From an optimization exercise on the open Yosys and OpenROAD flow, aimed at small area and few clock cycles; shortcuts taken in it are not production practice. RTL that was checked went through simulation tests only; none was proved equivalent to the original. Some runs may be left out. An edit can pass the tests and still lose a function that they never use. The RTL of runs 5 to 7 was laid out without a check of its function. No driver is modelled on the clock port, so clocking that relies on it looks cheaper here than on a real chip.

Run 1, the metal 3 layer:
(1 px per um)
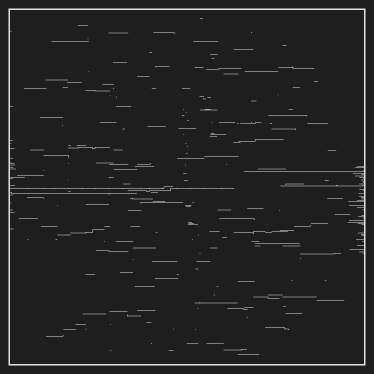
Run 1, routing congestion:
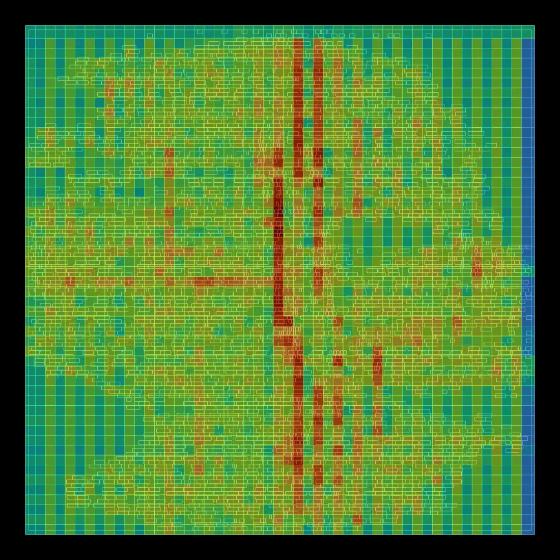
Run 1, placement by cell class:
(2 px per um)
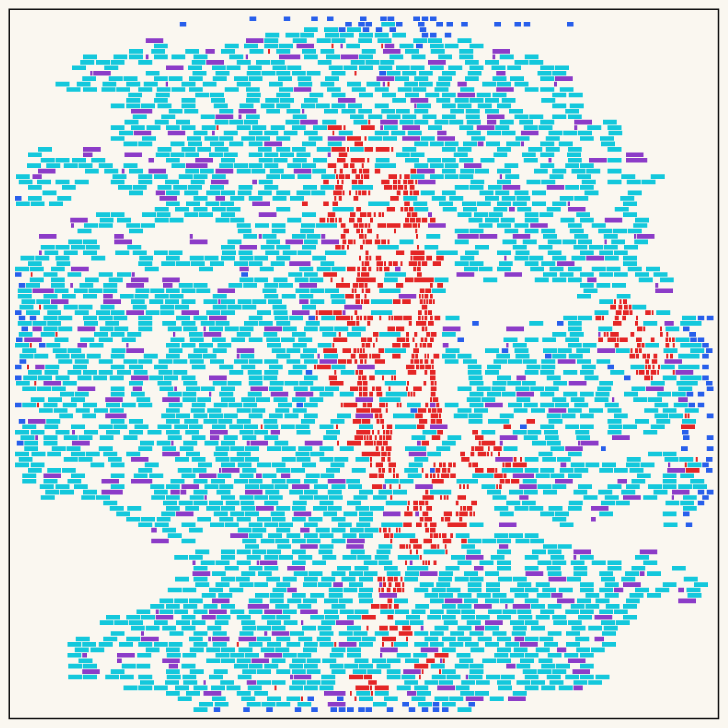
Run 1, sequential cells colored by netlist name:
(1.5 px per um) Other sequential cells in the stronger gray, the rest of the logic in the fainter gray.
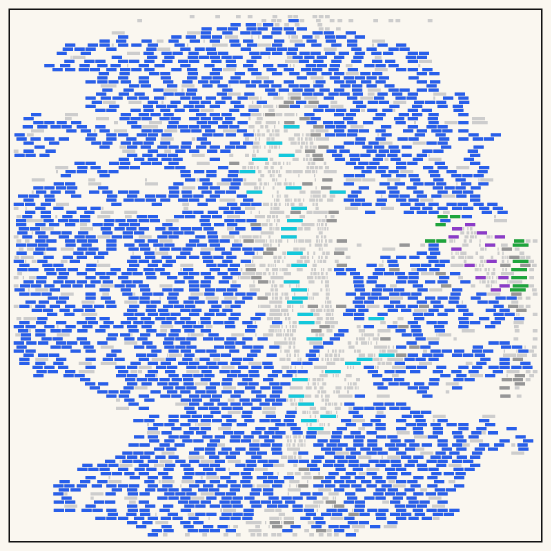
==> flow/design.v <==
module fifo (i_clk, i_reset, i_wr, i_data, i_rd,  o_data );
  parameter WIDTH = 8;  
  parameter M_WIDTH  = 8;  
  input wire i_clk;
  input wire i_reset;
  input wire i_wr;
  input wire [(WIDTH-1):0] i_data;
  input wire i_rd;
  output reg [(WIDTH-1):0] o_data;
  reg o_full;
  reg o_empty;
  reg [(WIDTH-1):0] fifo_mem [0:(1<<M_WIDTH)-1];  
  wire w_wr = (i_wr && !o_full);  
  wire w_rd = i_rd &&!o_empty;    
  reg [M_WIDTH:0] wr_addr;  
  reg [M_WIDTH:0] rd_addr;
  always @ (posedge i_clk) begin
    if (i_reset) begin
        wr_addr <= 0;
        rd_addr <= 0;
    end else begin
    if (w_wr)
        wr_addr <= wr_addr + 1;
    if (w_rd)
        rd_addr <= rd_addr + 1;
    end
  end
  always @ (posedge i_clk) begin
    if (w_wr)
        fifo_mem[wr_addr[M_WIDTH-1:0]] <= i_data;
    if (w_rd)
        o_data <= fifo_mem[rd_addr[M_WIDTH-1:0]];
  end
  reg [M_WIDTH:0] o_fill;
  always @ (*)
    o_fill = wr_addr - rd_addr;
  always @ (*)
    o_empty = (o_fill == 0);
  always @ (*)
    o_full = (o_fill == {1'b1,{(M_WIDTH){1'b0}} });
endmodule  
module dive2d (i_clk, i_reset, i_datax, i_datay, i_start, o_read, o_data, o_address, o_valid, o_bussy);
  input  wire        i_clk;
  input  wire        i_reset;
  input  wire [31:0] i_datax;
  input  wire [31:0] i_datay;
  input  wire        i_start;
  output wire        o_read;
  output wire [31:0] o_data;
  output wire [11:0] o_address;
  output wire        o_valid;
  output wire        o_bussy;
  reg  [31:0] dl [0:63];    
  reg  [31:0] py;           
  reg  [31:0] c0;           
  reg  [31:0] r_data;
  reg  [11:0] r_addr;
  reg         r_valid;
  reg  [12:0] cnt;          
  reg         busy, rd, dv;
  wire x0   = (cnt[5:0] == 6'd0);
  wire fin  = busy & cnt[12] & cnt[6] & (cnt[5:0] == 6'd0) & ~dv;  
  wire last = busy & cnt[12] & cnt[6] & (cnt[5:0] == 6'd1);        
  wire [31:0] t = dl[63] - i_datax - i_datay;
  integer i;
  always @(posedge i_clk) begin
    dl[0] <= i_datax;
    for (i = 1; i < 64; i = i + 1)
      dl[i] <= dl[i-1];
    py <= i_datay;
    if (x0)
      c0 <= t;
    r_data <= (x0 ? c0 : t) + py;
    r_addr[5:0] <= cnt[5:0];
    if (!x0)
      r_addr[11:6] <= cnt[11:6];
  end
  always @(posedge i_clk) begin
    if (i_reset) begin
      busy    <= 1'b0;
      rd      <= 1'b0;
      dv      <= 1'b0;
      r_valid <= 1'b0;
    end else begin
      dv      <= rd;
      r_valid <= (dv & (cnt[12:6] != 7'd0) & (~x0 | (cnt[12:7] != 6'd0))) | fin;
      if (i_start) begin
        busy <= 1'b1;
        rd   <= 1'b1;
      end else begin
        if (last)
          busy <= 1'b0;
        if (cnt[12] & ~cnt[6] & (cnt[5:0] == 6'd62))
          rd <= 1'b0;
      end
    end
  end
  always @(posedge i_clk) begin
    if (i_start)
      cnt <= 13'h1fff;
    else if (busy)
      cnt <= cnt + 13'd1;
  end
  assign o_read    = rd;
  assign o_bussy   = busy;
  assign o_valid   = r_valid;
  assign o_data    = r_data;
  assign o_address = r_addr;
endmodule
==> flow/run.sh <==
#!/bin/bash
# synth_recipe.tcl (not shown) runs the flow's synth.tcl, then flattens the netlist and writes it again
# the make line also repeats each setting of config.mk as NAME=value (left out here)
make -C /OpenROAD-flow-scripts/flow DESIGN_CONFIG=/design/flow/config.mk WORK_HOME=/design/flow/orfs CLKGATE_MAP_FILE= SYNTH_SCRIPT=/design/flow/synth_recipe.tcl finish
==> flow/config.mk <==
export PLATFORM = sky130hd
export DESIGN_NAME = dive2d
export DESIGN_NICKNAME = dive2d
export VERILOG_FILES = /design/flow/design.v
export SDC_FILE = /design/flow/constraint.sdc
export NUM_CORES = 4
export LEC_CHECK = 0
export CAP_MARGIN = 20
export CORE_MARGIN = 2
export CORE_UTILIZATION = 40
export SLEW_MARGIN = 20
==> flow/constraint.sdc <==
create_clock -name core_clock -period 10.0 [get_ports {i_clk}]
set_input_delay 2.0000 -clock core_clock [delete_from_list [all_inputs] [get_ports {i_clk}]]
set_output_delay 2.0000 -clock core_clock [all_outputs]
set_load 0.01 [all_outputs]
==> impl_metrics.py, run 1 <==
metrics = {
    "yosys": {
        "synth-simple-area-share_pct": 1.93,
        "ys_warn_count": 2,
        "synth-main-ff-cell": "dfxtp_1",
        "netlist_area_um2": 49000,
        "ys_seq_area_share_pct": 89.6,
        "synth_top_family_by_area": "compound AO/OA/AOI/OAI gates",
        "synthCells": 2868,
        "synth_seq_cells": 2173,
        "synth_enable_flop_cells": 38,
        "avgSynthCellArea_um2": 17.1,
        "synth.distinct_cells": 70,
        "synth_fa_ha_area_share_pct": 3.10,
        "async_flop_share_pct": 0,
        "syn_nets": 3037,
    },
    "clock_tree": {
        "clk_latency_ps": 760,
        "cts_buffers": 193,
        "htreeDepth": 4,
        "clock_path_buffers": 3,
        "ctsResizeCount": 0,
        "cts_hold_buf": 0,
        "cts_tree": "built",
        "post_cts_buffers": 0,
        "clock_sinks": 2173,
        "path_clk_slew_ps": 60,
    },
    "detailed_routing": {
        "vias_per_cell": 3.91,
        "drt_first_pass_iters": 11,
        "met3WireLength_um": 3280,
        "wl_met1_um": 34800,
        "drtIter0Drc": 775,
        "drc_errors": 0,
        "highest_layer": "met5",
        "ant_nets": 0,
    },
    "layout": {
        "multiInputGateArea_um2": 4720,
        "area_growth_pct": 19.6,
        "top_area_cell_class": "sequential cells",
        "mostFrequentLayoutCells": "dfxtp_1, clkbuf_16, clkdlybuf4s50_1",
        "diodes": 1,
        "drive_above_1_share_pct": 10.7,
        "largest_register_ffs": 2048,
        "inverters": 87,
        "multi_input_area_share_pct": 8.06,
        "buffer_area_share_pct": 1.96,
        "fill_cells": 10402,
        "largest_register": "dl",
        "sequential_cell_total": 2173,
        "clkCellAreaFrac_pct": 11.0,
        "n_all_buffers": 115,
    },
    "global_route": {
        "grt_max_degree": 41,
        "antenna_found_initial": 5,
        "grt_use_met2_pct": 14.7,
        "grt_pass1_vias": 19616,
        "grt_util_met1_pct": 15.6,
    },
    "timing": {
        "holdWs_ps": 313,
        "post-route-min-period_ps": 6540,
        "min_period_over_period_pct": 65.4,
        "finalSetupViolations": 0,
        "setup_slack_ps": 3460,
        "slew_viol_final": 0,
        "final_hold_viol_count": 0,
        "worst_slew_pin_slew_ps": 642,
        "max-slew-margin-rel_pct": 57.1,
        "tns_ps": 0,
    },
    "setup_path": {
        "cp-startpoint": "i_datax[2]",
        "reg2reg_slack_ps": 4990,
        "startpoint_type": "input port",
        "reg2reg_from": "dl[63][2]",
        "end_kind": "flip-flop",
        "crit_required_ps": 10610,
        "crit_type": "input port to flip-flop",
        "r2r_cells": 18,
        "worst-path-max-fanout": 5,
        "cp_data_arrival_time_ps": 7150,
    },
    "floorplanning": {
        "fp.dieH_um": 354,
        "die_w_um": 354,
        "tap-cell-count": 1625,
        "ios": 114,
        "rows": 128,
        "die-area_um2": 125000,
        "initial_utilization_pct": 40.2,
        "core_area_um2": 122000,
    },
    "hold_path": {
        "holdPathStages": 0,
        "hp-class": "flip-flop to flip-flop",
    },
    "place": {
        "gp_congestion": 0.776,
        "detailed_place.area_um2": 52100,
        "post-place-cells": 4596,
        "io_buffers": 113,
        "place_ws_ps": 2740,
    },
    "run_status": {
        "outcome": "no timing/DRC/antenna violations",
    },
}
Testbench counts for the RTL of run 1, summed over its fixed seeds: cycles 99,912.
Notes on 'the metal 3 layer' above:
main direction: horizontal
wire length on this layer: 3280 um
nets with wire on the layer: 109
share of all routed wire: 4.9%
longest straight run: 125 um
vias: 19314
met3 GRT Util: 3.15%
Routed WL: 66500 um

Notes on 'routing congestion' above:
routed length per instance: 13.4 um
All-Layer GR Usage: 10.8%

Notes on 'placement by cell class' above:
[purple] clock drivers and dummy loads | cells: 347
[blue] other buffers and delay cells | cells: 115
[cyan] flops | cells: 2173
[red] combinational and other logic | cells: 683

Notes on 'sequential cells colored by netlist name' above:
[purple] `cnt` | flops: 13 | where: middle right
[blue] `dl` | flops: 2048 | where: all over the die
[green] `r_addr` | flops: 12 | where: middle right
[cyan] `c0` | flops: 32
not colored: 68
fraction of area in registers: 74.9%
fin util: 48.1%
register area: 43900 um^2

run 1: worst max-delay path: stages:
cell             delay, ps
clkdlybuf4s50_1        480
inv_1                   60
fa_1                   600
ha_1                   420
nor2b_1                240
o31a_4                 180
o21a_4                 170
nor2_4                  50
o31ai_2                500
a311oi_2               180
xnor2_1                170
mux2_2                 290
ha_1                   340
nand2_1                100
or3_1                  330
nor3_1                 340
a2111oi_4              160
o31ai_1                310
xnor2_1                170
xnor2_1                 90
run 1: synth_stat cells, types with 14 or more instances:
library cell  count  share of area (%)
a21o_1           25               0.38
a21oi_1          58               0.59
dfxtp_1        2135                 87
edfxtp_1         38                2.3
fa_1             32                1.3
ha_1             70                1.8
inv_1            86               0.66
nand2_1          84               0.64
nand3_1          14               0.14
nor2_1           51               0.39
o21ai_0          35               0.36
o21bai_1         14               0.21
xnor2_1          44               0.79
xor2_1           26               0.46
Run 1, clock network drawn from the DEF:
(1.5 px per um)
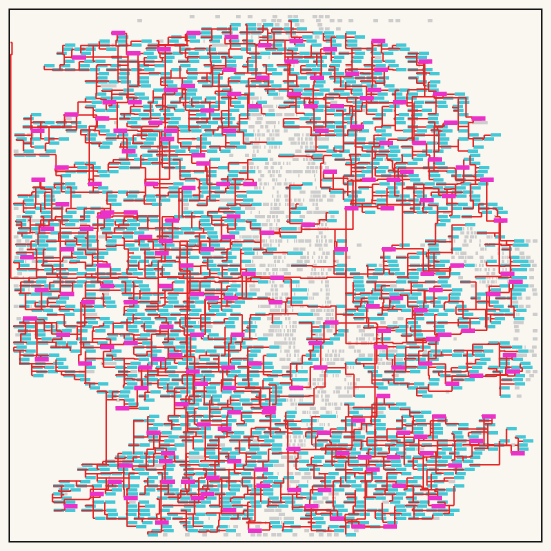

==> inputs of run 2 (changes only) <==
--- a/flow/config.mk
+++ b/flow/config.mk
@@ -10,2 +10,4 @@
 export CORE_UTILIZATION = 40
+export CTS_CLUSTER_DIAMETER = 60
+export CTS_CLUSTER_SIZE = 30
 export SLEW_MARGIN = 20
Run 2, clock network drawn from the DEF:
(1.5 px per um)
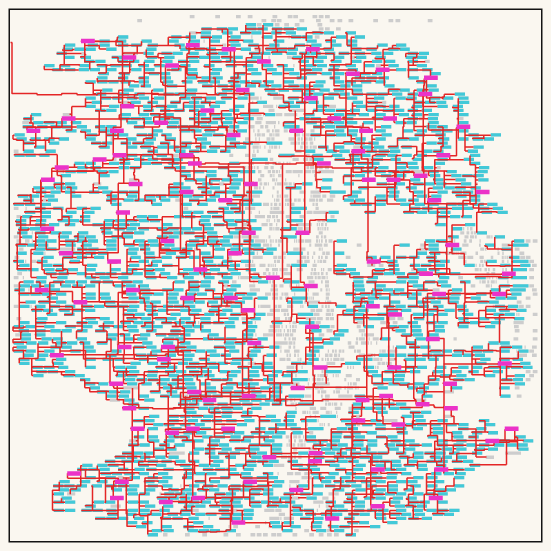
[magenta] clock drivers | count: 113
[cyan] flip-flops | count: 2173
[red] clock wires | length: 19400 um
flops lie: all over the die

Run 2, the metal 3 layer:
(1 px per um)
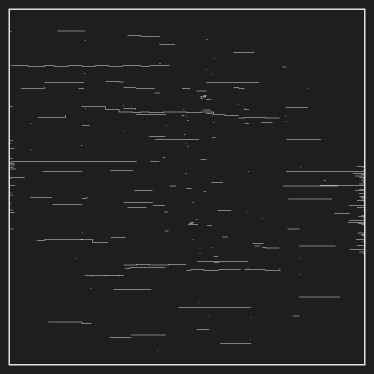
wire length on this layer: 2630 um
main direction: horizontal
longest straight run: 125 um
nets with wire on the layer: 97

==> run 2 against run 1 <==
Global-route usage is 0.48 points lower. Critical endpoint unchanged. Still clean. Clock skew increased by 18 ps. Register-to-register slack about the same. Largest cell class unchanged. Core utilization is 1.8 points lower. Die area did not move. Worst hold slack lost 18 ps. Final area fell by 3.8%. Sequential share of layout area rose by 3.0 points. Via count down 3.2%. Synthesized cell count did not move. Count of clock-buffer cells in the layout is 150 lower.
==> impl_metrics.py, run 2 <==
metrics = {
    "yosys": {
        "ys_seq_area_share_pct": 89.6,
        "avgSynthCellArea_um2": 17.1,
        "syn_nets": 3037,
        "synthCells": 2868,
        "synth_enable_flop_cells": 38,
        "async_flop_share_pct": 0,
        "netlist_area_um2": 49000,
        "yosysMostFrequentCell": "dfxtp_1",
        "ys_warn_count": 2,
        "synth_seq_cells": 2173,
        "synth.distinct_cells": 70,
        "synth_top_area_cell": "dfxtp_1",
        "synth-main-ff-cell": "dfxtp_1",
        "synthTopCellsByCount": "dfxtp_1, inv_1, nand2_1, ha_1, a21oi_1",
    },
    "layout": {
        "register_area_um2": 43900,
        "area_growth_pct": 15.0,
        "multiInputGateArea_um2": 4720,
        "post-route-util_pct": 46.3,
        "fill_cells": 10574,
        "mostFrequentLayoutCells": "dfxtp_1, clkbuf_16, clkdlybuf4s50_1",
        "largest_register": "dl",
        "largest_register_ffs": 2048,
    },
    "setup_path": {
        "worst-path-max-fanout": 5,
        "crit_required_ps": 10590,
        "crit_type": "input port to flip-flop",
        "reg2reg_slack_ps": 4980,
        "crit_chain": "clkdlybuf4s50_1 -> inv_1 -> fa_1 -> ha_1 -> nor2b_1 -> o31a_4 -> o21a_4 -> nor2_4 -> o31ai_2 -> a311oi_2 -> xnor2_1 -> mux2_2 -> ha_1 -> nand2_1 -> or3_1 -> nor3_1 -> a2111oi_4 -> o31ai_1 -> xnor2_1 -> xnor2_1",
        "end_kind": "flip-flop",
        "cp_data_arrival_time_ps": 7140,
        "cp_slowest_cell": "fa_1",
        "crit_buf_inv": 2,
    },
    "clock_tree": {
        "post_cts_buffers": 0,
        "clock_sinks": 2173,
        "cts_buffers": 113,
        "cts_hold_buf": 0,
        "path_clk_slew_ps": 100,
        "cts_tree": "built",
        "htreeDepth": 3,
        "ctsResizeCount": 0,
        "clk_latency_ps": 730,
        "clock_path_buffers": 3,
    },
    "timing": {
        "final_hold_viol_count": 0,
        "max-slew-margin-rel_pct": 59.5,
        "holdWs_ps": 294,
        "worst_slew_pin_slew_ps": 602,
        "finalSetupViolations": 0,
        "post-route-min-period_ps": 6560,
        "setup_slack_ps": 3440,
        "slew_viol_final": 0,
        "min_period_over_period_pct": 65.6,
    },
    "detailed_routing": {
        "wirelength_um": 64400,
        "ant_nets": 0,
        "via_count": 18702,
        "wl_met1_um": 34700,
        "drc_errors": 0,
        "highest_layer": "met5",
        "routedWlPerCell_um": 13.4,
        "drtIter0Drc": 821,
        "met3WireLength_um": 2630,
        "vias_per_cell": 3.89,
    },
    "place": {
        "place_ws_ps": 2740,
        "gp_congestion": 0.776,
        "detailed_place.area_um2": 52100,
        "io_buffers": 113,
        "post-place-cells": 4596,
    },
    "floorplanning": {
        "fp.dieH_um": 354,
        "die-area_um2": 125000,
        "initial_utilization_pct": 40.2,
        "ios": 114,
    },
    "hold_path": {
        "hp-class": "flip-flop to flip-flop",
    },
    "run_status": {
        "outcome": "no timing/DRC/antenna violations",
    },
    "global_route": {
        "grt_pass1_wl_um": 102000,
        "grt_util_met1_pct": 15.5,
        "grtUsageTotal_pct": 10.4,
        "antenna_found_initial": 5,
        "grt_max_degree": 41,
    },
}
Run 2, placement by cell class:
(2 px per um)
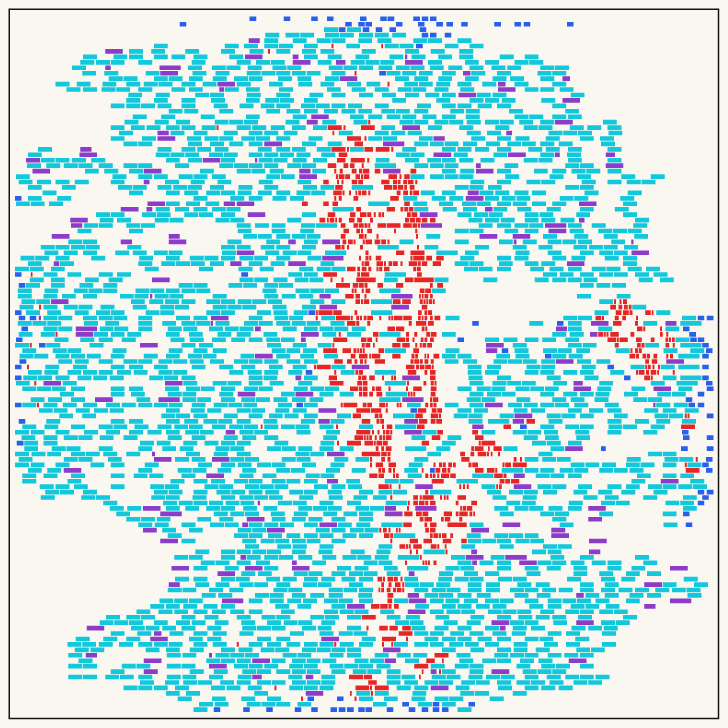
[blue] other buffers and delay cells | cells: 115
[red] combinational and other logic | cells: 683
[purple] clock drivers and dummy loads | cells: 207
[cyan] flops | cells: 2173
Site Rows: 128
core area: 122000 um^2
Post-Layout Inst Area: 56300 um^2
fraction of area in registers: 77.9%

==> run 2: worst reg2reg max path, delay by kind of cell (launching register included) <==
family	cells	cell delay, ps
muxes	1	290
DFF	1	320
adders and majority gates	3	1320
AOI/OAI and AO/OA	6	1490
and+or+nand+nor	5	1050
xor gates and xnor gates	3	420
==> run 2: cells by family after synthesis <==
logic type | share of synthesized area, %
and+or+nand+nor | 1.93
muxes | 0.250
xor gates and xnor gates | 1.25
DFF | 89.6
buffers and inverters | 0.766
adders and majority gates | 3.10
AOI/OAI and AO/OA | 3.11
==> run 2: final timing paths <==
check | from | cells past startpoint | endpoint
setup reg to reg | dl[63][2] | 18 | r_data[31]
setup / recovery | i_datax[2] | 20 | r_data[31]
hold / removal | dl[41][0] | 0 | dl[42][0]
hold reg to reg | dl[41][0] | 0 | dl[42][0]
==> run 2: final cells by class <==
cell class	count	area share [%]
clock inverters	81	2.29
well taps	1625	3.61
multi-input cells	596	8.39
inverters	87	0.580
repair buffers	115	2.03
clock buffers	126	5.20
flip-flops and latches	2173	77.9
diodes	1	0.00444
Run 2, routing congestion:
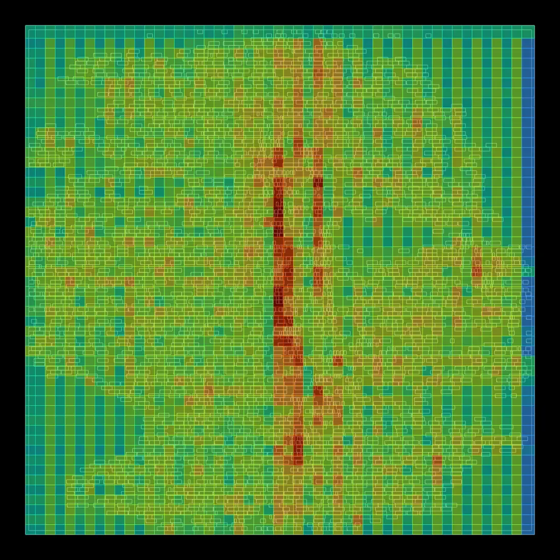

==> inputs of run 3 (changes only) <==
--- a/flow/config.mk
+++ b/flow/config.mk
@@ -9,5 +9,6 @@
 export CORE_MARGIN = 2
-export CORE_UTILIZATION = 40
+export CORE_UTILIZATION = 70
 export CTS_CLUSTER_DIAMETER = 60
 export CTS_CLUSTER_SIZE = 30
+export PLACE_DENSITY = 0.8
 export SLEW_MARGIN = 20
Run 3, routing congestion:
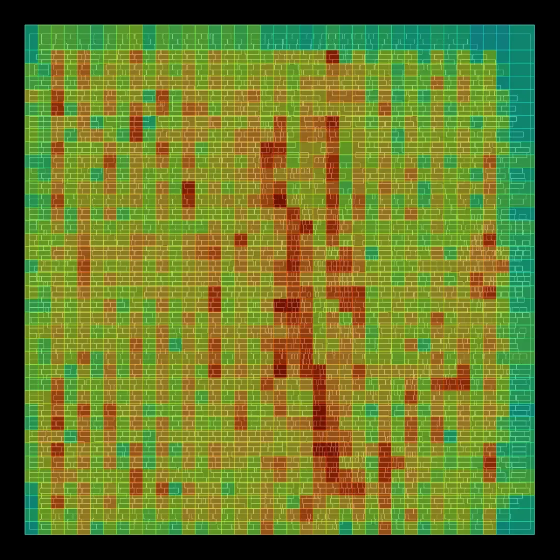
GRT busiest layer: met2
met2 Resource Use GR: 36.3%
M1 GR Usage: 29.3%
All-Layer GR Usage: 21.4%

Run 3, clock network drawn from the DEF:
(2 px per um)
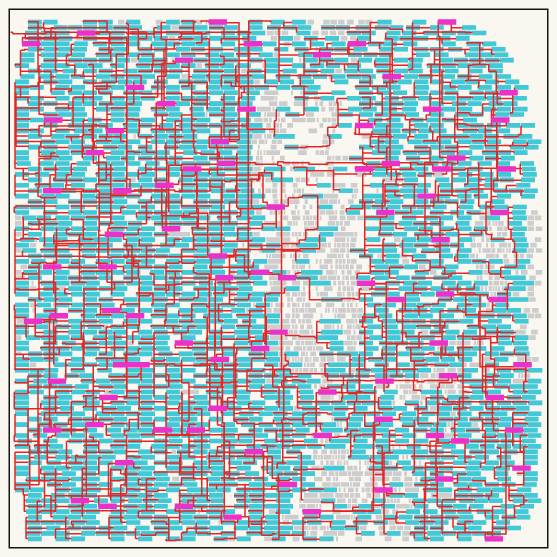
[cyan] flip-flops | count: 2173
[red] clock wires | length: 18200 um
[magenta] clock drivers | count: 87
routed clock nets: 88
flops lie: all over the die

Run 3, sequential cells colored by netlist name:
(2 px per um) Other sequential cells in the stronger gray, the rest of the logic in the fainter gray.
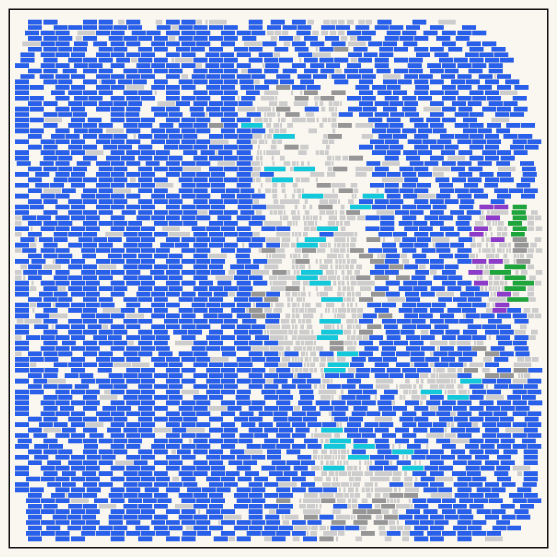
[blue] `dl` | flops: 2048 | where: all over the die
[green] `r_addr` | flops: 12 | where: middle right
[purple] `cnt` | flops: 13 | where: middle right
[cyan] `c0` | flops: 32
not colored: 68
fin util: 78.2%
fraction of area in registers: 81.4%

==> run 3 against run 2 <==
Final area is 4.3% lower. Via count is 2.4% higher. Non-clock buffer count stayed put. Register-to-register slack better by 30 ps. Critical path depth stayed put. Fmax is 1.8% lower. Worst hold slack better by 16 ps. Global-route usage is 11 points higher. Synthesized cell count stayed put. Sequential share of layout area is 3.5 points higher. Largest cell class unchanged.
==> impl_metrics.py, run 3 <==
metrics = {
    "run_status": {
        "outcome": "no timing/DRC/antenna violations",
    },
    "floorplanning": {
        "core_area_um2": 68900,
        "die-area_um2": 72100,
        "ios": 114,
        "die_w_um": 269,
        "initial_utilization_pct": 71.0,
        "rows": 96,
        "fp.dieH_um": 269,
    },
    "layout": {
        "mostFrequentLayoutCells": "dfxtp_1, clkdlybuf4s50_1, clkbuf_16",
        "final_nets": 3229,
        "largest_register_ffs": 2048,
        "drive_above_1_share_pct": 5.04,
        "design_area_um2": 53900,
        "largest_register": "dl",
        "area_growth_pct": 10.0,
    },
    "timing": {
        "max-slew-margin-rel_pct": 50.1,
        "final_hold_viol_count": 0,
        "tns_ps": 0,
        "setup_slack_ps": 3320,
        "finalSetupViolations": 0,
        "slew_viol_final": 0,
        "holdWs_ps": 310,
        "fin_skew_ps": 52.7,
        "min_period_over_period_pct": 66.8,
        "post-route-min-period_ps": 6680,
        "worst_slew_pin_slew_ps": 749,
    },
    "yosys": {
        "synth_enable_flop_cells": 38,
        "async_flop_share_pct": 0,
        "synth-main-ff-cell": "dfxtp_1",
        "synth_area_leaders": "dfxtp_1, edfxtp_1, ha_1",
        "yosysMostFrequentCell": "dfxtp_1",
        "synth_top_area_cell": "dfxtp_1",
        "synth_top_area_share_pct": 87.3,
        "ys_seq_area_share_pct": 89.6,
        "ys_warn_count": 2,
        "synthTopCellsByCount": "dfxtp_1, inv_1, nand2_1, ha_1, a21oi_1",
        "avgSynthCellArea_um2": 17.1,
        "synth.distinct_cells": 70,
        "synthCells": 2868,
        "netlist_area_um2": 49000,
        "syn_nets": 3037,
        "synth_seq_cells": 2173,
    },
    "detailed_routing": {
        "wl_met1_um": 34200,
        "met3WireLength_um": 2210,
        "drc_errors": 0,
        "routedWlPerCell_um": 18.6,
        "wirelength_um": 74900,
        "vias_per_cell": 4.75,
        "highest_layer": "met4",
        "drt_first_pass_iters": 5,
        "ant_nets": 0,
        "drtIter0Drc": 1170,
        "via_count": 19154,
    },
    "clock_tree": {
        "clock_path_buffers": 3,
        "cts_hold_buf": 0,
        "ctsResizeCount": 0,
        "clk_latency_ps": 690,
        "cts_tree": "built",
        "htreeDepth": 3,
        "post_cts_buffers": 0,
        "clock_sinks": 2173,
        "cts_buffers": 87,
        "path_clk_slew_ps": 100,
    },
    "place": {
        "place_ws_ps": 2800,
        "io_buffers": 113,
        "gp_congestion": 0.855,
        "detailed_place.area_um2": 51200,
        "post-place-cells": 3902,
    },
    "global_route": {
        "grt_pass1_vias": 20717,
        "use_met3_pct": 3.18,
        "grt_pass1_wl_um": 118000,
        "grt_overflow": 0,
        "grt_max_degree": 58,
        "antenna_found_initial": 0,
    },
    "hold_path": {
        "hold_start": "dl[48][30]",
        "hp-class": "flip-flop to flip-flop",
    },
    "setup_path": {
        "crit_type": "input port to flip-flop",
        "worst-path-max-fanout": 6,
        "reg2reg_from": "dl[63][8]",
        "crit_chain": "clkdlybuf4s50_1 -> inv_1 -> fa_1 -> ha_1 -> a21oi_1 -> nand2_1 -> a211o_1 -> a31o_2 -> nor2_1 -> nor2_1 -> xor2_1 -> mux2_2 -> ha_1 -> nand2_1 -> or3_1 -> nor3_1 -> a2111oi_4 -> o31ai_1 -> a21oi_1 -> xnor2_1",
        "end_kind": "flip-flop",
        "cp-startpoint": "i_datax[12]",
        "critPathTopFamily": "compound AO/OA/AOI/OAI gates",
        "cp_slowest_cell": "clkdlybuf4s50_1",
        "crit_required_ps": 10530,
        "slowest_delay_ps": 630,
        "crit_buf_inv": 2,
        "startpoint_type": "input port",
        "cp_data_arrival_time_ps": 7210,
    },
}
[run 3: cells by family (layout without fill, tap and decap cells)]
logic type / after synthesis / after routing / share of synthesized area, %
buffers and inverters: 99 / 329 / 0.766
AOI/OAI and AO/OA: 208 / 208 / 3.11
muxes: 11 / 11 / 0.250
xor gates and xnor gates: 70 / 70 / 1.25
adders and majority gates: 102 / 102 / 3.10
other: 0 / 1 / 0
DFF: 2173 / 2173 / 89.6
and+or+nand+nor: 205 / 205 / 1.93
[run 3: cell type report]
class | instances | area, um^2
multi-input combinational | 596 | 4720
sequential | 2173 | 43900
clock inverter | 23 | 319
inverter | 87 | 327
clock buffer | 104 | 2340
timing repair buffer | 115 | 1150
tap | 931 | 1160
fill | 3601 | 15000
antenna | 1 | 2.50
[run 3: path summary, 6_finish.rpt]
check,to,slack [ps],cells past startpoint
max,r_data[27],3320,20
min,dl[49][30],310,0
max reg2reg,r_data[27],5010,17
min reg2reg,dl[49][30],310,0
Run 3, the metal 3 layer:
(1.5 px per um)
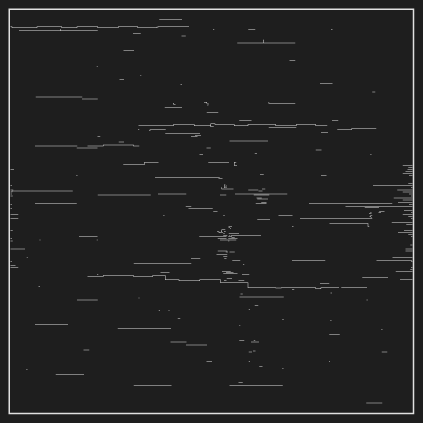

==> inputs of run 4 (changes only) <==
==> flow/flow/run.sh (new file) <==
#!/bin/bash
# Standard ORFS layout (standard.sh), with CTS run without dummy loads
# and larger sink clusters, and the ports buffered with buf_1.
set -uo pipefail
export CTS_ARGS="-sink_clustering_enable -repair_clock_nets -dont_use_dummy_load -sink_clustering_size 30 -sink_clustering_max_diameter 60"
export BUFFER_PORTS_ARGS="-buffer_cell sky130_fd_sc_hd__buf_1"
bash standard.sh > standard.log 2>&1
==> flow/standard.sh (new file) <==
#!/bin/bash
# synth_recipe.tcl (not shown) runs the flow's synth.tcl, then flattens the netlist and writes it again
# the make line also repeats each setting of config.mk as NAME=value (left out here)
make -C /OpenROAD-flow-scripts/flow DESIGN_CONFIG=/design/flow/config.mk WORK_HOME=/design/flow/orfs CLKGATE_MAP_FILE= SYNTH_SCRIPT=/design/flow/synth_recipe.tcl "${@:-finish}"
--- a/flow/config.mk
+++ b/flow/config.mk
@@ -10,4 +10,2 @@
 export CORE_UTILIZATION = 70
-export CTS_CLUSTER_DIAMETER = 60
-export CTS_CLUSTER_SIZE = 30
 export PLACE_DENSITY = 0.8
removed: flow/run.sh
Run 4, the metal 3 layer:
(1.5 px per um)
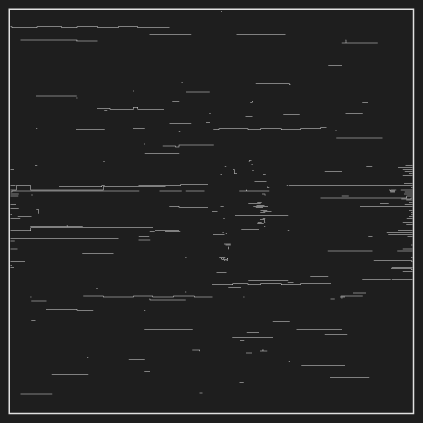
nets with wire on the layer: 116
share of all routed wire: 3.5%
longest straight run: 84.6 um
main direction: horizontal

Run 4, sequential cells colored by netlist name:
(2 px per um) Other sequential cells in the stronger gray, the rest of the logic in the fainter gray.
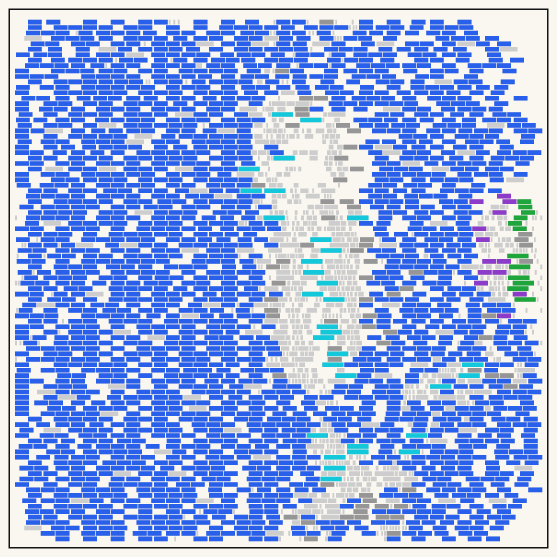
[blue] `dl` | flops: 2048 | where: all over the die
[purple] `cnt` | flops: 13 | where: middle right
[green] `r_addr` | flops: 12 | where: middle right
[cyan] `c0` | flops: 32
not colored: 68

Run 4, placement by cell class:
(2 px per um)
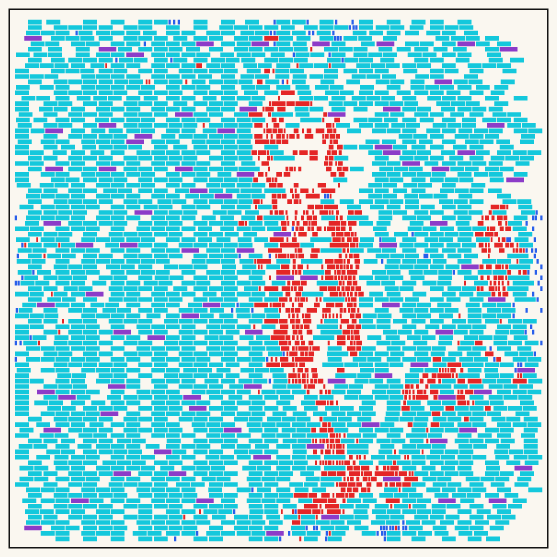
[blue] other buffers and delay cells | cells: 115
[cyan] flops | cells: 2173
[purple] clock drivers | cells: 86
[red] combinational and other logic | cells: 683
core area: 68900 um^2
Site Rows: 96
Post-Layout Inst Area: 52700 um^2

==> run 4 against run 3 <==
Critical endpoint is now r_data[28]. Worst hold slack lost 12 ps. Die area did not move. Clock skew up 37 ps. Flip-flop and latch count stayed put.
==> impl_metrics.py, run 4 <==
metrics = {
    "run_status": {
        "outcome": "no timing/DRC/antenna violations",
    },
    "timing": {
        "fin_skew_ps": 89.4,
        "min_period_over_period_pct": 64.1,
        "finalSetupViolations": 0,
        "setup_slack_ps": 3590,
        "worst_slew_pin_slew_ps": 686,
        "tns_ps": 0,
        "max-slew-margin-rel_pct": 54.3,
        "post-route-min-period_ps": 6410,
        "holdWs_ps": 298,
        "final_hold_viol_count": 0,
    },
    "layout": {
        "final_nets": 3228,
        "largest_register": "dl",
        "mostFrequentLayoutCells": "dfxtp_1, buf_1, inv_1, clkbuf_16, nand2_1",
        "drive_above_1_share_pct": 4.15,
        "post-route-util_pct": 76.4,
        "area_growth_pct": 7.58,
    },
    "yosys": {
        "synth_top_area_cell": "dfxtp_1",
        "ys_warn_count": 2,
        "synth-simple-area-share_pct": 1.93,
        "synthCells": 2868,
        "async_flop_share_pct": 0,
        "synthTopCellsByCount": "dfxtp_1, inv_1, nand2_1, ha_1, a21oi_1",
        "netlist_area_um2": 49000,
        "yosysMostFrequentCell": "dfxtp_1",
        "synth_enable_flop_cells": 38,
        "synth_top_area_share_pct": 87.3,
        "syn_nets": 3037,
        "synth_xor_area_share_pct": 1.25,
        "synth_area_leaders": "dfxtp_1, edfxtp_1, ha_1",
        "synth_compound_area_share_pct": 3.11,
        "synth-main-ff-cell": "dfxtp_1",
        "synth_top_family_by_area": "compound AO/OA/AOI/OAI gates",
        "synth.distinct_cells": 70,
        "ys_seq_area_share_pct": 89.6,
        "synth_seq_cells": 2173,
    },
    "clock_tree": {
        "cts_hold_buf": 0,
        "clock_path_buffers": 3,
        "clk_latency_ps": 670,
        "htreeDepth": 3,
        "clock_sinks": 2173,
        "cts_buffers": 86,
        "path_clk_slew_ps": 100,
        "ctsResizeCount": 0,
        "cts_tree": "built",
        "post_cts_buffers": 0,
    },
    "detailed_routing": {
        "routedWlPerCell_um": 18.0,
        "via_count": 18917,
        "wl_met1_um": 32700,
        "wirelength_um": 72000,
        "highest_layer": "met5",
        "drt_first_pass_iters": 5,
        "drc_errors": 0,
        "vias_per_cell": 4.74,
    },
    "floorplanning": {
        "initial_utilization_pct": 71.0,
        "fp.dieH_um": 269,
        "die_w_um": 269,
        "ios": 114,
        "die-area_um2": 72100,
    },
    "global_route": {
        "grt_pass1_vias": 20266,
        "grt_pass1_wl_um": 114000,
        "use_met3_pct": 3.91,
        "grtUsageTotal_pct": 20.6,
        "grt_use_met2_pct": 34.8,
        "grt_overflow": 0,
    },
    "setup_path": {
        "startpoint_type": "input port",
        "crit_type": "input port to flip-flop",
        "worst-path-max-fanout": 6,
        "r2r_cells": 20,
        "cp_data_arrival_time_ps": 6880,
    },
    "place": {
        "post-place-cells": 3902,
        "gp_congestion": 0.850,
        "detailed_place.area_um2": 50500,
        "place_ws_ps": 3120,
    },
}
-- run 4: cell counts after synthesis --
No cell type changed its count.
-- run 4: worst max-delay path, cell delays in order --
cell and delay, ps:
buf_1 280, inv_1 130, fa_1 500, ha_1 390, a21oi_1 360, nand2_1 150, a211o_1 260, a31o_2 270
a21oi_1 180, xnor2_1 160, nand2_1 80, nand2_1 90, ha_1 290, a21o_1 210, a21o_1 170, a21oi_1 160
o21ai_0 160, a2111oi_2 490, o32ai_2 200, o2111ai_1 210, o311ai_1 110
-- run 4: path summary, 6_finish.rpt --
check	start	endpoint	slack (ps)
max	i_datax[12]	r_data[28]	3590
min reg2reg	dl[26][26]	dl[27][26]	300
max reg2reg	dl[63][0]	r_data[28]	5040
min	dl[26][26]	dl[27][26]	300
-- run 4: cell type report --
| type | instances | area, um^2 |
|---|---|---|
| inverters | 87 | 327 |
| flip-flops and latches | 2173 | 43900 |
| well taps | 931 | 1160 |
| repair buffers | 115 | 439 |
| clock buffers | 86 | 2150 |
| diodes | 1 | 2.50 |
| multi-input cells | 596 | 4720 |
| fillers | 3756 | 16300 |
Run 4, routing congestion:
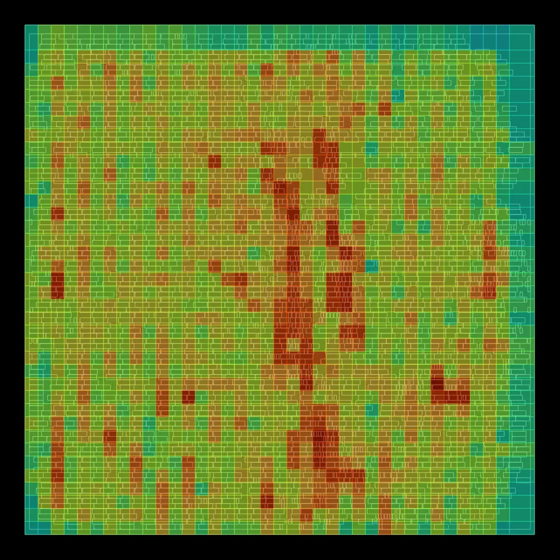

==> inputs of run 5 (changes only) <==
--- a/flow/design.v
+++ b/flow/design.v
@@ -63,3 +63,28 @@
   wire last = busy & cnt[12] & cnt[6] & (cnt[5:0] == 6'd1);        
-  wire [31:0] t = dl[63] - i_datax - i_datay;
+  wire [31:0] a = dl[63];
+  wire [31:0] b = ~i_datax;
+  wire [31:0] e = ~i_datay;
+  wire [31:0] cs_s = a ^ b ^ e;
+  wire [31:0] cs_c = (a & b) | (a & e) | (b & e);
+  wire [31:0] u = {cs_c[30:0], 1'b1};    
+  wire [32:0] k1;                        
+  wire [31:0] t;
+  assign k1[0] = 1'b1;
+  genvar g;
+  generate
+    for (g = 0; g < 32; g = g + 1) begin : rc1
+      assign t[g]    = cs_s[g] ^ u[g] ^ k1[g];
+      assign k1[g+1] = (cs_s[g] & u[g]) | (cs_s[g] & k1[g]) | (u[g] & k1[g]);
+    end
+  endgenerate
+  wire [31:0] m = x0 ? c0 : t;
+  wire [32:0] k2;
+  wire [31:0] r;
+  assign k2[0] = 1'b0;
+  generate
+    for (g = 0; g < 32; g = g + 1) begin : rc2
+      assign r[g]    = m[g] ^ py[g] ^ k2[g];
+      assign k2[g+1] = (m[g] & py[g]) | (m[g] & k2[g]) | (py[g] & k2[g]);
+    end
+  endgenerate
   integer i;
@@ -72,3 +97,3 @@
       c0 <= t;
-    r_data <= (x0 ? c0 : t) + py;
+    r_data <= r;
     r_addr[5:0] <= cnt[5:0];
Run 5, routing congestion:
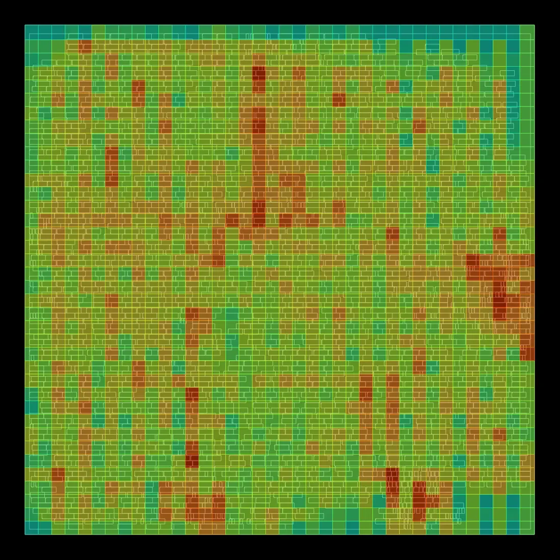
All-Layer GR Usage: 17.9%
fin util: 76.9%
met3 GRT Util: 3.87%
routed length per instance: 17.0 um

Run 5, placement by cell class:
(2 px per um)
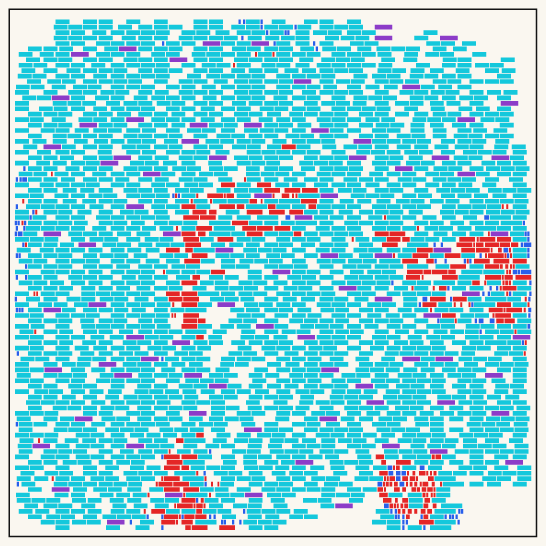
[red] combinational and other logic | cells: 281
[blue] other buffers and delay cells | cells: 131
[purple] clock drivers | cells: 84
[cyan] flops | cells: 2173

==> run 5 against run 4 <==
Highest routed layer unchanged. Flip-flop and latch count unchanged. Via count decreased by 16%. Clock skew decreased by 37 ps. The layout now fails its checks (negative setup slack). Worst hold slack improved by 3.3 ps. Global-route usage decreased by 2.7 points. Register-to-register slack got worse by 7500 ps. Count of clock-buffer cells in the layout decreased by 2. Critical path type unchanged. Wire length decreased by 17%.
==> impl_metrics.py, run 5 <==
metrics = {
    "detailed_routing": {
        "vias_per_cell": 4.49,
        "wl_met1_um": 28100,
        "drtIter0Drc": 798,
        "ant_nets": 0,
        "via_count": 15865,
        "wirelength_um": 60000,
        "drc_errors": 0,
        "drt_first_pass_iters": 4,
    },
    "global_route": {
        "grt_util_met1_pct": 24.8,
        "grt_pass1_vias": 17230,
        "antenna_found_initial": 5,
        "grt_pass1_wl_um": 95600,
        "grt_busiest_layer": "met2",
        "grt_max_degree": 41,
        "grt_overflow": 0,
    },
    "setup_path": {
        "cp_common_cell": "fa_2",
        "cp_slowest_cell": "fa_1",
        "worst-path-max-fanout": 2,
        "crit_required_ps": 10580,
        "reg2reg_slack_ps": -2430,
        "crit_type": "input port to flip-flop",
        "r2r_end": "r_data[30]",
        "r2r_cells": 37,
        "slowest_delay_ps": 450,
        "startpoint_type": "input port",
    },
    "yosys": {
        "synth_top_family_by_area": "adder cells",
        "synthTopCellsByCount": "dfxtp_1, fa_1, inv_1, edfxtp_1, mux2_2",
        "synth_top_area_share_pct": 91.1,
        "synth_area_leaders": "dfxtp_1, fa_1, edfxtp_1",
        "synth-simple-area-share_pct": 0.547,
        "synth_top_area_cell": "dfxtp_1",
        "yosysMostFrequentCell": "dfxtp_1",
        "async_flop_share_pct": 0,
        "synth_xor_area_share_pct": 0.291,
        "synth_enable_flop_cells": 38,
        "synth_compound_area_share_pct": 0.168,
        "ys_warn_count": 2,
        "syn_nets": 2624,
        "avgSynthCellArea_um2": 19.1,
        "netlist_area_um2": 46900,
        "synth_mux_area_share_pct": 0.669,
        "synth.distinct_cells": 37,
    },
    "clock_tree": {
        "post_cts_buffers": 1,
        "cts_hold_buf": 0,
        "clk_latency_ps": 650,
        "ctsResizeCount": 8,
        "clock_path_buffers": 3,
        "htreeDepth": 3,
        "path_clk_slew_ps": 110,
    },
    "layout": {
        "multiInputGateArea_um2": 2830,
        "drive_above_1_share_pct": 7.64,
        "register_area_um2": 43900,
        "area_growth_pct": 8.29,
        "design_area_um2": 50800,
        "largest_register_ffs": 2048,
        "mostFrequentLayoutCells": "dfxtp_1, buf_1, clkbuf_16",
    },
    "timing": {
        "max-slew-margin-rel_pct": 60.1,
        "finalSetupViolations": 20,
        "fin_skew_ps": 52.0,
        "worst_slew_pin_slew_ps": 598,
        "setup_slack_ps": -3500,
        "holdWs_ps": 301,
    },
    "place": {
        "post-place-cells": 3448,
        "place_ws_ps": -4270,
        "gp_congestion": 0.796,
    },
    "hold_path": {
        "holdPathStages": 0,
        "hp-class": "flip-flop to flip-flop",
    },
    "run_status": {
        "so_faults": "negative setup slack",
        "outcome": "finished with violations",
    },
    "floorplanning": {
        "ios": 114,
        "die-area_um2": 69100,
        "core_area_um2": 66100,
    },
}
Run 5, the metal 3 layer:
(1.5 px per um)
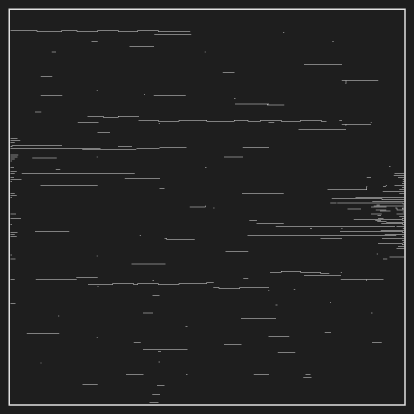
nets with wire on the layer: 100
share of all routed wire: 3.9%
wire length on this layer: 2320 um
longest straight run: 98.9 um
main direction: horizontal

-- run 5: logic make-up after synthesis --
group / Yosys count
AO/OA/AOI/OAI: 14
XOR/XNOR: 14
adder cells (fa/ha/maj): 96
buffers and inverters: 93
flip-flops: 2173
multiplexers: 28
AND/OR/NAND/NOR: 43
-- run 5: cell type report --
type                            count  share of cell area (%)
Sequential cell                  2173                    86.4
Multi-Input combinational cell    195                    5.57
Clock buffer                       84                    4.14
Tap cell                          864                    2.13
Timing Repair Buffer              131                    1.14
Inverter                           86                   0.640
Antenna cell                        2                 0.00985
-- run 5: worst max-delay path by stage --
| stage | slack, ps | from | to |
|---|---|---|---|
| 2_1_floorplan | -3530 | i_datax[1] | r_data[30] |
| 3_3_place_gp | -4010 | i_datax[1] | r_data[30] |
| 3_5_place_dp | -4270 | i_datax[1] | r_data[30] |
| 4_1_cts | -3570 | i_datax[1] | r_data[30] |
| 5_1_grt | -3700 | i_datax[1] | r_data[31] |
| 6_report | -3500 | i_datax[1] | r_data[30] |
-- run 5: critical path: cells and delay by family --
family                   cells  cell delay (ps)
adder cells (fa/ha/maj)     32            11460
buffers and inverters        4              300
multiplexers                 1              290
Run 5, clock network drawn from the DEF:
(2 px per um)
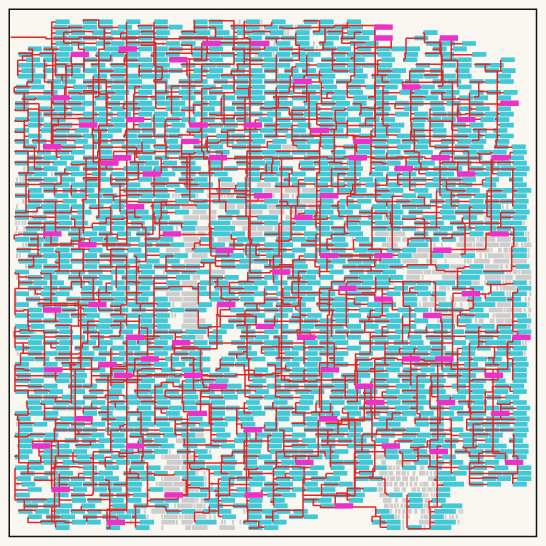

==> inputs of run 6 (changes only) <==
==> flow/run.sh (new file) <==
#!/bin/bash
# synth_recipe.tcl (not shown) runs the flow's synth.tcl, then flattens the netlist and writes it again
# the make line also repeats each setting of config.mk as NAME=value (left out here)
make -C /OpenROAD-flow-scripts/flow DESIGN_CONFIG=/design/flow/config.mk WORK_HOME=/design/flow/orfs CLKGATE_MAP_FILE= SYNTH_SCRIPT=/design/flow/synth_recipe.tcl finish
--- a/flow/config.mk
+++ b/flow/config.mk
@@ -10,2 +10,4 @@
 export CORE_UTILIZATION = 70
+export CTS_CLUSTER_DIAMETER = 60
+export CTS_CLUSTER_SIZE = 30
 export PLACE_DENSITY = 0.8
removed: flow/flow/run.sh
removed: flow/standard.sh
Run 6, clock network drawn from the DEF:
(2 px per um)
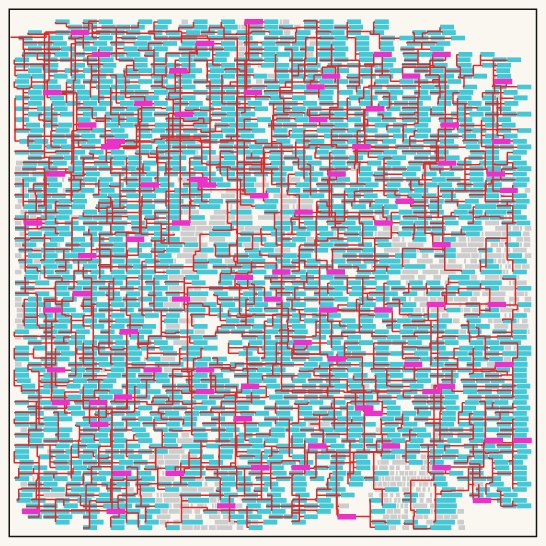
[cyan] flip-flops | count: 2173
[red] clock wires | length: 17400 um
[magenta] clock drivers | count: 84
flops lie: all over the die
routed clock nets: 85
Setup Skew: 28.5 ps
Skew-Pair Late Insertion Delay: 670 ps

Run 6, sequential cells colored by netlist name:
(2 px per um) Other sequential cells in the stronger gray, the rest of the logic in the fainter gray.
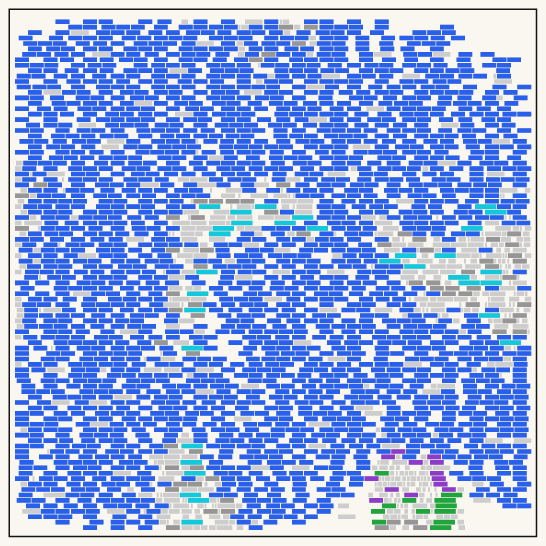
[cyan] `c0` | flops: 32
[blue] `dl` | flops: 2048 | where: all over the die
[purple] `cnt` | flops: 13 | where: lower right
[green] `r_addr` | flops: 12 | where: lower right
not colored: 68

==> run 6 against run 5 <==
The layout still fails its checks (negative setup slack). Worst hold slack improved by 25 ps. Synthesized cell count did not move. Worst setup slack improved by 90 ps. Fmax rose by 0.67%. Flip-flop and latch count did not move. Sequential share of layout area fell by 1.6 points. Count of clock-buffer cells in the layout rose by 12. Critical path type unchanged. Die area did not move.
==> impl_metrics.py, run 6 <==
metrics = {
    "detailed_routing": {
        "wl_met1_um": 28500,
        "vias_per_cell": 4.47,
        "via_count": 15905,
        "drtIter0Drc": 828,
        "routedWlPerCell_um": 16.8,
        "drt_first_pass_iters": 4,
        "met3WireLength_um": 2010,
        "drc_errors": 0,
    },
    "clock_tree": {
        "clock_sinks": 2173,
        "clock_path_buffers": 3,
        "htreeDepth": 3,
        "path_clk_slew_ps": 100,
    },
    "run_status": {
        "so_faults": "negative setup slack",
        "outcome": "finished with violations",
    },
    "timing": {
        "slew_viol_final": 0,
        "tns_ps": -33630,
        "final_hold_viol_count": 0,
        "setup_slack_ps": -3410,
        "finalSetupViolations": 20,
        "holdWs_ps": 326,
    },
    "global_route": {
        "grt_pass1_wl_um": 95600,
        "grt_util_met1_pct": 25.1,
        "grt_max_degree": 41,
        "antenna_found_initial": 6,
        "use_met3_pct": 3.25,
    },
    "yosys": {
        "netlist_area_um2": 46900,
        "synth_enable_flop_cells": 38,
        "synth-main-ff-cell": "dfxtp_1",
        "synth_top_area_share_pct": 91.1,
        "yosysMostFrequentCell": "dfxtp_1",
        "avgSynthCellArea_um2": 19.1,
        "synth.distinct_cells": 37,
        "synthTopCellsByCount": "dfxtp_1, fa_1, inv_1, edfxtp_1, mux2_2",
        "async_flop_share_pct": 0,
    },
    "layout": {
        "n_all_buffers": 129,
        "register_area_um2": 43900,
        "largest_register": "dl",
        "drive_above_1_share_pct": 8.34,
        "area_growth_pct": 10.3,
        "buffer_area_share_pct": 2.40,
        "multi_input_area_share_pct": 5.50,
    },
    "setup_path": {
        "cp_common_cell": "fa_2",
        "startpoint_type": "input port",
        "crit_type": "input port to flip-flop",
        "r2r_end": "r_data[31]",
    },
    "hold_path": {
        "hp-class": "flip-flop to flip-flop",
        "holdPathStages": 0,
        "holdPathEnd": "dl[52][6]",
    },
    "place": {
        "post-place-cells": 3445,
        "place_ws_ps": -4570,
    },
    "floorplanning": {
        "fp.dieH_um": 263,
    },
}
Run 6, placement by cell class:
(2 px per um)
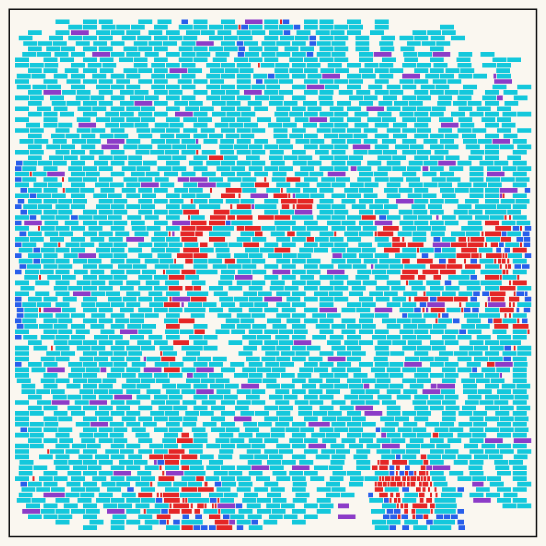
[blue] other buffers and delay cells | cells: 129
[cyan] flops | cells: 2173
[red] combinational and other logic | cells: 281
[purple] clock drivers and dummy loads | cells: 114
Site Rows: 94
Post-Layout Inst Area: 51700 um^2

==> run 6: cell counts after synthesis <==
No cell type changed its count.
==> run 6: cells by family (layout without fill, tap and decap cells) <==
kind of cell | after synthesis | count (layout) | synth area share, %
DFF | 2173 | 2173 | 93.5
adders and majority gates | 96 | 96 | 4.00
buffers and inverters | 93 | 329 | 0.797
and+or+nand+nor | 43 | 43 | 0.547
muxes | 28 | 28 | 0.669
AOI/OAI and AO/OA | 14 | 14 | 0.168
xor gates and xnor gates | 14 | 14 | 0.291
==> run 6: timing repair <==
| item | CTS | global route |
|---|---|---|
| endpoints found under the setup margin | 22 | 20 |
| setup buffers | 2 | 0 |
| hold buffers | 0 | 0 |
| resized for setup | 31 | 2 |
==> run 6: worst max-delay path: cells and delay by family <==
kind	cells	cell delay [ps]
mux	1	290
buf+inv	3	230
fa+ha+maj	32	11210
xor+xnor	2	260
Run 6, the metal 3 layer:
(1.5 px per um)
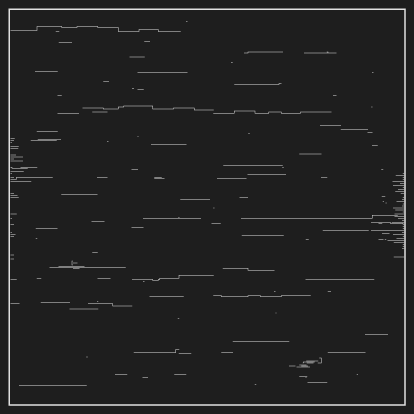

==> inputs of run 7 (changes only) <==
--- a/flow/design.v
+++ b/flow/design.v
@@ -63,28 +63,16 @@
   wire last = busy & cnt[12] & cnt[6] & (cnt[5:0] == 6'd1);        
-  wire [31:0] a = dl[63];
-  wire [31:0] b = ~i_datax;
-  wire [31:0] e = ~i_datay;
-  wire [31:0] cs_s = a ^ b ^ e;
-  wire [31:0] cs_c = (a & b) | (a & e) | (b & e);
-  wire [31:0] u = {cs_c[30:0], 1'b1};    
-  wire [32:0] k1;                        
+  wire [31:0] a  = dl[63];
+  wire [31:0] b  = ~i_datax;
+  wire [31:0] e  = ~i_datay;
+  wire [31:0] s1 = a ^ b ^ e;
+  wire [31:0] c1 = (a & b) | (a & e) | (b & e);
+  wire [31:0] u1 = {c1[30:0], 1'b1};
   wire [31:0] t;
-  assign k1[0] = 1'b1;
-  genvar g;
-  generate
-    for (g = 0; g < 32; g = g + 1) begin : rc1
-      assign t[g]    = cs_s[g] ^ u[g] ^ k1[g];
-      assign k1[g+1] = (cs_s[g] & u[g]) | (cs_s[g] & k1[g]) | (u[g] & k1[g]);
-    end
-  endgenerate
-  wire [31:0] m = x0 ? c0 : t;
-  wire [32:0] k2;
+  cia_add #(.N(32), .L1(16), .L2(32)) add_t (.a(s1), .b(u1), .ci(1'b1), .s(t));
+  wire [31:0] xa = x0 ? c0 : s1;
+  wire [31:0] xb = x0 ? 32'd0 : u1;
+  wire [31:0] s2 = xa ^ xb ^ py;
+  wire [31:0] c2 = (xa & xb) | (xa & py) | (xb & py);
   wire [31:0] r;
-  assign k2[0] = 1'b0;
-  generate
-    for (g = 0; g < 32; g = g + 1) begin : rc2
-      assign r[g]    = m[g] ^ py[g] ^ k2[g];
-      assign k2[g+1] = (m[g] & py[g]) | (m[g] & k2[g]) | (py[g] & k2[g]);
-    end
-  endgenerate
+  cia_add #(.N(32), .L1(11), .L2(22)) add_r (.a(s2), .b({c2[30:0], ~x0}), .ci(1'b0), .s(r));
   integer i;
@@ -134 +122,28 @@
 endmodule
+module cia_add #(parameter N = 32, L1 = 16, L2 = 32) (a, b, ci, s);
+  input  wire [N-1:0] a, b;
+  input  wire         ci;
+  output wire [N-1:0] s;
+  wire [N:0]   k;      
+  wire [N-1:0] s0;     
+  wire [N:0]   p;      
+  wire [N:0]   bc;     
+  genvar g;
+  generate
+    for (g = 0; g < N; g = g + 1) begin : bt
+      wire kin = (g == 0) ? ci : ((g == L1 || g == L2) ? 1'b0 : k[g]);
+      assign s0[g]  = a[g] ^ b[g] ^ kin;
+      assign k[g+1] = (a[g] & b[g]) | (a[g] & kin) | (b[g] & kin);
+      if (g < L1) begin : lo
+        assign s[g] = s0[g];
+      end else begin : hi
+        wire pin = (g == L1 || g == L2) ? 1'b1 : p[g];
+        assign p[g+1] = pin & s0[g];
+        wire cin = (g < L2) ? bc[L1] : bc[L2];
+        assign s[g] = s0[g] ^ (cin & pin);
+      end
+    end
+  endgenerate
+  assign bc[L1] = k[L1];
+  assign bc[L2] = (L2 < N) ? (k[L2] | (bc[L1] & p[L2])) : 1'b0;
+endmodule
==> flow/flow/run.sh (new file) <==
#!/bin/bash
# Standard ORFS layout (standard.sh), with CTS run without dummy loads
# and larger sink clusters, and the ports buffered with buf_1.
set -uo pipefail
export CTS_ARGS="-sink_clustering_enable -repair_clock_nets -dont_use_dummy_load -sink_clustering_size 30 -sink_clustering_max_diameter 60"
export BUFFER_PORTS_ARGS="-buffer_cell sky130_fd_sc_hd__buf_1"
bash standard.sh > standard.log 2>&1
==> flow/standard.sh (new file) <==
#!/bin/bash
# synth_recipe.tcl (not shown) runs the flow's synth.tcl, then flattens the netlist and writes it again
# the make line also repeats each setting of config.mk as NAME=value (left out here)
make -C /OpenROAD-flow-scripts/flow DESIGN_CONFIG=/design/flow/config.mk WORK_HOME=/design/flow/orfs CLKGATE_MAP_FILE= SYNTH_SCRIPT=/design/flow/synth_recipe.tcl "${@:-finish}"
--- a/flow/config.mk
+++ b/flow/config.mk
@@ -10,4 +10,2 @@
 export CORE_UTILIZATION = 70
-export CTS_CLUSTER_DIAMETER = 60
-export CTS_CLUSTER_SIZE = 30
 export PLACE_DENSITY = 0.8
removed: flow/run.sh
Run 7, the metal 3 layer:
(1.5 px per um)
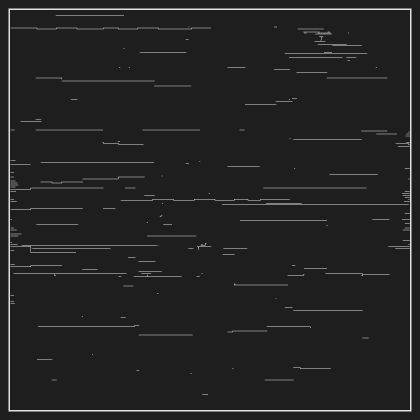
wire length on this layer: 2660 um
main direction: horizontal
longest straight run: 124 um
met3 GRT Util: 3.22%
vias: 17035

Run 7, sequential cells colored by netlist name:
(2 px per um) Other sequential cells in the stronger gray, the rest of the logic in the fainter gray.
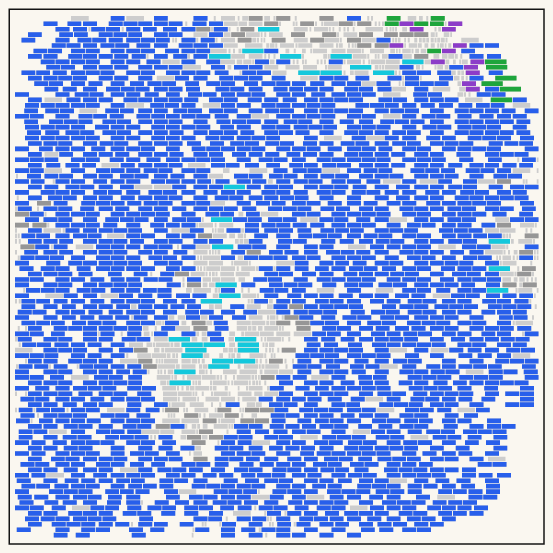
[cyan] `c0` | flops: 32
[green] `r_addr` | flops: 12 | where: upper right
[blue] `dl` | flops: 2048 | where: all over the die
[purple] `cnt` | flops: 13 | where: upper right
not colored: 68
fin util: 76.0%
fraction of area in registers: 84.3%

Run 7, routing congestion:
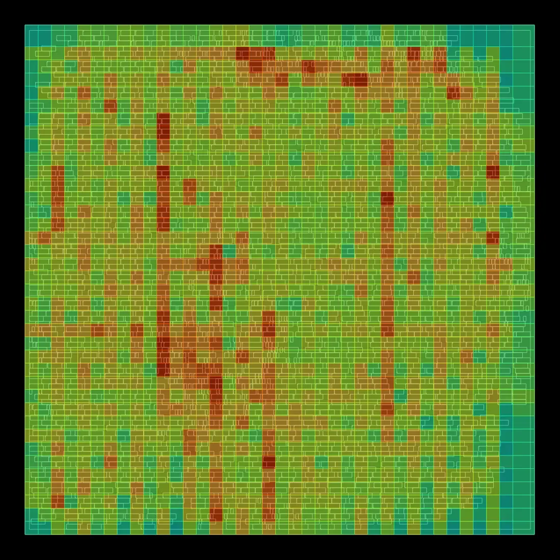
All-Layer GR Usage: 18.1%
routed length per instance: 16.6 um
met2 Resource Use GR: 29.0%

==> run 7 against run 6 <==
The run now finishes clean. Die area rose by 2.9%. Wire length rose by 4.4%. Core utilization down 2.2 points. Fmax up 39%. Synthesized cell count up 9.0%. Critical path type unchanged. Critical endpoint is now c0[31]. Highest routed layer unchanged.
==> impl_metrics.py, run 7 <==
metrics = {
    "floorplanning": {
        "fp.dieH_um": 267,
        "ios": 114,
    },
    "setup_path": {
        "worst-path-max-fanout": 4,
        "crit_type": "input port to flip-flop",
        "startpoint_type": "input port",
    },
    "run_status": {
        "outcome": "no timing/DRC/antenna violations",
    },
    "yosys": {
        "synth.distinct_cells": 38,
        "avgSynthCellArea_um2": 18.0,
        "ys_warn_count": 2,
        "yosysMostFrequentCell": "dfxtp_1",
        "synthTopCellsByCount": "dfxtp_1, inv_1, fa_1, nand2_1, edfxtp_1",
    },
    "layout": {
        "diodes": 1,
        "design_area_um2": 52100,
        "multi_input_area_share_pct": 7.47,
        "fill_cells": 3761,
        "mostFrequentLayoutCells": "dfxtp_1, inv_1, fa_1",
        "largest_register": "dl",
    },
    "place": {
        "io_buffers": 113,
        "post-place-cells": 3675,
        "place_ws_ps": -624,
    },
    "timing": {
        "finalSetupViolations": 0,
        "fin_skew_ps": 55.0,
        "post-route-min-period_ps": 9660,
        "max-slew-margin-rel_pct": 58.9,
        "worst_slew_pin_slew_ps": 616,
    },
    "clock_tree": {
        "clock_sinks": 2173,
        "cts_buffers": 88,
        "htreeDepth": 3,
    },
    "global_route": {
        "grt_overflow": 0,
        "grt_busiest_layer": "met2",
        "grt_util_met1_pct": 25.8,
        "antenna_found_initial": 6,
        "grt_pass1_vias": 18132,
    },
    "detailed_routing": {
        "vias_per_cell": 4.53,
        "drc_errors": 0,
    },
}
==> run 7: cell families after synthesis <==
logic type | share of synthesized area [%]
mux | 0.104
buf+inv | 1.10
simple gates | 1.47
fa+ha+maj | 5.16
flops | 90.9
xor+xnor | 0.816
compound gates | 0.482
==> run 7: worst paths after layout <==
path              start         end  slack, ps
max          i_datax[1]      c0[31]        340
min          dl[61][23]  dl[62][23]        270
max reg2reg      cnt[3]  r_data[28]       1290
min reg2reg  dl[61][23]  dl[62][23]        270
==> run 7: critical path: stages <==
cell and delay (ps):
buf_1 100, fa_1 550, ha_1 150, inv_1 60, fa_2 450, fa_1 480
fa_1 480, fa_1 470, fa_1 470, fa_1 470, fa_1 480, fa_1 490
fa_1 480, fa_1 480, fa_2 440, fa_1 480, fa_1 420, inv_1 90
fa_1 220, nand4bb_1 160, nand2b_1 160, or4b_4 160, nor4_1 80, xor2_1 170
==> run 7: what timing repair did <==
item	CTS	global route
gates resized for setup	0	3
setup endpoints to repair	0	8
hold buffers	0	0
==> run 7: metal layers <==
metal	vias to the layer above	wire, um
met5	-	42
met4	6	1300
met3	91	2660
met2	251	29100
met1	8152	29200
li1	8535	-
Run 7, clock network drawn from the DEF:
(2 px per um)
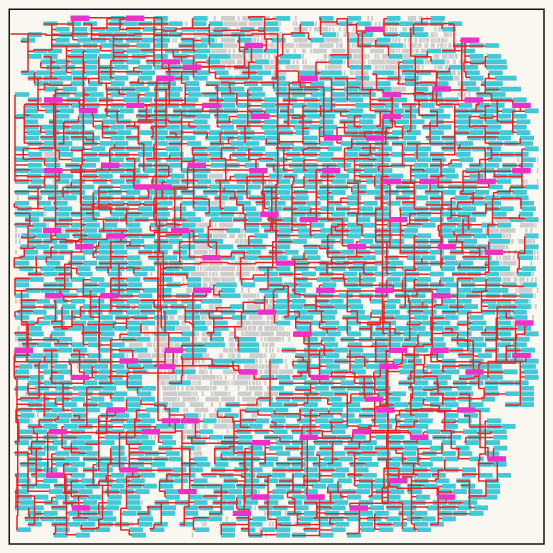

==> inputs of run 8 (changes only) <==
--- a/flow/design.v
+++ b/flow/design.v
@@ -56,3 +56,2 @@
   reg  [31:0] r_data;
-  reg  [11:0] r_addr;
   reg         r_valid;
@@ -60,5 +59,5 @@
   reg         busy, rd, dv;
-  wire x0   = (cnt[5:0] == 6'd0);
-  wire fin  = busy & cnt[12] & cnt[6] & (cnt[5:0] == 6'd0) & ~dv;  
-  wire last = busy & cnt[12] & cnt[6] & (cnt[5:0] == 6'd1);        
+  wire x0   = (cnt[5:0] == 6'd63);                                   
+  wire fin  = busy & cnt[12] & ~cnt[6] & (cnt[5:0] == 6'd63) & ~dv;   
+  wire last = busy & cnt[12] & cnt[6] & (cnt[5:0] == 6'd0);           
   wire [31:0] a  = dl[63];
@@ -86,5 +85,2 @@
     r_data <= r;
-    r_addr[5:0] <= cnt[5:0];
-    if (!x0)
-      r_addr[11:6] <= cnt[11:6];
   end
@@ -98,3 +94,3 @@
       dv      <= rd;
-      r_valid <= (dv & (cnt[12:6] != 7'd0) & (~x0 | (cnt[12:7] != 6'd0))) | fin;
+      r_valid <= (dv & (cnt[12:6] != 7'd0) & (cnt[12:6] != 7'h7f)) | fin;
       if (i_start) begin
@@ -105,3 +101,3 @@
           busy <= 1'b0;
-        if (cnt[12] & ~cnt[6] & (cnt[5:0] == 6'd62))
+        if (cnt[12] & ~cnt[6] & (cnt[5:0] == 6'd61))
           rd <= 1'b0;
@@ -112,6 +108,7 @@
     if (i_start)
-      cnt <= 13'h1fff;
-    else if (busy)
+      cnt <= 13'h1ffe;
+    else
       cnt <= cnt + 13'd1;
   end
+  wire [5:0] row = cnt[11:6] - {5'd0, (cnt[5:0] == 6'd0)};
   assign o_read    = rd;
@@ -120,3 +117,3 @@
   assign o_data    = r_data;
-  assign o_address = r_addr;
+  assign o_address = {row, cnt[5:0]};
 endmodule
==> flow/flow/run.sh (replaced) <==
#!/bin/bash
# Standard ORFS layout (standard.sh) with two changes: CTS without
# dummy loads, clustering 11 sinks per clkbuf_4, and the ports buffered with buf_1.
set -uo pipefail
export CTS_ARGS="-sink_clustering_enable -repair_clock_nets -dont_use_dummy_load -sink_clustering_size 11 -sink_clustering_max_diameter 40 -buf_list sky130_fd_sc_hd__clkbuf_4"
export BUFFER_PORTS_ARGS="-buffer_cell sky130_fd_sc_hd__buf_1"
bash standard.sh > standard.log 2>&1
Run 8, clock network drawn from the DEF:
(2 px per um)
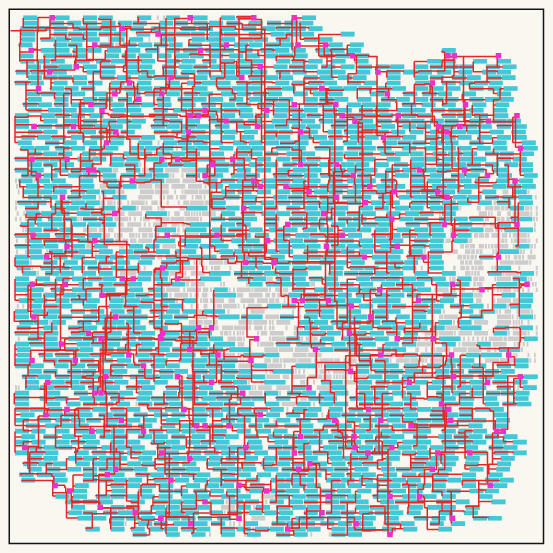
[cyan] flip-flops | count: 2161
[magenta] clock drivers | count: 219
[red] clock wires | length: 17900 um
flops lie: all over the die

Run 8, sequential cells colored by netlist name:
(2 px per um) Other sequential cells in the stronger gray, the rest of the logic in the fainter gray.
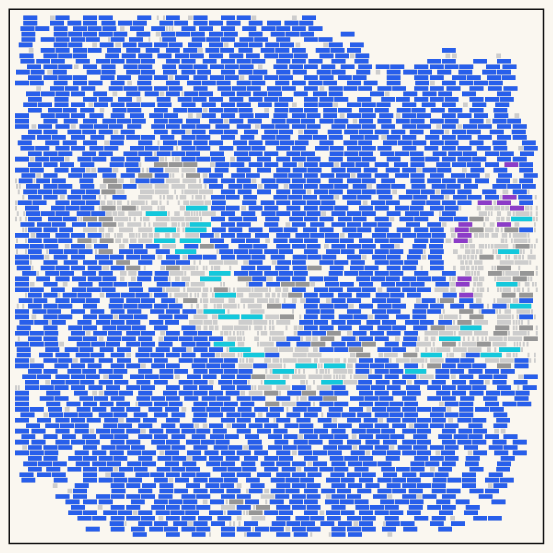
[cyan] `c0` | flops: 32
[blue] `dl` | flops: 2048 | where: all over the die
[purple] `cnt` | flops: 13 | where: middle right
not colored: 68
fraction of area in registers: 84.9%
register area: 43600 um^2
fin util: 75.1%

==> run 8 against run 7 <==
Via count grew 3.2%. Clock skew rose by 110 ps. Worst setup slack better by 380 ps. Worst hold slack got worse by 47 ps. Count of clock-buffer cells in the layout grew 131. Non-clock buffer count is the same. Synthesized cell count fell by 0.30%. Die area shrank 0.22%.
==> impl_metrics.py, run 8 <==
metrics = {
    "yosys": {
        "yosysMostFrequentCell": "dfxtp_1",
        "synth-main-ff-cell": "dfxtp_1",
        "ys_seq_area_share_pct": 90.5,
        "synth_xor_area_share_pct": 0.854,
        "ys_warn_count": 2,
        "synth_compound_area_share_pct": 0.327,
        "synth_top_family_by_area": "adder cells",
        "synth-simple-area-share_pct": 1.55,
        "synth_area_leaders": "dfxtp_1, fa_1, edfxtp_1",
        "syn_nets": 2871,
        "synth_top_area_share_pct": 88.5,
        "synth_mux_area_share_pct": 0.374,
        "avgSynthCellArea_um2": 18.0,
        "netlist_area_um2": 48200,
        "synth_enable_flop_cells": 32,
        "synthCells": 2674,
        "synth_top_area_cell": "dfxtp_1",
    },
    "layout": {
        "inverters": 132,
        "final_common_cell": "dfxtp_1",
        "clkCellAreaFrac_pct": 3.20,
        "largest_register_ffs": 2048,
        "nMultiInputCombCells": 360,
        "top_area_cell_class": "sequential cells",
        "multi_input_area_share_pct": 7.80,
        "area_growth_pct": 6.55,
        "drive_above_1_share_pct": 8.08,
        "nClkBuffers": 219,
        "final_nets": 3194,
        "diodes": 4,
        "largest_register": "dl",
        "buffer_area_share_pct": 0.972,
        "sequential_cell_total": 2161,
        "fill_cells": 3873,
    },
    "floorplanning": {
        "ios": 114,
        "fp.dieH_um": 266,
        "tap-cell-count": 882,
        "initial_utilization_pct": 70.5,
        "die-area_um2": 70900,
    },
    "detailed_routing": {
        "drt_first_pass_iters": 5,
        "wl_met1_um": 28300,
        "route.met2.wl_um": 27200,
        "met3WireLength_um": 3590,
        "drc_errors": 0,
        "wirelength_um": 60600,
        "ant_nets": 0,
        "vias_per_cell": 4.53,
        "routedWlPerCell_um": 15.6,
        "via_count": 17579,
    },
    "clock_tree": {
        "clock_sinks": 2161,
        "clock_path_buffers": 3,
        "cts_hold_buf": 0,
        "clk_latency_ps": 1050,
        "post_cts_buffers": 0,
        "ctsResizeCount": 0,
        "htreeDepth": 4,
    },
    "global_route": {
        "grt_overflow": 0,
        "grt_pass1_wl_um": 99900,
        "antenna_found_initial": 7,
        "grt_max_degree": 34,
        "grtUsageTotal_pct": 18.3,
    },
    "hold_path": {
        "hp-class": "flip-flop to flip-flop",
        "holdPathStages": 0,
    },
    "timing": {
        "min_period_over_period_pct": 92.8,
        "final_hold_viol_count": 0,
        "post-route-min-period_ps": 9280,
        "fin_skew_ps": 161,
        "holdWs_ps": 227,
        "max-slew-margin-rel_pct": 62.5,
        "finalSetupViolations": 0,
        "slew_viol_final": 0,
        "setup_slack_ps": 720,
        "worst_slew_pin_slew_ps": 562,
    },
    "setup_path": {
        "crit_required_ps": 10720,
        "path_depth": 24,
        "cp_data_arrival_time_ps": 10000,
        "crit_type": "input port to flip-flop",
        "cp_common_cell": "fa_1",
        "crit_buf_inv": 3,
        "end_kind": "flip-flop",
        "critPathTopFamily": "adder cells",
        "slowest_delay_ps": 540,
        "startpoint_type": "input port",
        "crit_chain": "buf_1 -> fa_1 -> ha_1 -> inv_1 -> fa_1 -> fa_1 -> fa_1 -> fa_1 -> fa_1 -> fa_1 -> fa_1 -> fa_1 -> fa_1 -> fa_1 -> fa_1 -> fa_1 -> fa_1 -> inv_1 -> fa_1 -> nand4bb_2 -> or3b_1 -> or4_4 -> nor3_4 -> xor2_1",
        "worst-path-max-fanout": 3,
    },
    "run_status": {
        "outcome": "no timing/DRC/antenna violations",
    },
    "place": {
        "post-place-cells": 3658,
        "place_ws_ps": -326,
        "io_buffers": 113,
        "gp_congestion": 0.814,
    },
}
Testbench counts for the RTL of run 8, summed over its fixed seeds: cycles 99,912.
Run 8, placement by cell class:
(2 px per um)
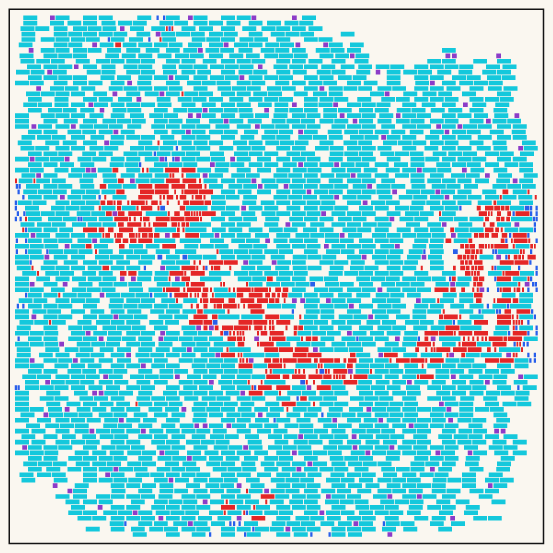
[cyan] flops | cells: 2161
[blue] other buffers and delay cells | cells: 123
[red] combinational and other logic | cells: 492
[purple] clock drivers | cells: 219
Post-Layout Inst Area: 51300 um^2
core area: 68300 um^2
Site Rows: 96

run 8: layer usage:
metal | track usage (%) | up-vias
li1 | - | 8770
met1 | 25.5 | 8299
met2 | 27.6 | 369
met3 | 5.04 | 133
met4 | 7.62 | 8
met5 | 0 | -
run 8: worst register-to-register path, stage by stage, from the launching register on:
cell and delay, ps:
dfxtp_1 320, inv_1 60, fa_1 560, ha_1 160, inv_1 60, fa_1 490, fa_1 480, fa_1 470
fa_1 480, fa_1 460, fa_1 470, fa_1 490, fa_1 490, fa_1 480, fa_1 460, fa_1 470
fa_1 470, fa_1 460, inv_1 90, fa_1 190, nand4bb_2 140, or3b_1 180, or4_4 180, nor3_4 50
xor2_1 170
run 8: path summary, 6_finish.rpt:
check	startpoint	end	slack (ps)
max reg2reg	dl[63][1]	c0[31]	1440
min reg2reg	dl[36][11]	dl[37][11]	230
min	dl[36][11]	dl[37][11]	230
max	i_datax[1]	c0[31]	720
Run 8, the metal 3 layer:
(1.5 px per um)
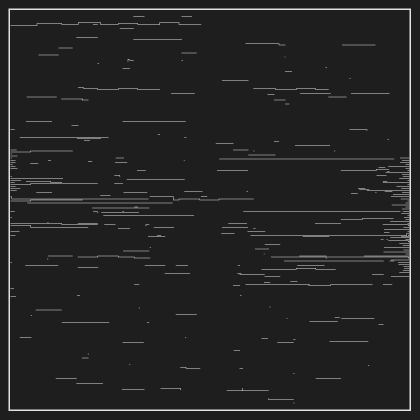

==> inputs of run 9 (changes only) <==
==> flow/flow/run.sh (replaced) <==
#!/bin/bash
# Standard ORFS layout (standard.sh) with two changes: CTS without
# dummy loads, clustering 10 sinks per clkbuf_4, and the ports buffered with buf_1.
set -uo pipefail
export CTS_ARGS="-sink_clustering_enable -repair_clock_nets -dont_use_dummy_load -sink_clustering_size 10 -sink_clustering_max_diameter 40 -buf_list sky130_fd_sc_hd__clkbuf_4"
export BUFFER_PORTS_ARGS="-buffer_cell sky130_fd_sc_hd__buf_1"
bash standard.sh > standard.log 2>&1
Run 9, the metal 3 layer:
(1.5 px per um)
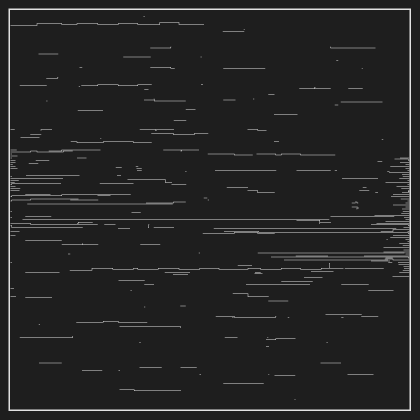
nets with wire on the layer: 140
share of all routed wire: 6.6%
longest straight run: 204 um
main direction: horizontal
met3 GRT Util: 5.44%
vias: 17674
Routed WL: 60700 um

Run 9, placement by cell class:
(2 px per um)
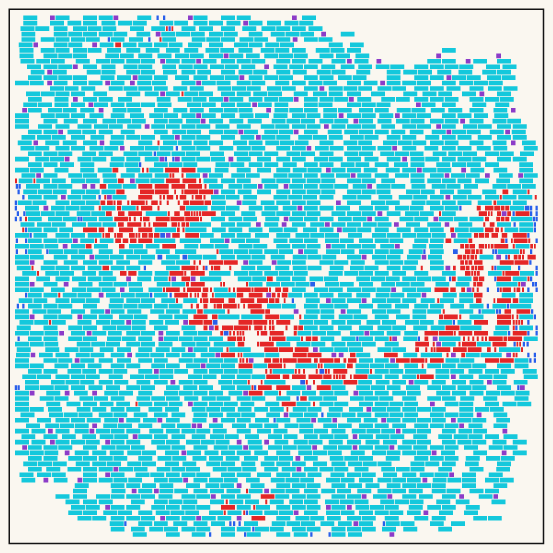
[blue] other buffers and delay cells | cells: 123
[purple] clock drivers | cells: 238
[cyan] flops | cells: 2161
[red] combinational and other logic | cells: 492
fraction of area in registers: 84.6%
Post-Layout Inst Area: 51500 um^2
fin util: 75.3%

Run 9, sequential cells colored by netlist name:
(2 px per um) Other sequential cells in the stronger gray, the rest of the logic in the fainter gray.
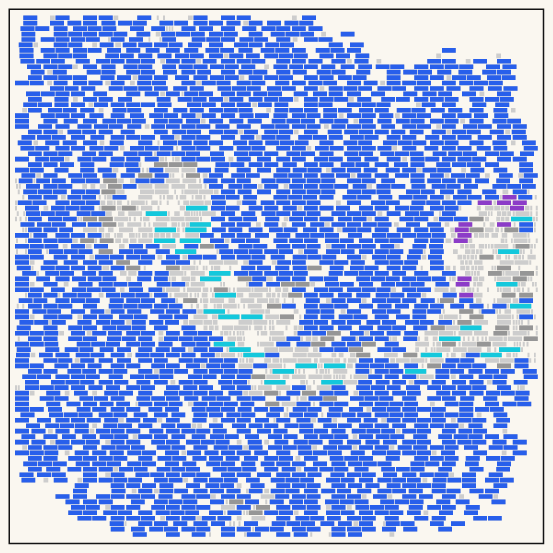
[purple] `cnt` | flops: 13 | where: middle right
[blue] `dl` | flops: 2048 | where: all over the die
[cyan] `c0` | flops: 32

==> run 9 against run 8 <==
Still clean. Register-to-register slack better by 30 ps. Final area is 0.30% higher. Count of clock-buffer cells in the layout is 19 higher. Critical endpoint unchanged. Highest routed layer unchanged.
==> impl_metrics.py, run 9 <==
metrics = {
    "timing": {
        "holdWs_ps": 224,
        "post-route-min-period_ps": 9210,
        "tns_ps": 0,
        "max-slew-margin-rel_pct": 60.9,
        "setup_slack_ps": 792,
        "min_period_over_period_pct": 92.1,
        "worst_slew_pin_slew_ps": 580,
        "finalSetupViolations": 0,
        "final_hold_viol_count": 0,
        "fin_skew_ps": 123,
        "slew_viol_final": 0,
    },
    "floorplanning": {
        "initial_utilization_pct": 70.5,
        "die-area_um2": 70900,
        "rows": 96,
        "ios": 114,
    },
    "layout": {
        "register_area_um2": 43600,
        "multiInputGateArea_um2": 4000,
        "largest_register_ffs": 2048,
        "final_nets": 3213,
        "drive_above_1_share_pct": 8.66,
        "area_growth_pct": 6.87,
        "largest_register": "dl",
        "final_common_cell": "dfxtp_1",
        "fill_cells": 3862,
    },
    "yosys": {
        "yosysMostFrequentCell": "dfxtp_1",
        "avgSynthCellArea_um2": 18.0,
        "synth_enable_flop_cells": 32,
        "synth_xor_area_share_pct": 0.854,
        "synthCells": 2674,
        "synth_top_family_by_area": "adder cells",
        "synthTopCellsByCount": "dfxtp_1, inv_1, fa_1, nand2_1, edfxtp_1",
        "netlist_area_um2": 48200,
        "synth_area_leaders": "dfxtp_1, fa_1, edfxtp_1",
        "synth-main-ff-cell": "dfxtp_1",
        "ys_warn_count": 2,
        "ys_seq_area_share_pct": 90.5,
        "async_flop_share_pct": 0,
        "synth-simple-area-share_pct": 1.55,
        "synth_fa_ha_area_share_pct": 5.20,
        "synth.distinct_cells": 44,
        "synth_top_area_share_pct": 88.5,
    },
    "clock_tree": {
        "cts_tree": "built",
        "ctsResizeCount": 0,
        "path_clk_slew_ps": 110,
        "htreeDepth": 4,
        "clock_sinks": 2161,
        "post_cts_buffers": 0,
        "cts_buffers": 238,
    },
    "setup_path": {
        "critPathTopFamily": "adder cells",
        "startpoint_type": "input port",
        "cp_data_arrival_time_ps": 10000,
        "reg2reg_slack_ps": 1470,
        "cp-startpoint": "i_datax[1]",
        "r2r_cells": 24,
        "cp_common_cell": "fa_1",
        "crit_end": "c0[31]",
        "r2r_end": "c0[31]",
        "reg2reg_from": "dl[63][1]",
        "path_depth": 24,
        "cp_slowest_cell": "fa_1",
    },
    "detailed_routing": {
        "drtIter0Drc": 748,
        "drc_errors": 0,
        "vias_per_cell": 4.53,
        "routedWlPerCell_um": 15.5,
        "drt_first_pass_iters": 5,
    },
    "place": {
        "place_ws_ps": -326,
        "gp_congestion": 0.814,
    },
    "global_route": {
        "grt_pass1_vias": 19503,
        "grtUsageTotal_pct": 18.3,
        "grt_max_degree": 34,
        "grt_overflow": 0,
    },
    "hold_path": {
        "hold_start": "dl[36][11]",
        "holdPathStages": 0,
        "hp-class": "flip-flop to flip-flop",
    },
    "run_status": {
        "outcome": "no timing/DRC/antenna violations",
    },
}
[run 9: changes by cell type in the layout (fill, tap and decap cells not counted), sizes merged]
cell	previous run	this run
clkbuf	219	238
diode	4	8
[run 9: kinds of logic (layout without fill, tap and decap cells)]
group                      count (synthesis)  count (layout)
xor gates and xnor gates                  47              47
AOI/OAI and AO/OA                         23              23
and+or+nand+nor                          142             142
muxes                                     18              18
other                                      0               8
buffers and inverters                    153             493
DFF                                     2161            2161
adders and majority gates                130             130
[run 9: layer usage]
layer | track usage (%) | wire length (um)
met5 | 0 | 41
met4 | 7.14 | 1220
met3 | 5.44 | 4000
met2 | 27.5 | 27100
met1 | 25.5 | 28400
[run 9: cell type report]
class | instances | area share [%]
antenna | 8 | 0.0389
clock buffer | 238 | 3.47
inverter | 132 | 0.962
multi-input combinational | 360 | 7.78
sequential | 2161 | 84.6
tap | 882 | 2.14
timing repair buffer | 123 | 0.970
Run 9, clock network drawn from the DEF:
(2 px per um)
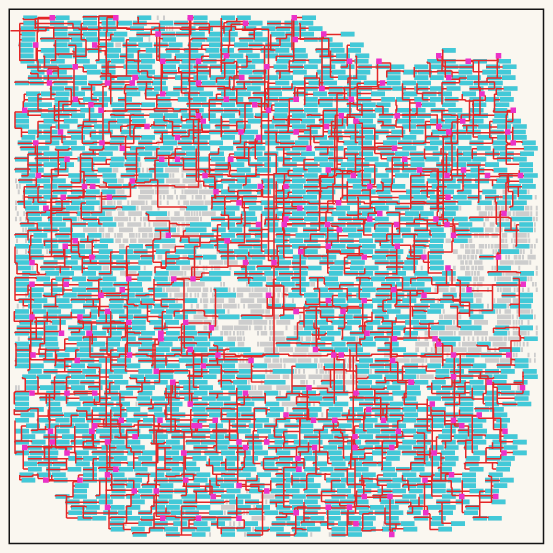

==> inputs of run 10 (changes only) <==
--- a/flow/design.v
+++ b/flow/design.v
@@ -52,4 +52,4 @@
   output wire        o_bussy;
-  reg  [31:0] dl [0:63];    
-  reg  [31:0] py;           
+  reg  [31:0] dl [0:62];    
+  reg  [31:0] d63;          
   reg  [31:0] c0;           
@@ -60,5 +60,8 @@
   wire x0   = (cnt[5:0] == 6'd63);                                   
+  wire x63  = (cnt[5:0] == 6'd62);                                   
   wire fin  = busy & cnt[12] & ~cnt[6] & (cnt[5:0] == 6'd63) & ~dv;   
   wire last = busy & cnt[12] & cnt[6] & (cnt[5:0] == 6'd0);           
-  wire [31:0] a  = dl[63];
+  wire [31:0] f;
+  cia_add #(.N(32), .L1(11), .L2(22)) add_f (.a(x63 ? c0 : dl[62]), .b(i_datay), .ci(1'b0), .s(f));
+  wire [31:0] a  = d63;
   wire [31:0] b  = ~i_datax;
@@ -68,10 +71,4 @@
   wire [31:0] u1 = {c1[30:0], 1'b1};
-  wire [31:0] t;
-  cia_add #(.N(32), .L1(16), .L2(32)) add_t (.a(s1), .b(u1), .ci(1'b1), .s(t));
-  wire [31:0] xa = x0 ? c0 : s1;
-  wire [31:0] xb = x0 ? 32'd0 : u1;
-  wire [31:0] s2 = xa ^ xb ^ py;
-  wire [31:0] c2 = (xa & xb) | (xa & py) | (xb & py);
   wire [31:0] r;
-  cia_add #(.N(32), .L1(11), .L2(22)) add_r (.a(s2), .b({c2[30:0], ~x0}), .ci(1'b0), .s(r));
+  cia_add #(.N(32), .L1(11), .L2(22)) add_r (.a(s1), .b(u1), .ci(1'b1), .s(r));
   integer i;
@@ -79,8 +76,10 @@
     dl[0] <= i_datax;
-    for (i = 1; i < 64; i = i + 1)
+    for (i = 1; i < 63; i = i + 1)
       dl[i] <= dl[i-1];
-    py <= i_datay;
+    d63 <= x63 ? dl[62] : f;
     if (x0)
-      c0 <= t;
-    r_data <= r;
+      c0 <= r;
+    else if (x63)
+      c0 <= f;
+    r_data <= x0 ? c0 : r;
   end
Run 10, clock network drawn from the DEF:
(2 px per um)
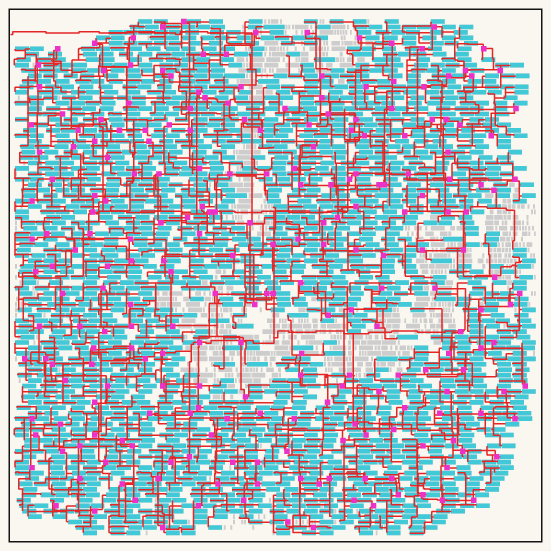
[red] clock wires | length: 17700 um
[magenta] clock drivers | count: 233
[cyan] flip-flops | count: 2129
flops lie: all over the die
routed clock nets: 234
Skew-Pair Late Insertion Delay: 1070 ps
Setup Skew: 73.5 ps

Run 10, placement by cell class:
(2 px per um)
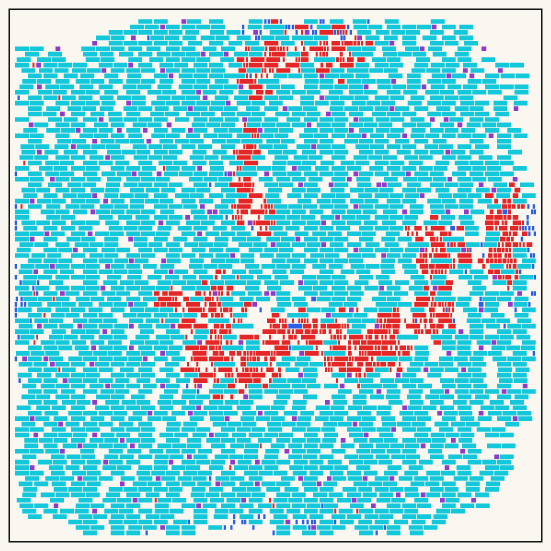
[purple] clock drivers | cells: 233
[blue] other buffers and delay cells | cells: 118
[cyan] flops | cells: 2129
[red] combinational and other logic | cells: 612
fin util: 75.8%
fraction of area in registers: 84.1%
Post-Layout Inst Area: 51100 um^2
core area: 67400 um^2
Site Rows: 95

==> run 10 against run 9 <==
Still clean. Sequential share of layout area decreased by 0.58 points. Synthesized area decreased by 0.63%. Wire length increased by 1.1%. Final area decreased by 0.79%. Non-clock buffer count decreased by 5. Cell count increased by 1.8%. Core utilization increased by 0.46 points. Highest routed layer unchanged.
==> impl_metrics.py, run 10 <==
metrics = {
    "yosys": {
        "synth_top_area_share_pct": 87.7,
        "avgSynthCellArea_um2": 17.3,
        "synth_area_leaders": "dfxtp_1, fa_1, edfxtp_1",
        "netlist_area_um2": 47900,
        "synth-main-ff-cell": "dfxtp_1",
        "ys_seq_area_share_pct": 89.7,
        "synthCells": 2774,
        "yosysMostFrequentCell": "dfxtp_1",
        "syn_nets": 2943,
        "synthTopCellsByCount": "dfxtp_1, nand2_1, inv_1, fa_1, nor2_1",
        "synth_seq_cells": 2129,
    },
    "layout": {
        "buffer_area_share_pct": 0.928,
        "clkCellAreaFrac_pct": 3.42,
        "sequential_cell_total": 2129,
        "largest_register_ffs": 2016,
        "nMultiInputCombCells": 501,
        "diodes": 11,
        "area_growth_pct": 6.70,
        "multi_input_area_share_pct": 8.58,
        "largest_register": "dl",
        "inverters": 111,
        "fill_cells": 3820,
        "top_area_cell_class": "sequential cells",
        "mostFrequentLayoutCells": "dfxtp_1, clkbuf_4, buf_1",
    },
    "global_route": {
        "grt_max_degree": 77,
        "grt_pass1_vias": 19733,
        "grt_overflow": 0,
        "grt_pass1_wl_um": 101000,
        "grt_use_met2_pct": 27.4,
    },
    "detailed_routing": {
        "met3WireLength_um": 3680,
        "via_count": 18415,
        "wl_met1_um": 28700,
        "routedWlPerCell_um": 15.4,
        "route.met2.wl_um": 27300,
        "drc_errors": 0,
        "drtIter0Drc": 824,
        "drt_first_pass_iters": 5,
        "wirelength_um": 61300,
        "vias_per_cell": 4.63,
    },
    "floorplanning": {
        "die-area_um2": 70500,
        "tap-cell-count": 873,
        "initial_utilization_pct": 71.0,
        "die_w_um": 266,
        "ios": 114,
        "fp.dieH_um": 266,
    },
    "timing": {
        "finalSetupViolations": 0,
        "final_hold_viol_count": 0,
        "worst_slew_pin_slew_ps": 915,
        "post-route-min-period_ps": 8810,
        "min_period_over_period_pct": 88.1,
    },
    "setup_path": {
        "cp_data_arrival_time_ps": 9530,
        "cp_common_cell": "fa_1",
        "crit_required_ps": 10730,
        "crit_type": "input port to flip-flop",
        "cp_slowest_cell": "a2111oi_0",
        "worst-path-max-fanout": 7,
        "slowest_delay_ps": 660,
        "critPathTopFamily": "adder cells",
        "end_kind": "flip-flop",
        "crit_buf_inv": 3,
        "startpoint_type": "input port",
    },
    "clock_tree": {
        "post_cts_buffers": 0,
        "path_clk_slew_ps": 100,
        "ctsResizeCount": 0,
        "cts_buffers": 233,
        "cts_tree": "built",
        "clock_sinks": 2129,
        "cts_hold_buf": 0,
        "clock_path_buffers": 3,
    },
    "place": {
        "post-place-cells": 3731,
        "gp_congestion": 0.786,
        "io_buffers": 113,
    },
    "hold_path": {
        "hp-class": "flip-flop to flip-flop",
    },
    "run_status": {
        "outcome": "no timing/DRC/antenna violations",
    },
}
Testbench counts for the RTL of run 10, summed over its fixed seeds: cycles 99,912.
Run 10, routing congestion:
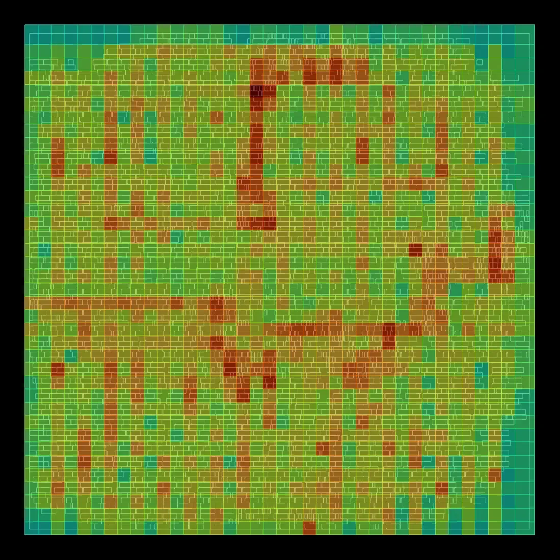
M1 GR Usage: 25.4%
All-Layer GR Usage: 18.4%

## run 10: cells by family (layout without fill, tap and decap cells)
| group | count (synthesis) | count (layout) | synth area share (%) |
|---|---|---|---|
| multiplexers | 53 | 53 | 1.22 |
| adder cells (fa/ha/maj) | 102 | 102 | 4.01 |
| AND/OR/NAND/NOR | 226 | 226 | 2.12 |
| XOR/XNOR | 54 | 54 | 0.988 |
| other | 0 | 11 | 0 |
| flip-flops | 2129 | 2129 | 89.7 |
| buffers and inverters | 144 | 462 | 1.19 |
| AO/OA/AOI/OAI | 66 | 66 | 0.781 |
## run 10: path summary, 6_finish.rpt
path                from         end  slack [ps]  cells past startpoint
min           dl[41][18]  dl[42][18]         290                      0
max          i_datax[11]      c0[27]        1190                     21
max reg2reg      d63[10]      c0[27]        2030                     21
min reg2reg   dl[41][18]  dl[42][18]         290                      0
## run 10: through the flow
stage / hold slack, ps / area (um^2) / worst slack [ps]
3_3_place_gp: 310 / 49300 / 307
6_report: 291 / 51100 / 1190
2_1_floorplan: 310 / 47900 / 1170
3_5_place_dp: 312 / 49300 / 172
5_1_grt: 267 / 51100 / 919
4_1_cts: 263 / 51000 / 1310
Run 10, sequential cells colored by netlist name:
(2 px per um) Other sequential cells in the stronger gray, the rest of the logic in the fainter gray.
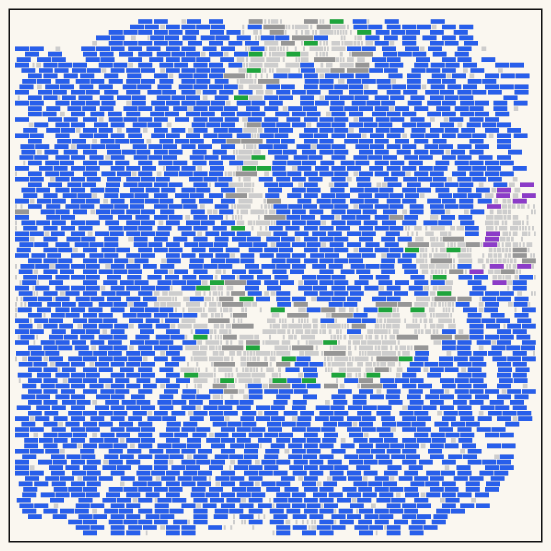

==> inputs of run 11 (changes only) <==
==> flow/flow/run.sh (replaced) <==
#!/bin/bash
# Standard ORFS layout (standard.sh) with two changes: CTS without
# dummy loads, clustering 12 sinks per clkbuf_4, and the ports buffered with buf_1.
set -uo pipefail
export CTS_ARGS="-sink_clustering_enable -repair_clock_nets -dont_use_dummy_load -sink_clustering_size 12 -sink_clustering_max_diameter 35 -buf_list sky130_fd_sc_hd__clkbuf_4"
export BUFFER_PORTS_ARGS="-buffer_cell sky130_fd_sc_hd__buf_1"
bash standard.sh > standard.log 2>&1
Run 11, sequential cells colored by netlist name:
(2 px per um) Other sequential cells in the stronger gray, the rest of the logic in the fainter gray.
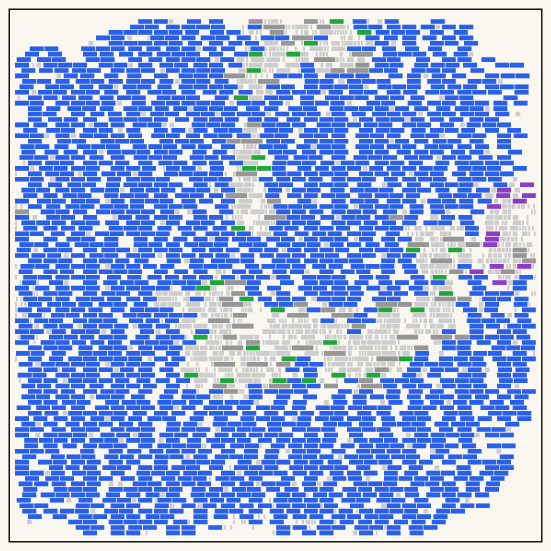
[blue] `dl` | flops: 2016 | where: all over the die
[green] `d63` | flops: 32
[purple] `cnt` | flops: 13 | where: middle right

Run 11, the metal 3 layer:
(1.5 px per um)
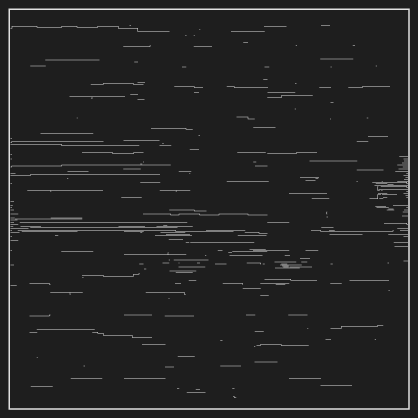
share of all routed wire: 6.0%
nets with wire on the layer: 136
main direction: horizontal

Run 11, clock network drawn from the DEF:
(2 px per um)
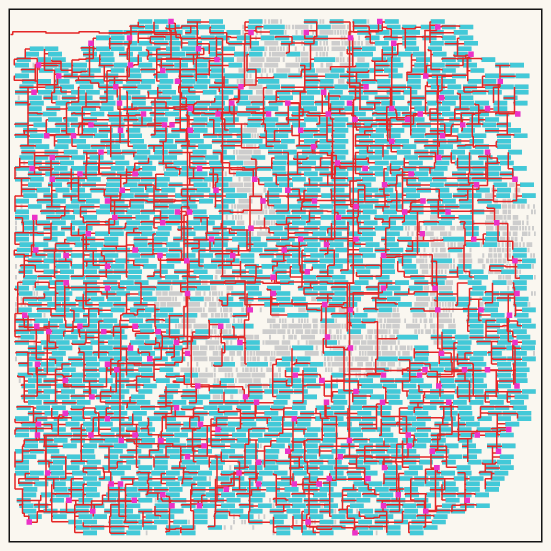
[magenta] clock drivers | count: 205
[red] clock wires | length: 17200 um
[cyan] flip-flops | count: 2129
flops lie: all over the die
routed clock nets: 206

==> run 11 against run 10 <==
Flip-flop and latch count stayed put. Critical path depth stayed put. Worst setup slack worse by 85 ps. Synthesized area stayed put. Worst hold slack worse by 23 ps. Fmax is 0.95% lower. Core utilization is 0.34 points lower. Register-to-register slack hardly changed.
==> impl_metrics.py, run 11 <==
metrics = {
    "run_status": {
        "outcome": "no timing/DRC/antenna violations",
    },
    "layout": {
        "inverters": 111,
        "multi_input_area_share_pct": 8.62,
        "area_growth_pct": 6.22,
        "final_nets": 3235,
        "buffer_area_share_pct": 0.932,
        "top_area_cell_class": "sequential cells",
        "fill_cells": 3877,
        "clkCellAreaFrac_pct": 3.03,
        "nClkBuffers": 205,
        "drive_above_1_share_pct": 8.58,
        "largest_register_ffs": 2016,
        "sequential_cell_total": 2129,
        "multiInputGateArea_um2": 4380,
        "largest_register": "dl",
        "diodes": 3,
        "register_area_um2": 42900,
        "final_common_cell": "dfxtp_1",
        "nMultiInputCombCells": 501,
        "seq_share_pct": 84.4,
        "mostFrequentLayoutCells": "dfxtp_1, clkbuf_4, buf_1",
    },
    "yosys": {
        "synth_seq_cells": 2129,
        "synth_area_leaders": "dfxtp_1, fa_1, edfxtp_1",
        "synthTopCellsByCount": "dfxtp_1, nand2_1, inv_1, fa_1, nor2_1",
        "synth-main-ff-cell": "dfxtp_1",
        "synthCells": 2774,
        "async_flop_share_pct": 0,
        "avgSynthCellArea_um2": 17.3,
        "netlist_area_um2": 47900,
        "synth_top_area_share_pct": 87.7,
        "synth.distinct_cells": 46,
        "ys_warn_count": 2,
        "yosysMostFrequentCell": "dfxtp_1",
        "syn_nets": 2943,
        "synth_enable_flop_cells": 32,
        "synth_top_area_cell": "dfxtp_1",
        "ys_seq_area_share_pct": 89.7,
    },
    "setup_path": {
        "startpoint_type": "input port",
        "crit_type": "input port to flip-flop",
        "worst-path-max-fanout": 7,
        "end_kind": "flip-flop",
        "crit_chain": "buf_1 -> fa_1 -> inv_1 -> ha_1 -> inv_1 -> fa_1 -> fa_1 -> fa_1 -> fa_1 -> fa_1 -> fa_1 -> fa_1 -> fa_1 -> fa_1 -> fa_1 -> nor4bb_1 -> nand4_1 -> a2111oi_0 -> xnor2_1 -> nor2_1 -> a21oi_1",
        "cp_data_arrival_time_ps": 9530,
        "crit_buf_inv": 3,
        "r2r_cells": 21,
        "critPathTopFamily": "adder cells",
        "cp_slowest_cell": "a2111oi_0",
        "slowest_delay_ps": 660,
        "cp_common_cell": "fa_1",
        "crit_required_ps": 10640,
        "path_depth": 21,
    },
    "floorplanning": {
        "fp.dieH_um": 266,
        "core_area_um2": 67400,
        "die_w_um": 266,
        "ios": 114,
        "rows": 95,
        "initial_utilization_pct": 71.0,
        "tap-cell-count": 873,
        "die-area_um2": 70500,
    },
    "job": {
        "maxCapViolations": 0,
    },
    "clock_tree": {
        "ctsResizeCount": 0,
        "cts_hold_buf": 0,
        "cts_tree": "built",
        "clock_path_buffers": 3,
        "htreeDepth": 4,
        "post_cts_buffers": 0,
        "clk_latency_ps": 1010,
        "clock_sinks": 2129,
        "path_clk_slew_ps": 100,
        "cts_buffers": 205,
    },
    "global_route": {
        "grt_overflow": 0,
        "grt_pass1_vias": 19448,
        "antenna_found_initial": 7,
        "grtUsageTotal_pct": 18.2,
        "grt_pass1_wl_um": 99700,
        "grt_max_degree": 77,
    },
    "timing": {
        "final_hold_viol_count": 0,
        "fin_skew_ps": 126,
        "min_period_over_period_pct": 88.9,
        "tns_ps": 0,
        "post-route-min-period_ps": 8890,
        "finalSetupViolations": 0,
        "worst_slew_pin_slew_ps": 922,
        "slew_viol_final": 0,
    },
    "place": {
        "post-place-cells": 3731,
        "gp_congestion": 0.786,
        "io_buffers": 113,
    },
    "detailed_routing": {
        "via_count": 18303,
        "drc_errors": 0,
        "vias_per_cell": 4.65,
        "drtIter0Drc": 905,
        "routedWlPerCell_um": 15.5,
        "wirelength_um": 60900,
        "drt_first_pass_iters": 7,
        "ant_nets": 0,
    },
    "hold_path": {
        "holdPathStages": 0,
        "hp-class": "flip-flop to flip-flop",
    },
}
==> run 11: cell counts after synthesis <==
No cell type changed its count.
==> run 11: worst paths after layout <==
kind	from	end	slack [ps]
setup / recovery	i_datax[11]	c0[27]	1110
hold reg to reg	dl[61][30]	dl[62][30]	270
setup reg to reg	d63[10]	c0[27]	2020
hold / removal	dl[61][30]	dl[62][30]	270
==> run 11: cells by family after synthesis <==
logic type      after synthesis  share of synthesized area, %
compound gates               66                         0.781
fa+ha+maj                   102                          4.01
buf+inv                     144                          1.19
xor+xnor                     54                         0.988
flops                      2129                          89.7
simple gates                226                          2.12
mux                          53                          1.22
==> run 11: through the flow <==
| step | setup WS [ps] | utilization, % | hold slack [ps] | area, um^2 |
|---|---|---|---|---|
| finish | 1110 | 75.5 | 268 | 50900 |
| floorplan | 1170 | - | 310 | 47900 |
| global placement | 307 | 73.1 | 310 | 49300 |
| detailed placement | 172 | 73.1 | 312 | 49300 |
| CTS | 1270 | 75.4 | 262 | 50800 |
| global route | 857 | 75.4 | 268 | 50900 |
==> run 11: routing by layer <==
layer  global-route usage [%]  part of all wire (%)
met1                     25.4                    47
met5                        0                 0.066
met2                     27.2                    45
met3                     5.38                   6.0
met4                     7.21                   2.5
Run 11, placement by cell class:
(2 px per um)
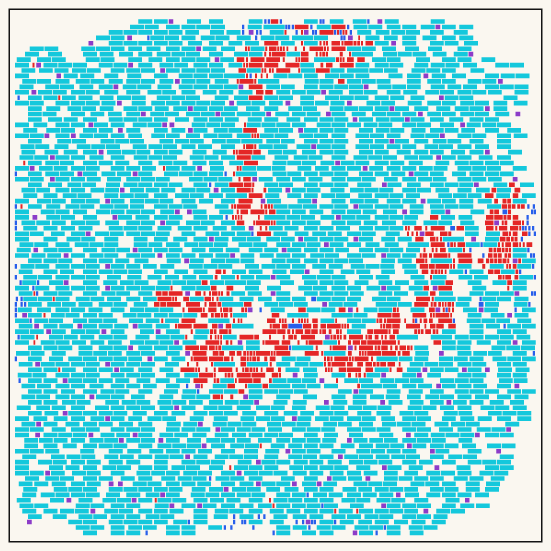

==> inputs of run 12 (changes only) <==
--- a/flow/config.mk
+++ b/flow/config.mk
@@ -9,4 +9,4 @@
 export CORE_MARGIN = 2
-export CORE_UTILIZATION = 70
-export PLACE_DENSITY = 0.8
+export CORE_UTILIZATION = 75
+export PLACE_DENSITY = 0.85
 export SLEW_MARGIN = 20
Run 12, placement by cell class:
(2 px per um)
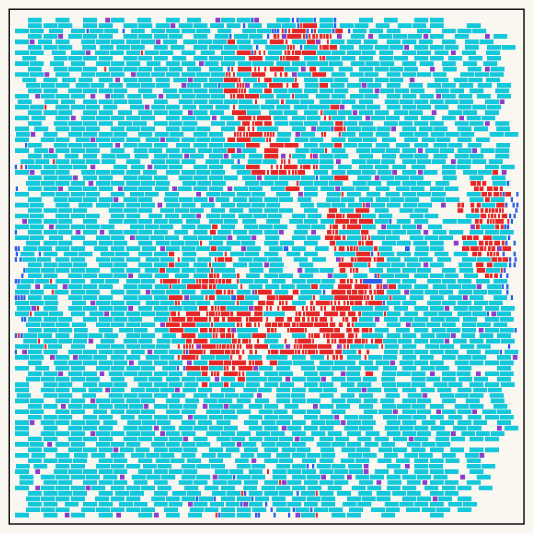
[cyan] flops | cells: 2129
[purple] clock drivers | cells: 205
[red] combinational and other logic | cells: 612
[blue] other buffers and delay cells | cells: 117
core area: 63100 um^2
fraction of area in registers: 84.5%
fin util: 80.6%
Post-Layout Inst Area: 50800 um^2
Site Rows: 92

Run 12, clock network drawn from the DEF:
(2 px per um)
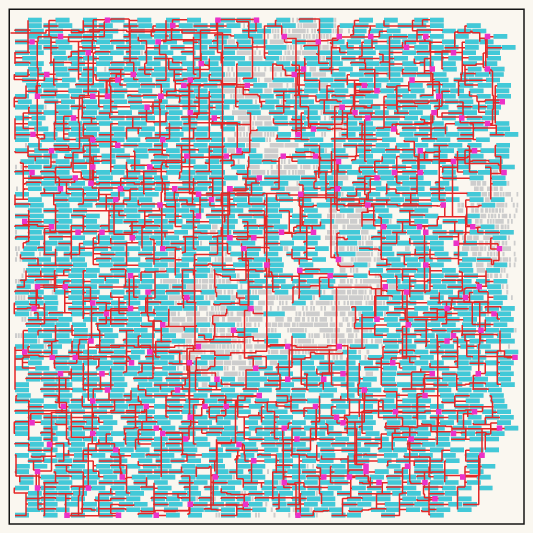
[magenta] clock drivers | count: 205
[red] clock wires | length: 17200 um
[cyan] flip-flops | count: 2129
routed clock nets: 206

==> run 12 against run 11 <==
Still clean on timing, DRC and antenna. Final area barely moved. First-iteration DRC count unchanged. Non-clock buffer count down 1. Largest cell class unchanged. Highest routed layer unchanged.
==> impl_metrics.py, run 12 <==
metrics = {
    "yosys": {
        "synth_top_area_cell": "dfxtp_1",
        "async_flop_share_pct": 0,
        "ys_warn_count": 2,
        "synth_area_leaders": "dfxtp_1, fa_1, edfxtp_1",
        "netlist_area_um2": 47900,
        "synth.distinct_cells": 46,
        "ys_seq_area_share_pct": 89.7,
        "syn_nets": 2943,
        "synth_top_area_share_pct": 87.7,
        "synth-main-ff-cell": "dfxtp_1",
        "synthTopCellsByCount": "dfxtp_1, nand2_1, inv_1, fa_1, nor2_1",
        "avgSynthCellArea_um2": 17.3,
        "synth_seq_cells": 2129,
        "synthCells": 2774,
        "yosysMostFrequentCell": "dfxtp_1",
        "synth_enable_flop_cells": 32,
    },
    "setup_path": {
        "cp-startpoint": "i_datax[11]",
        "crit_buf_inv": 3,
        "cp_data_arrival_time_ps": 9420,
        "critPathTopFamily": "adder cells",
        "startpoint_type": "input port",
        "cp_slowest_cell": "a2111oi_0",
        "path_depth": 21,
        "crit_end": "c0[27]",
        "slowest_delay_ps": 710,
        "crit_required_ps": 10720,
        "reg2reg_from": "cnt[2]",
        "reg2reg_slack_ps": 1810,
        "r2r_end": "c0[27]",
        "end_kind": "flip-flop",
        "crit_chain": "buf_1 -> fa_1 -> inv_1 -> ha_1 -> inv_1 -> fa_1 -> fa_1 -> fa_1 -> fa_1 -> fa_1 -> fa_1 -> fa_1 -> fa_1 -> fa_1 -> fa_1 -> nor4bb_1 -> nand4_1 -> a2111oi_0 -> xnor2_1 -> nor2_1 -> a21oi_1",
        "worst-path-max-fanout": 3,
        "r2r_cells": 20,
        "crit_type": "input port to flip-flop",
        "cp_common_cell": "fa_1",
    },
    "clock_tree": {
        "cts_tree": "built",
        "ctsResizeCount": 0,
        "path_clk_slew_ps": 120,
        "cts_buffers": 205,
        "clock_path_buffers": 3,
        "post_cts_buffers": 0,
        "htreeDepth": 4,
        "clock_sinks": 2129,
        "cts_hold_buf": 0,
        "root_buffer": "clkbuf_4",
        "clk_latency_ps": 1030,
    },
    "floorplanning": {
        "fp.dieH_um": 257,
        "die-area_um2": 65900,
        "initial_utilization_pct": 75.9,
        "die_w_um": 257,
        "ios": 114,
    },
    "layout": {
        "final_cell_count_no_fill": 3916,
        "mostFrequentLayoutCells": "dfxtp_1, clkbuf_4, buf_1",
        "final_nets": 3234,
        "largest_register": "dl",
        "drive_above_1_share_pct": 8.55,
        "area_growth_pct": 6.17,
        "largest_register_ffs": 2016,
        "final_common_cell": "dfxtp_1",
    },
    "detailed_routing": {
        "ant_nets": 0,
        "vias_per_cell": 4.72,
        "drt_first_pass_iters": 4,
        "wirelength_um": 65400,
        "drtIter0Drc": 905,
        "via_count": 18477,
        "drc_errors": 0,
    },
    "timing": {
        "fin_skew_ps": 88.8,
        "fmax_mhz": 115,
        "rsz0062_at_grt": "no",
        "setup_slack_ps": 1300,
        "slew_viol_final": 0,
        "tns_ps": 0,
        "holdWs_ps": 260,
        "post-route-min-period_ps": 8700,
        "worst_slew_pin_slew_ps": 981,
        "min_period_over_period_pct": 87.0,
        "max-slew-margin-rel_pct": 34.4,
        "finalSetupViolations": 0,
        "final_hold_viol_count": 0,
    },
    "place": {
        "post-place-cells": 3703,
        "place_ws_ps": 336,
        "hpwlAfterDp_um": 41200,
        "detailed_place.area_um2": 49200,
        "io_buffers": 113,
        "gp_congestion": 0.808,
    },
    "global_route": {
        "grt_pass1_vias": 20099,
        "grt_pass1_wl_um": 104000,
        "grt_max_degree": 78,
        "antenna_found_initial": 9,
        "grt_overflow": 0,
    },
    "hold_path": {
        "holdPathEnd": "dl[2][25]",
        "holdPathStages": 0,
        "hp-class": "flip-flop to flip-flop",
        "hold_start": "dl[1][25]",
    },
    "job": {
        "maxCapViolations": 0,
    },
    "run_status": {
        "outcome": "no timing/DRC/antenna violations",
    },
}
Run 12, routing congestion:
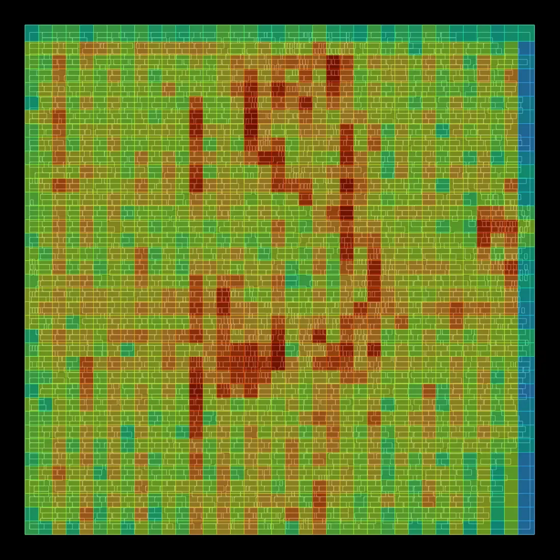
All-Layer GR Usage: 20.7%
M1 GR Usage: 27.7%
met2 Resource Use GR: 32.6%
routed length per instance: 16.7 um

run 12: logic make-up after synthesis:
| logic type | after synthesis | synth area share [%] |
|---|---|---|
| flip-flops | 2129 | 89.7 |
| AND/OR/NAND/NOR | 226 | 2.12 |
| buffers and inverters | 144 | 1.19 |
| adder cells (fa/ha/maj) | 102 | 4.01 |
| AO/OA/AOI/OAI | 66 | 0.781 |
| XOR/XNOR | 54 | 0.988 |
| multiplexers | 53 | 1.22 |
run 12: per-layer routing:
metal / vias to the layer above / routed length (um) / global-route usage, %
met5: - / 43 / 0
met4: 6 / 1670 / 8.32
met3: 147 / 3190 / 5.46
met2: 441 / 30600 / 32.6
met1: 8771 / 29900 / 27.7
li1: 9112 / - / -
run 12: cell type report:
class,instances,area (um^2)
tap,846,1060
sequential,2129,42900
inverter,111,417
multi-input combinational,501,4380
fill,3192,12200
antenna,7,17.5
timing repair buffer,117,474
clock buffer,205,1540

==> layout pictures side by side <==
Sequential cells colored by netlist name.
panel A
(2 px per um) Other sequential cells in the stronger gray, the rest of the logic in the fainter gray.
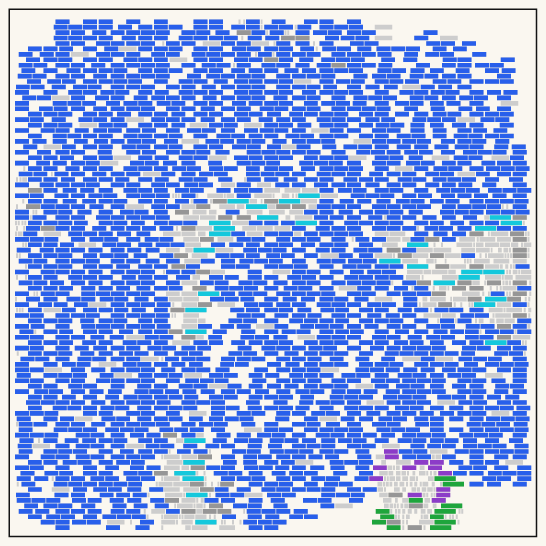
panel B
(1.5 px per um) Other sequential cells in the stronger gray, the rest of the logic in the fainter gray.
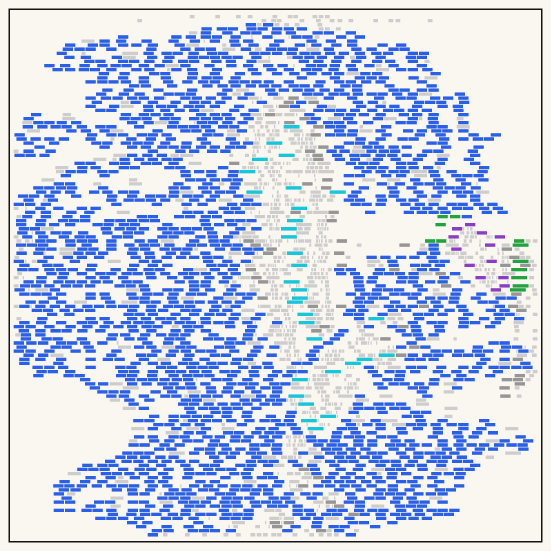
panel C
(2 px per um) Other sequential cells in the stronger gray, the rest of the logic in the fainter gray.
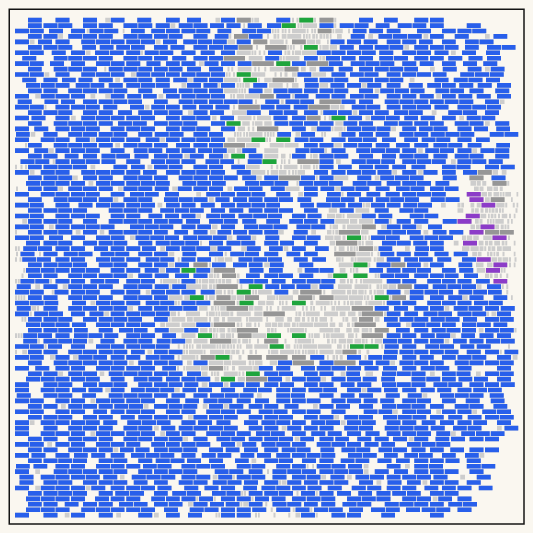
Panel A comes from run 5.
Panel C comes from run 12.
Panel B comes from run 2.


==> notes/layouts.md <==
Pictures saved along the way, in no particular order.

Routing congestion.
image #1
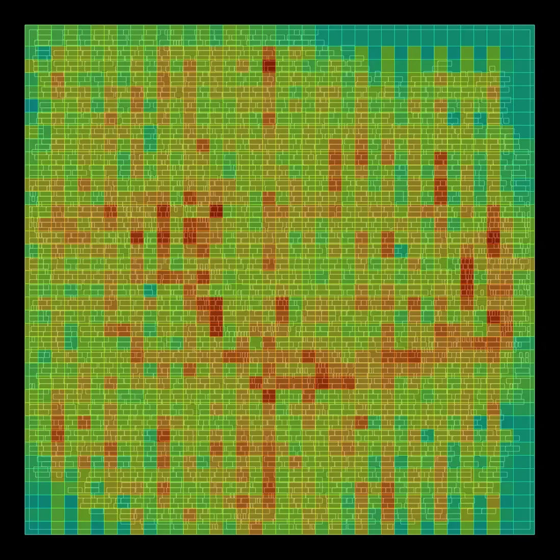
image #2
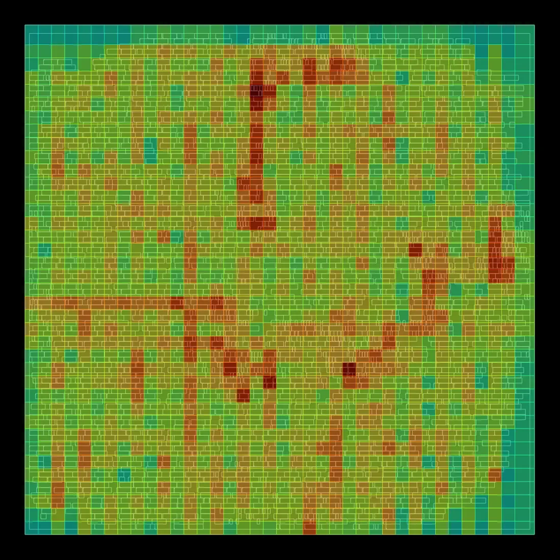
image #3
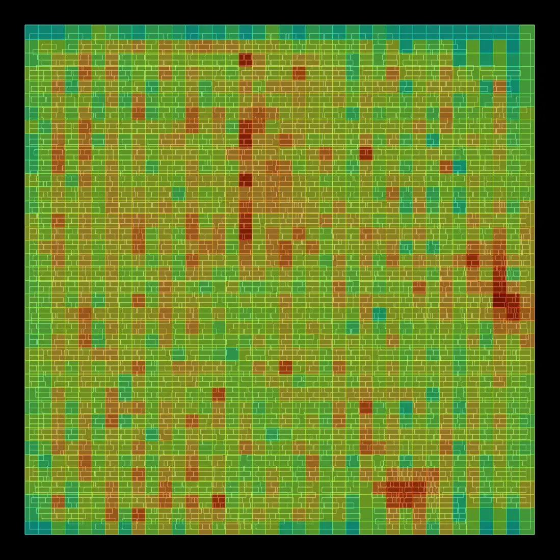
run 11 -> image #2
run 6 -> image #3
run 9 -> image #1

==> re-timing with driven ports <==
No port has a modelled driver above. Below, the same layouts with a new extraction and two added sets of constraints. Step 1 sets driving cells, clkbuf_16 on the clock port and buf_2 on the other inputs (assumed; they add their load-dependent delay and slew). Step 2 times the ports against the registers' clock, not the clock port: input delays grow and output delays shrink by t, the midpoint of the rising clock arrivals with the driver on. Three values: ideal, step 1, step 2; two values: the first two.
run | t, ns | slack for setup (ns) | slew at the worst register clock pin (ns)
run 1 | 0.811 | 3.461 / 3.501 / 2.690 | 0.07 / 0.07
run 2 | 0.777 | 3.444 / 3.485 / 2.708 | 0.11 / 0.11
run 3 | 0.728 | 3.324 / 3.358 / 2.630 | 0.12 / 0.12
run 4 | 0.694 | 3.593 / 3.633 / 2.940 | 0.11 / 0.11
run 5 | 0.694 | -3.505 / -3.482 / -4.176 | 0.11 / 0.11
run 6 | 0.721 | -3.415 / -3.387 / -4.108 | 0.11 / 0.11
run 7 | 0.691 | 0.344 / 0.387 / -0.304 | 0.11 / 0.11
run 8 | 1.031 | 0.720 / 0.758 / -0.274 | 0.12 / 0.12
run 9 | 1.088 | 0.792 / 0.828 / -0.260 | 0.11 / 0.11
run 10 | 1.106 | 1.194 / 1.227 / 0.121 | 0.11 / 0.11
run 11 | 1.006 | 1.109 / 1.136 / 0.131 | 0.12 / 0.12
run 12 | 1.060 | 1.303 / 1.340 / 0.280 | 0.12 / 0.12
Met with ideal ports but missed after step 2: setup timing in run 7, run 8 and run 9. The setup slack of run 10, which loses most, moves by +0.033 ns with the drivers and by -1.073 ns with both steps.
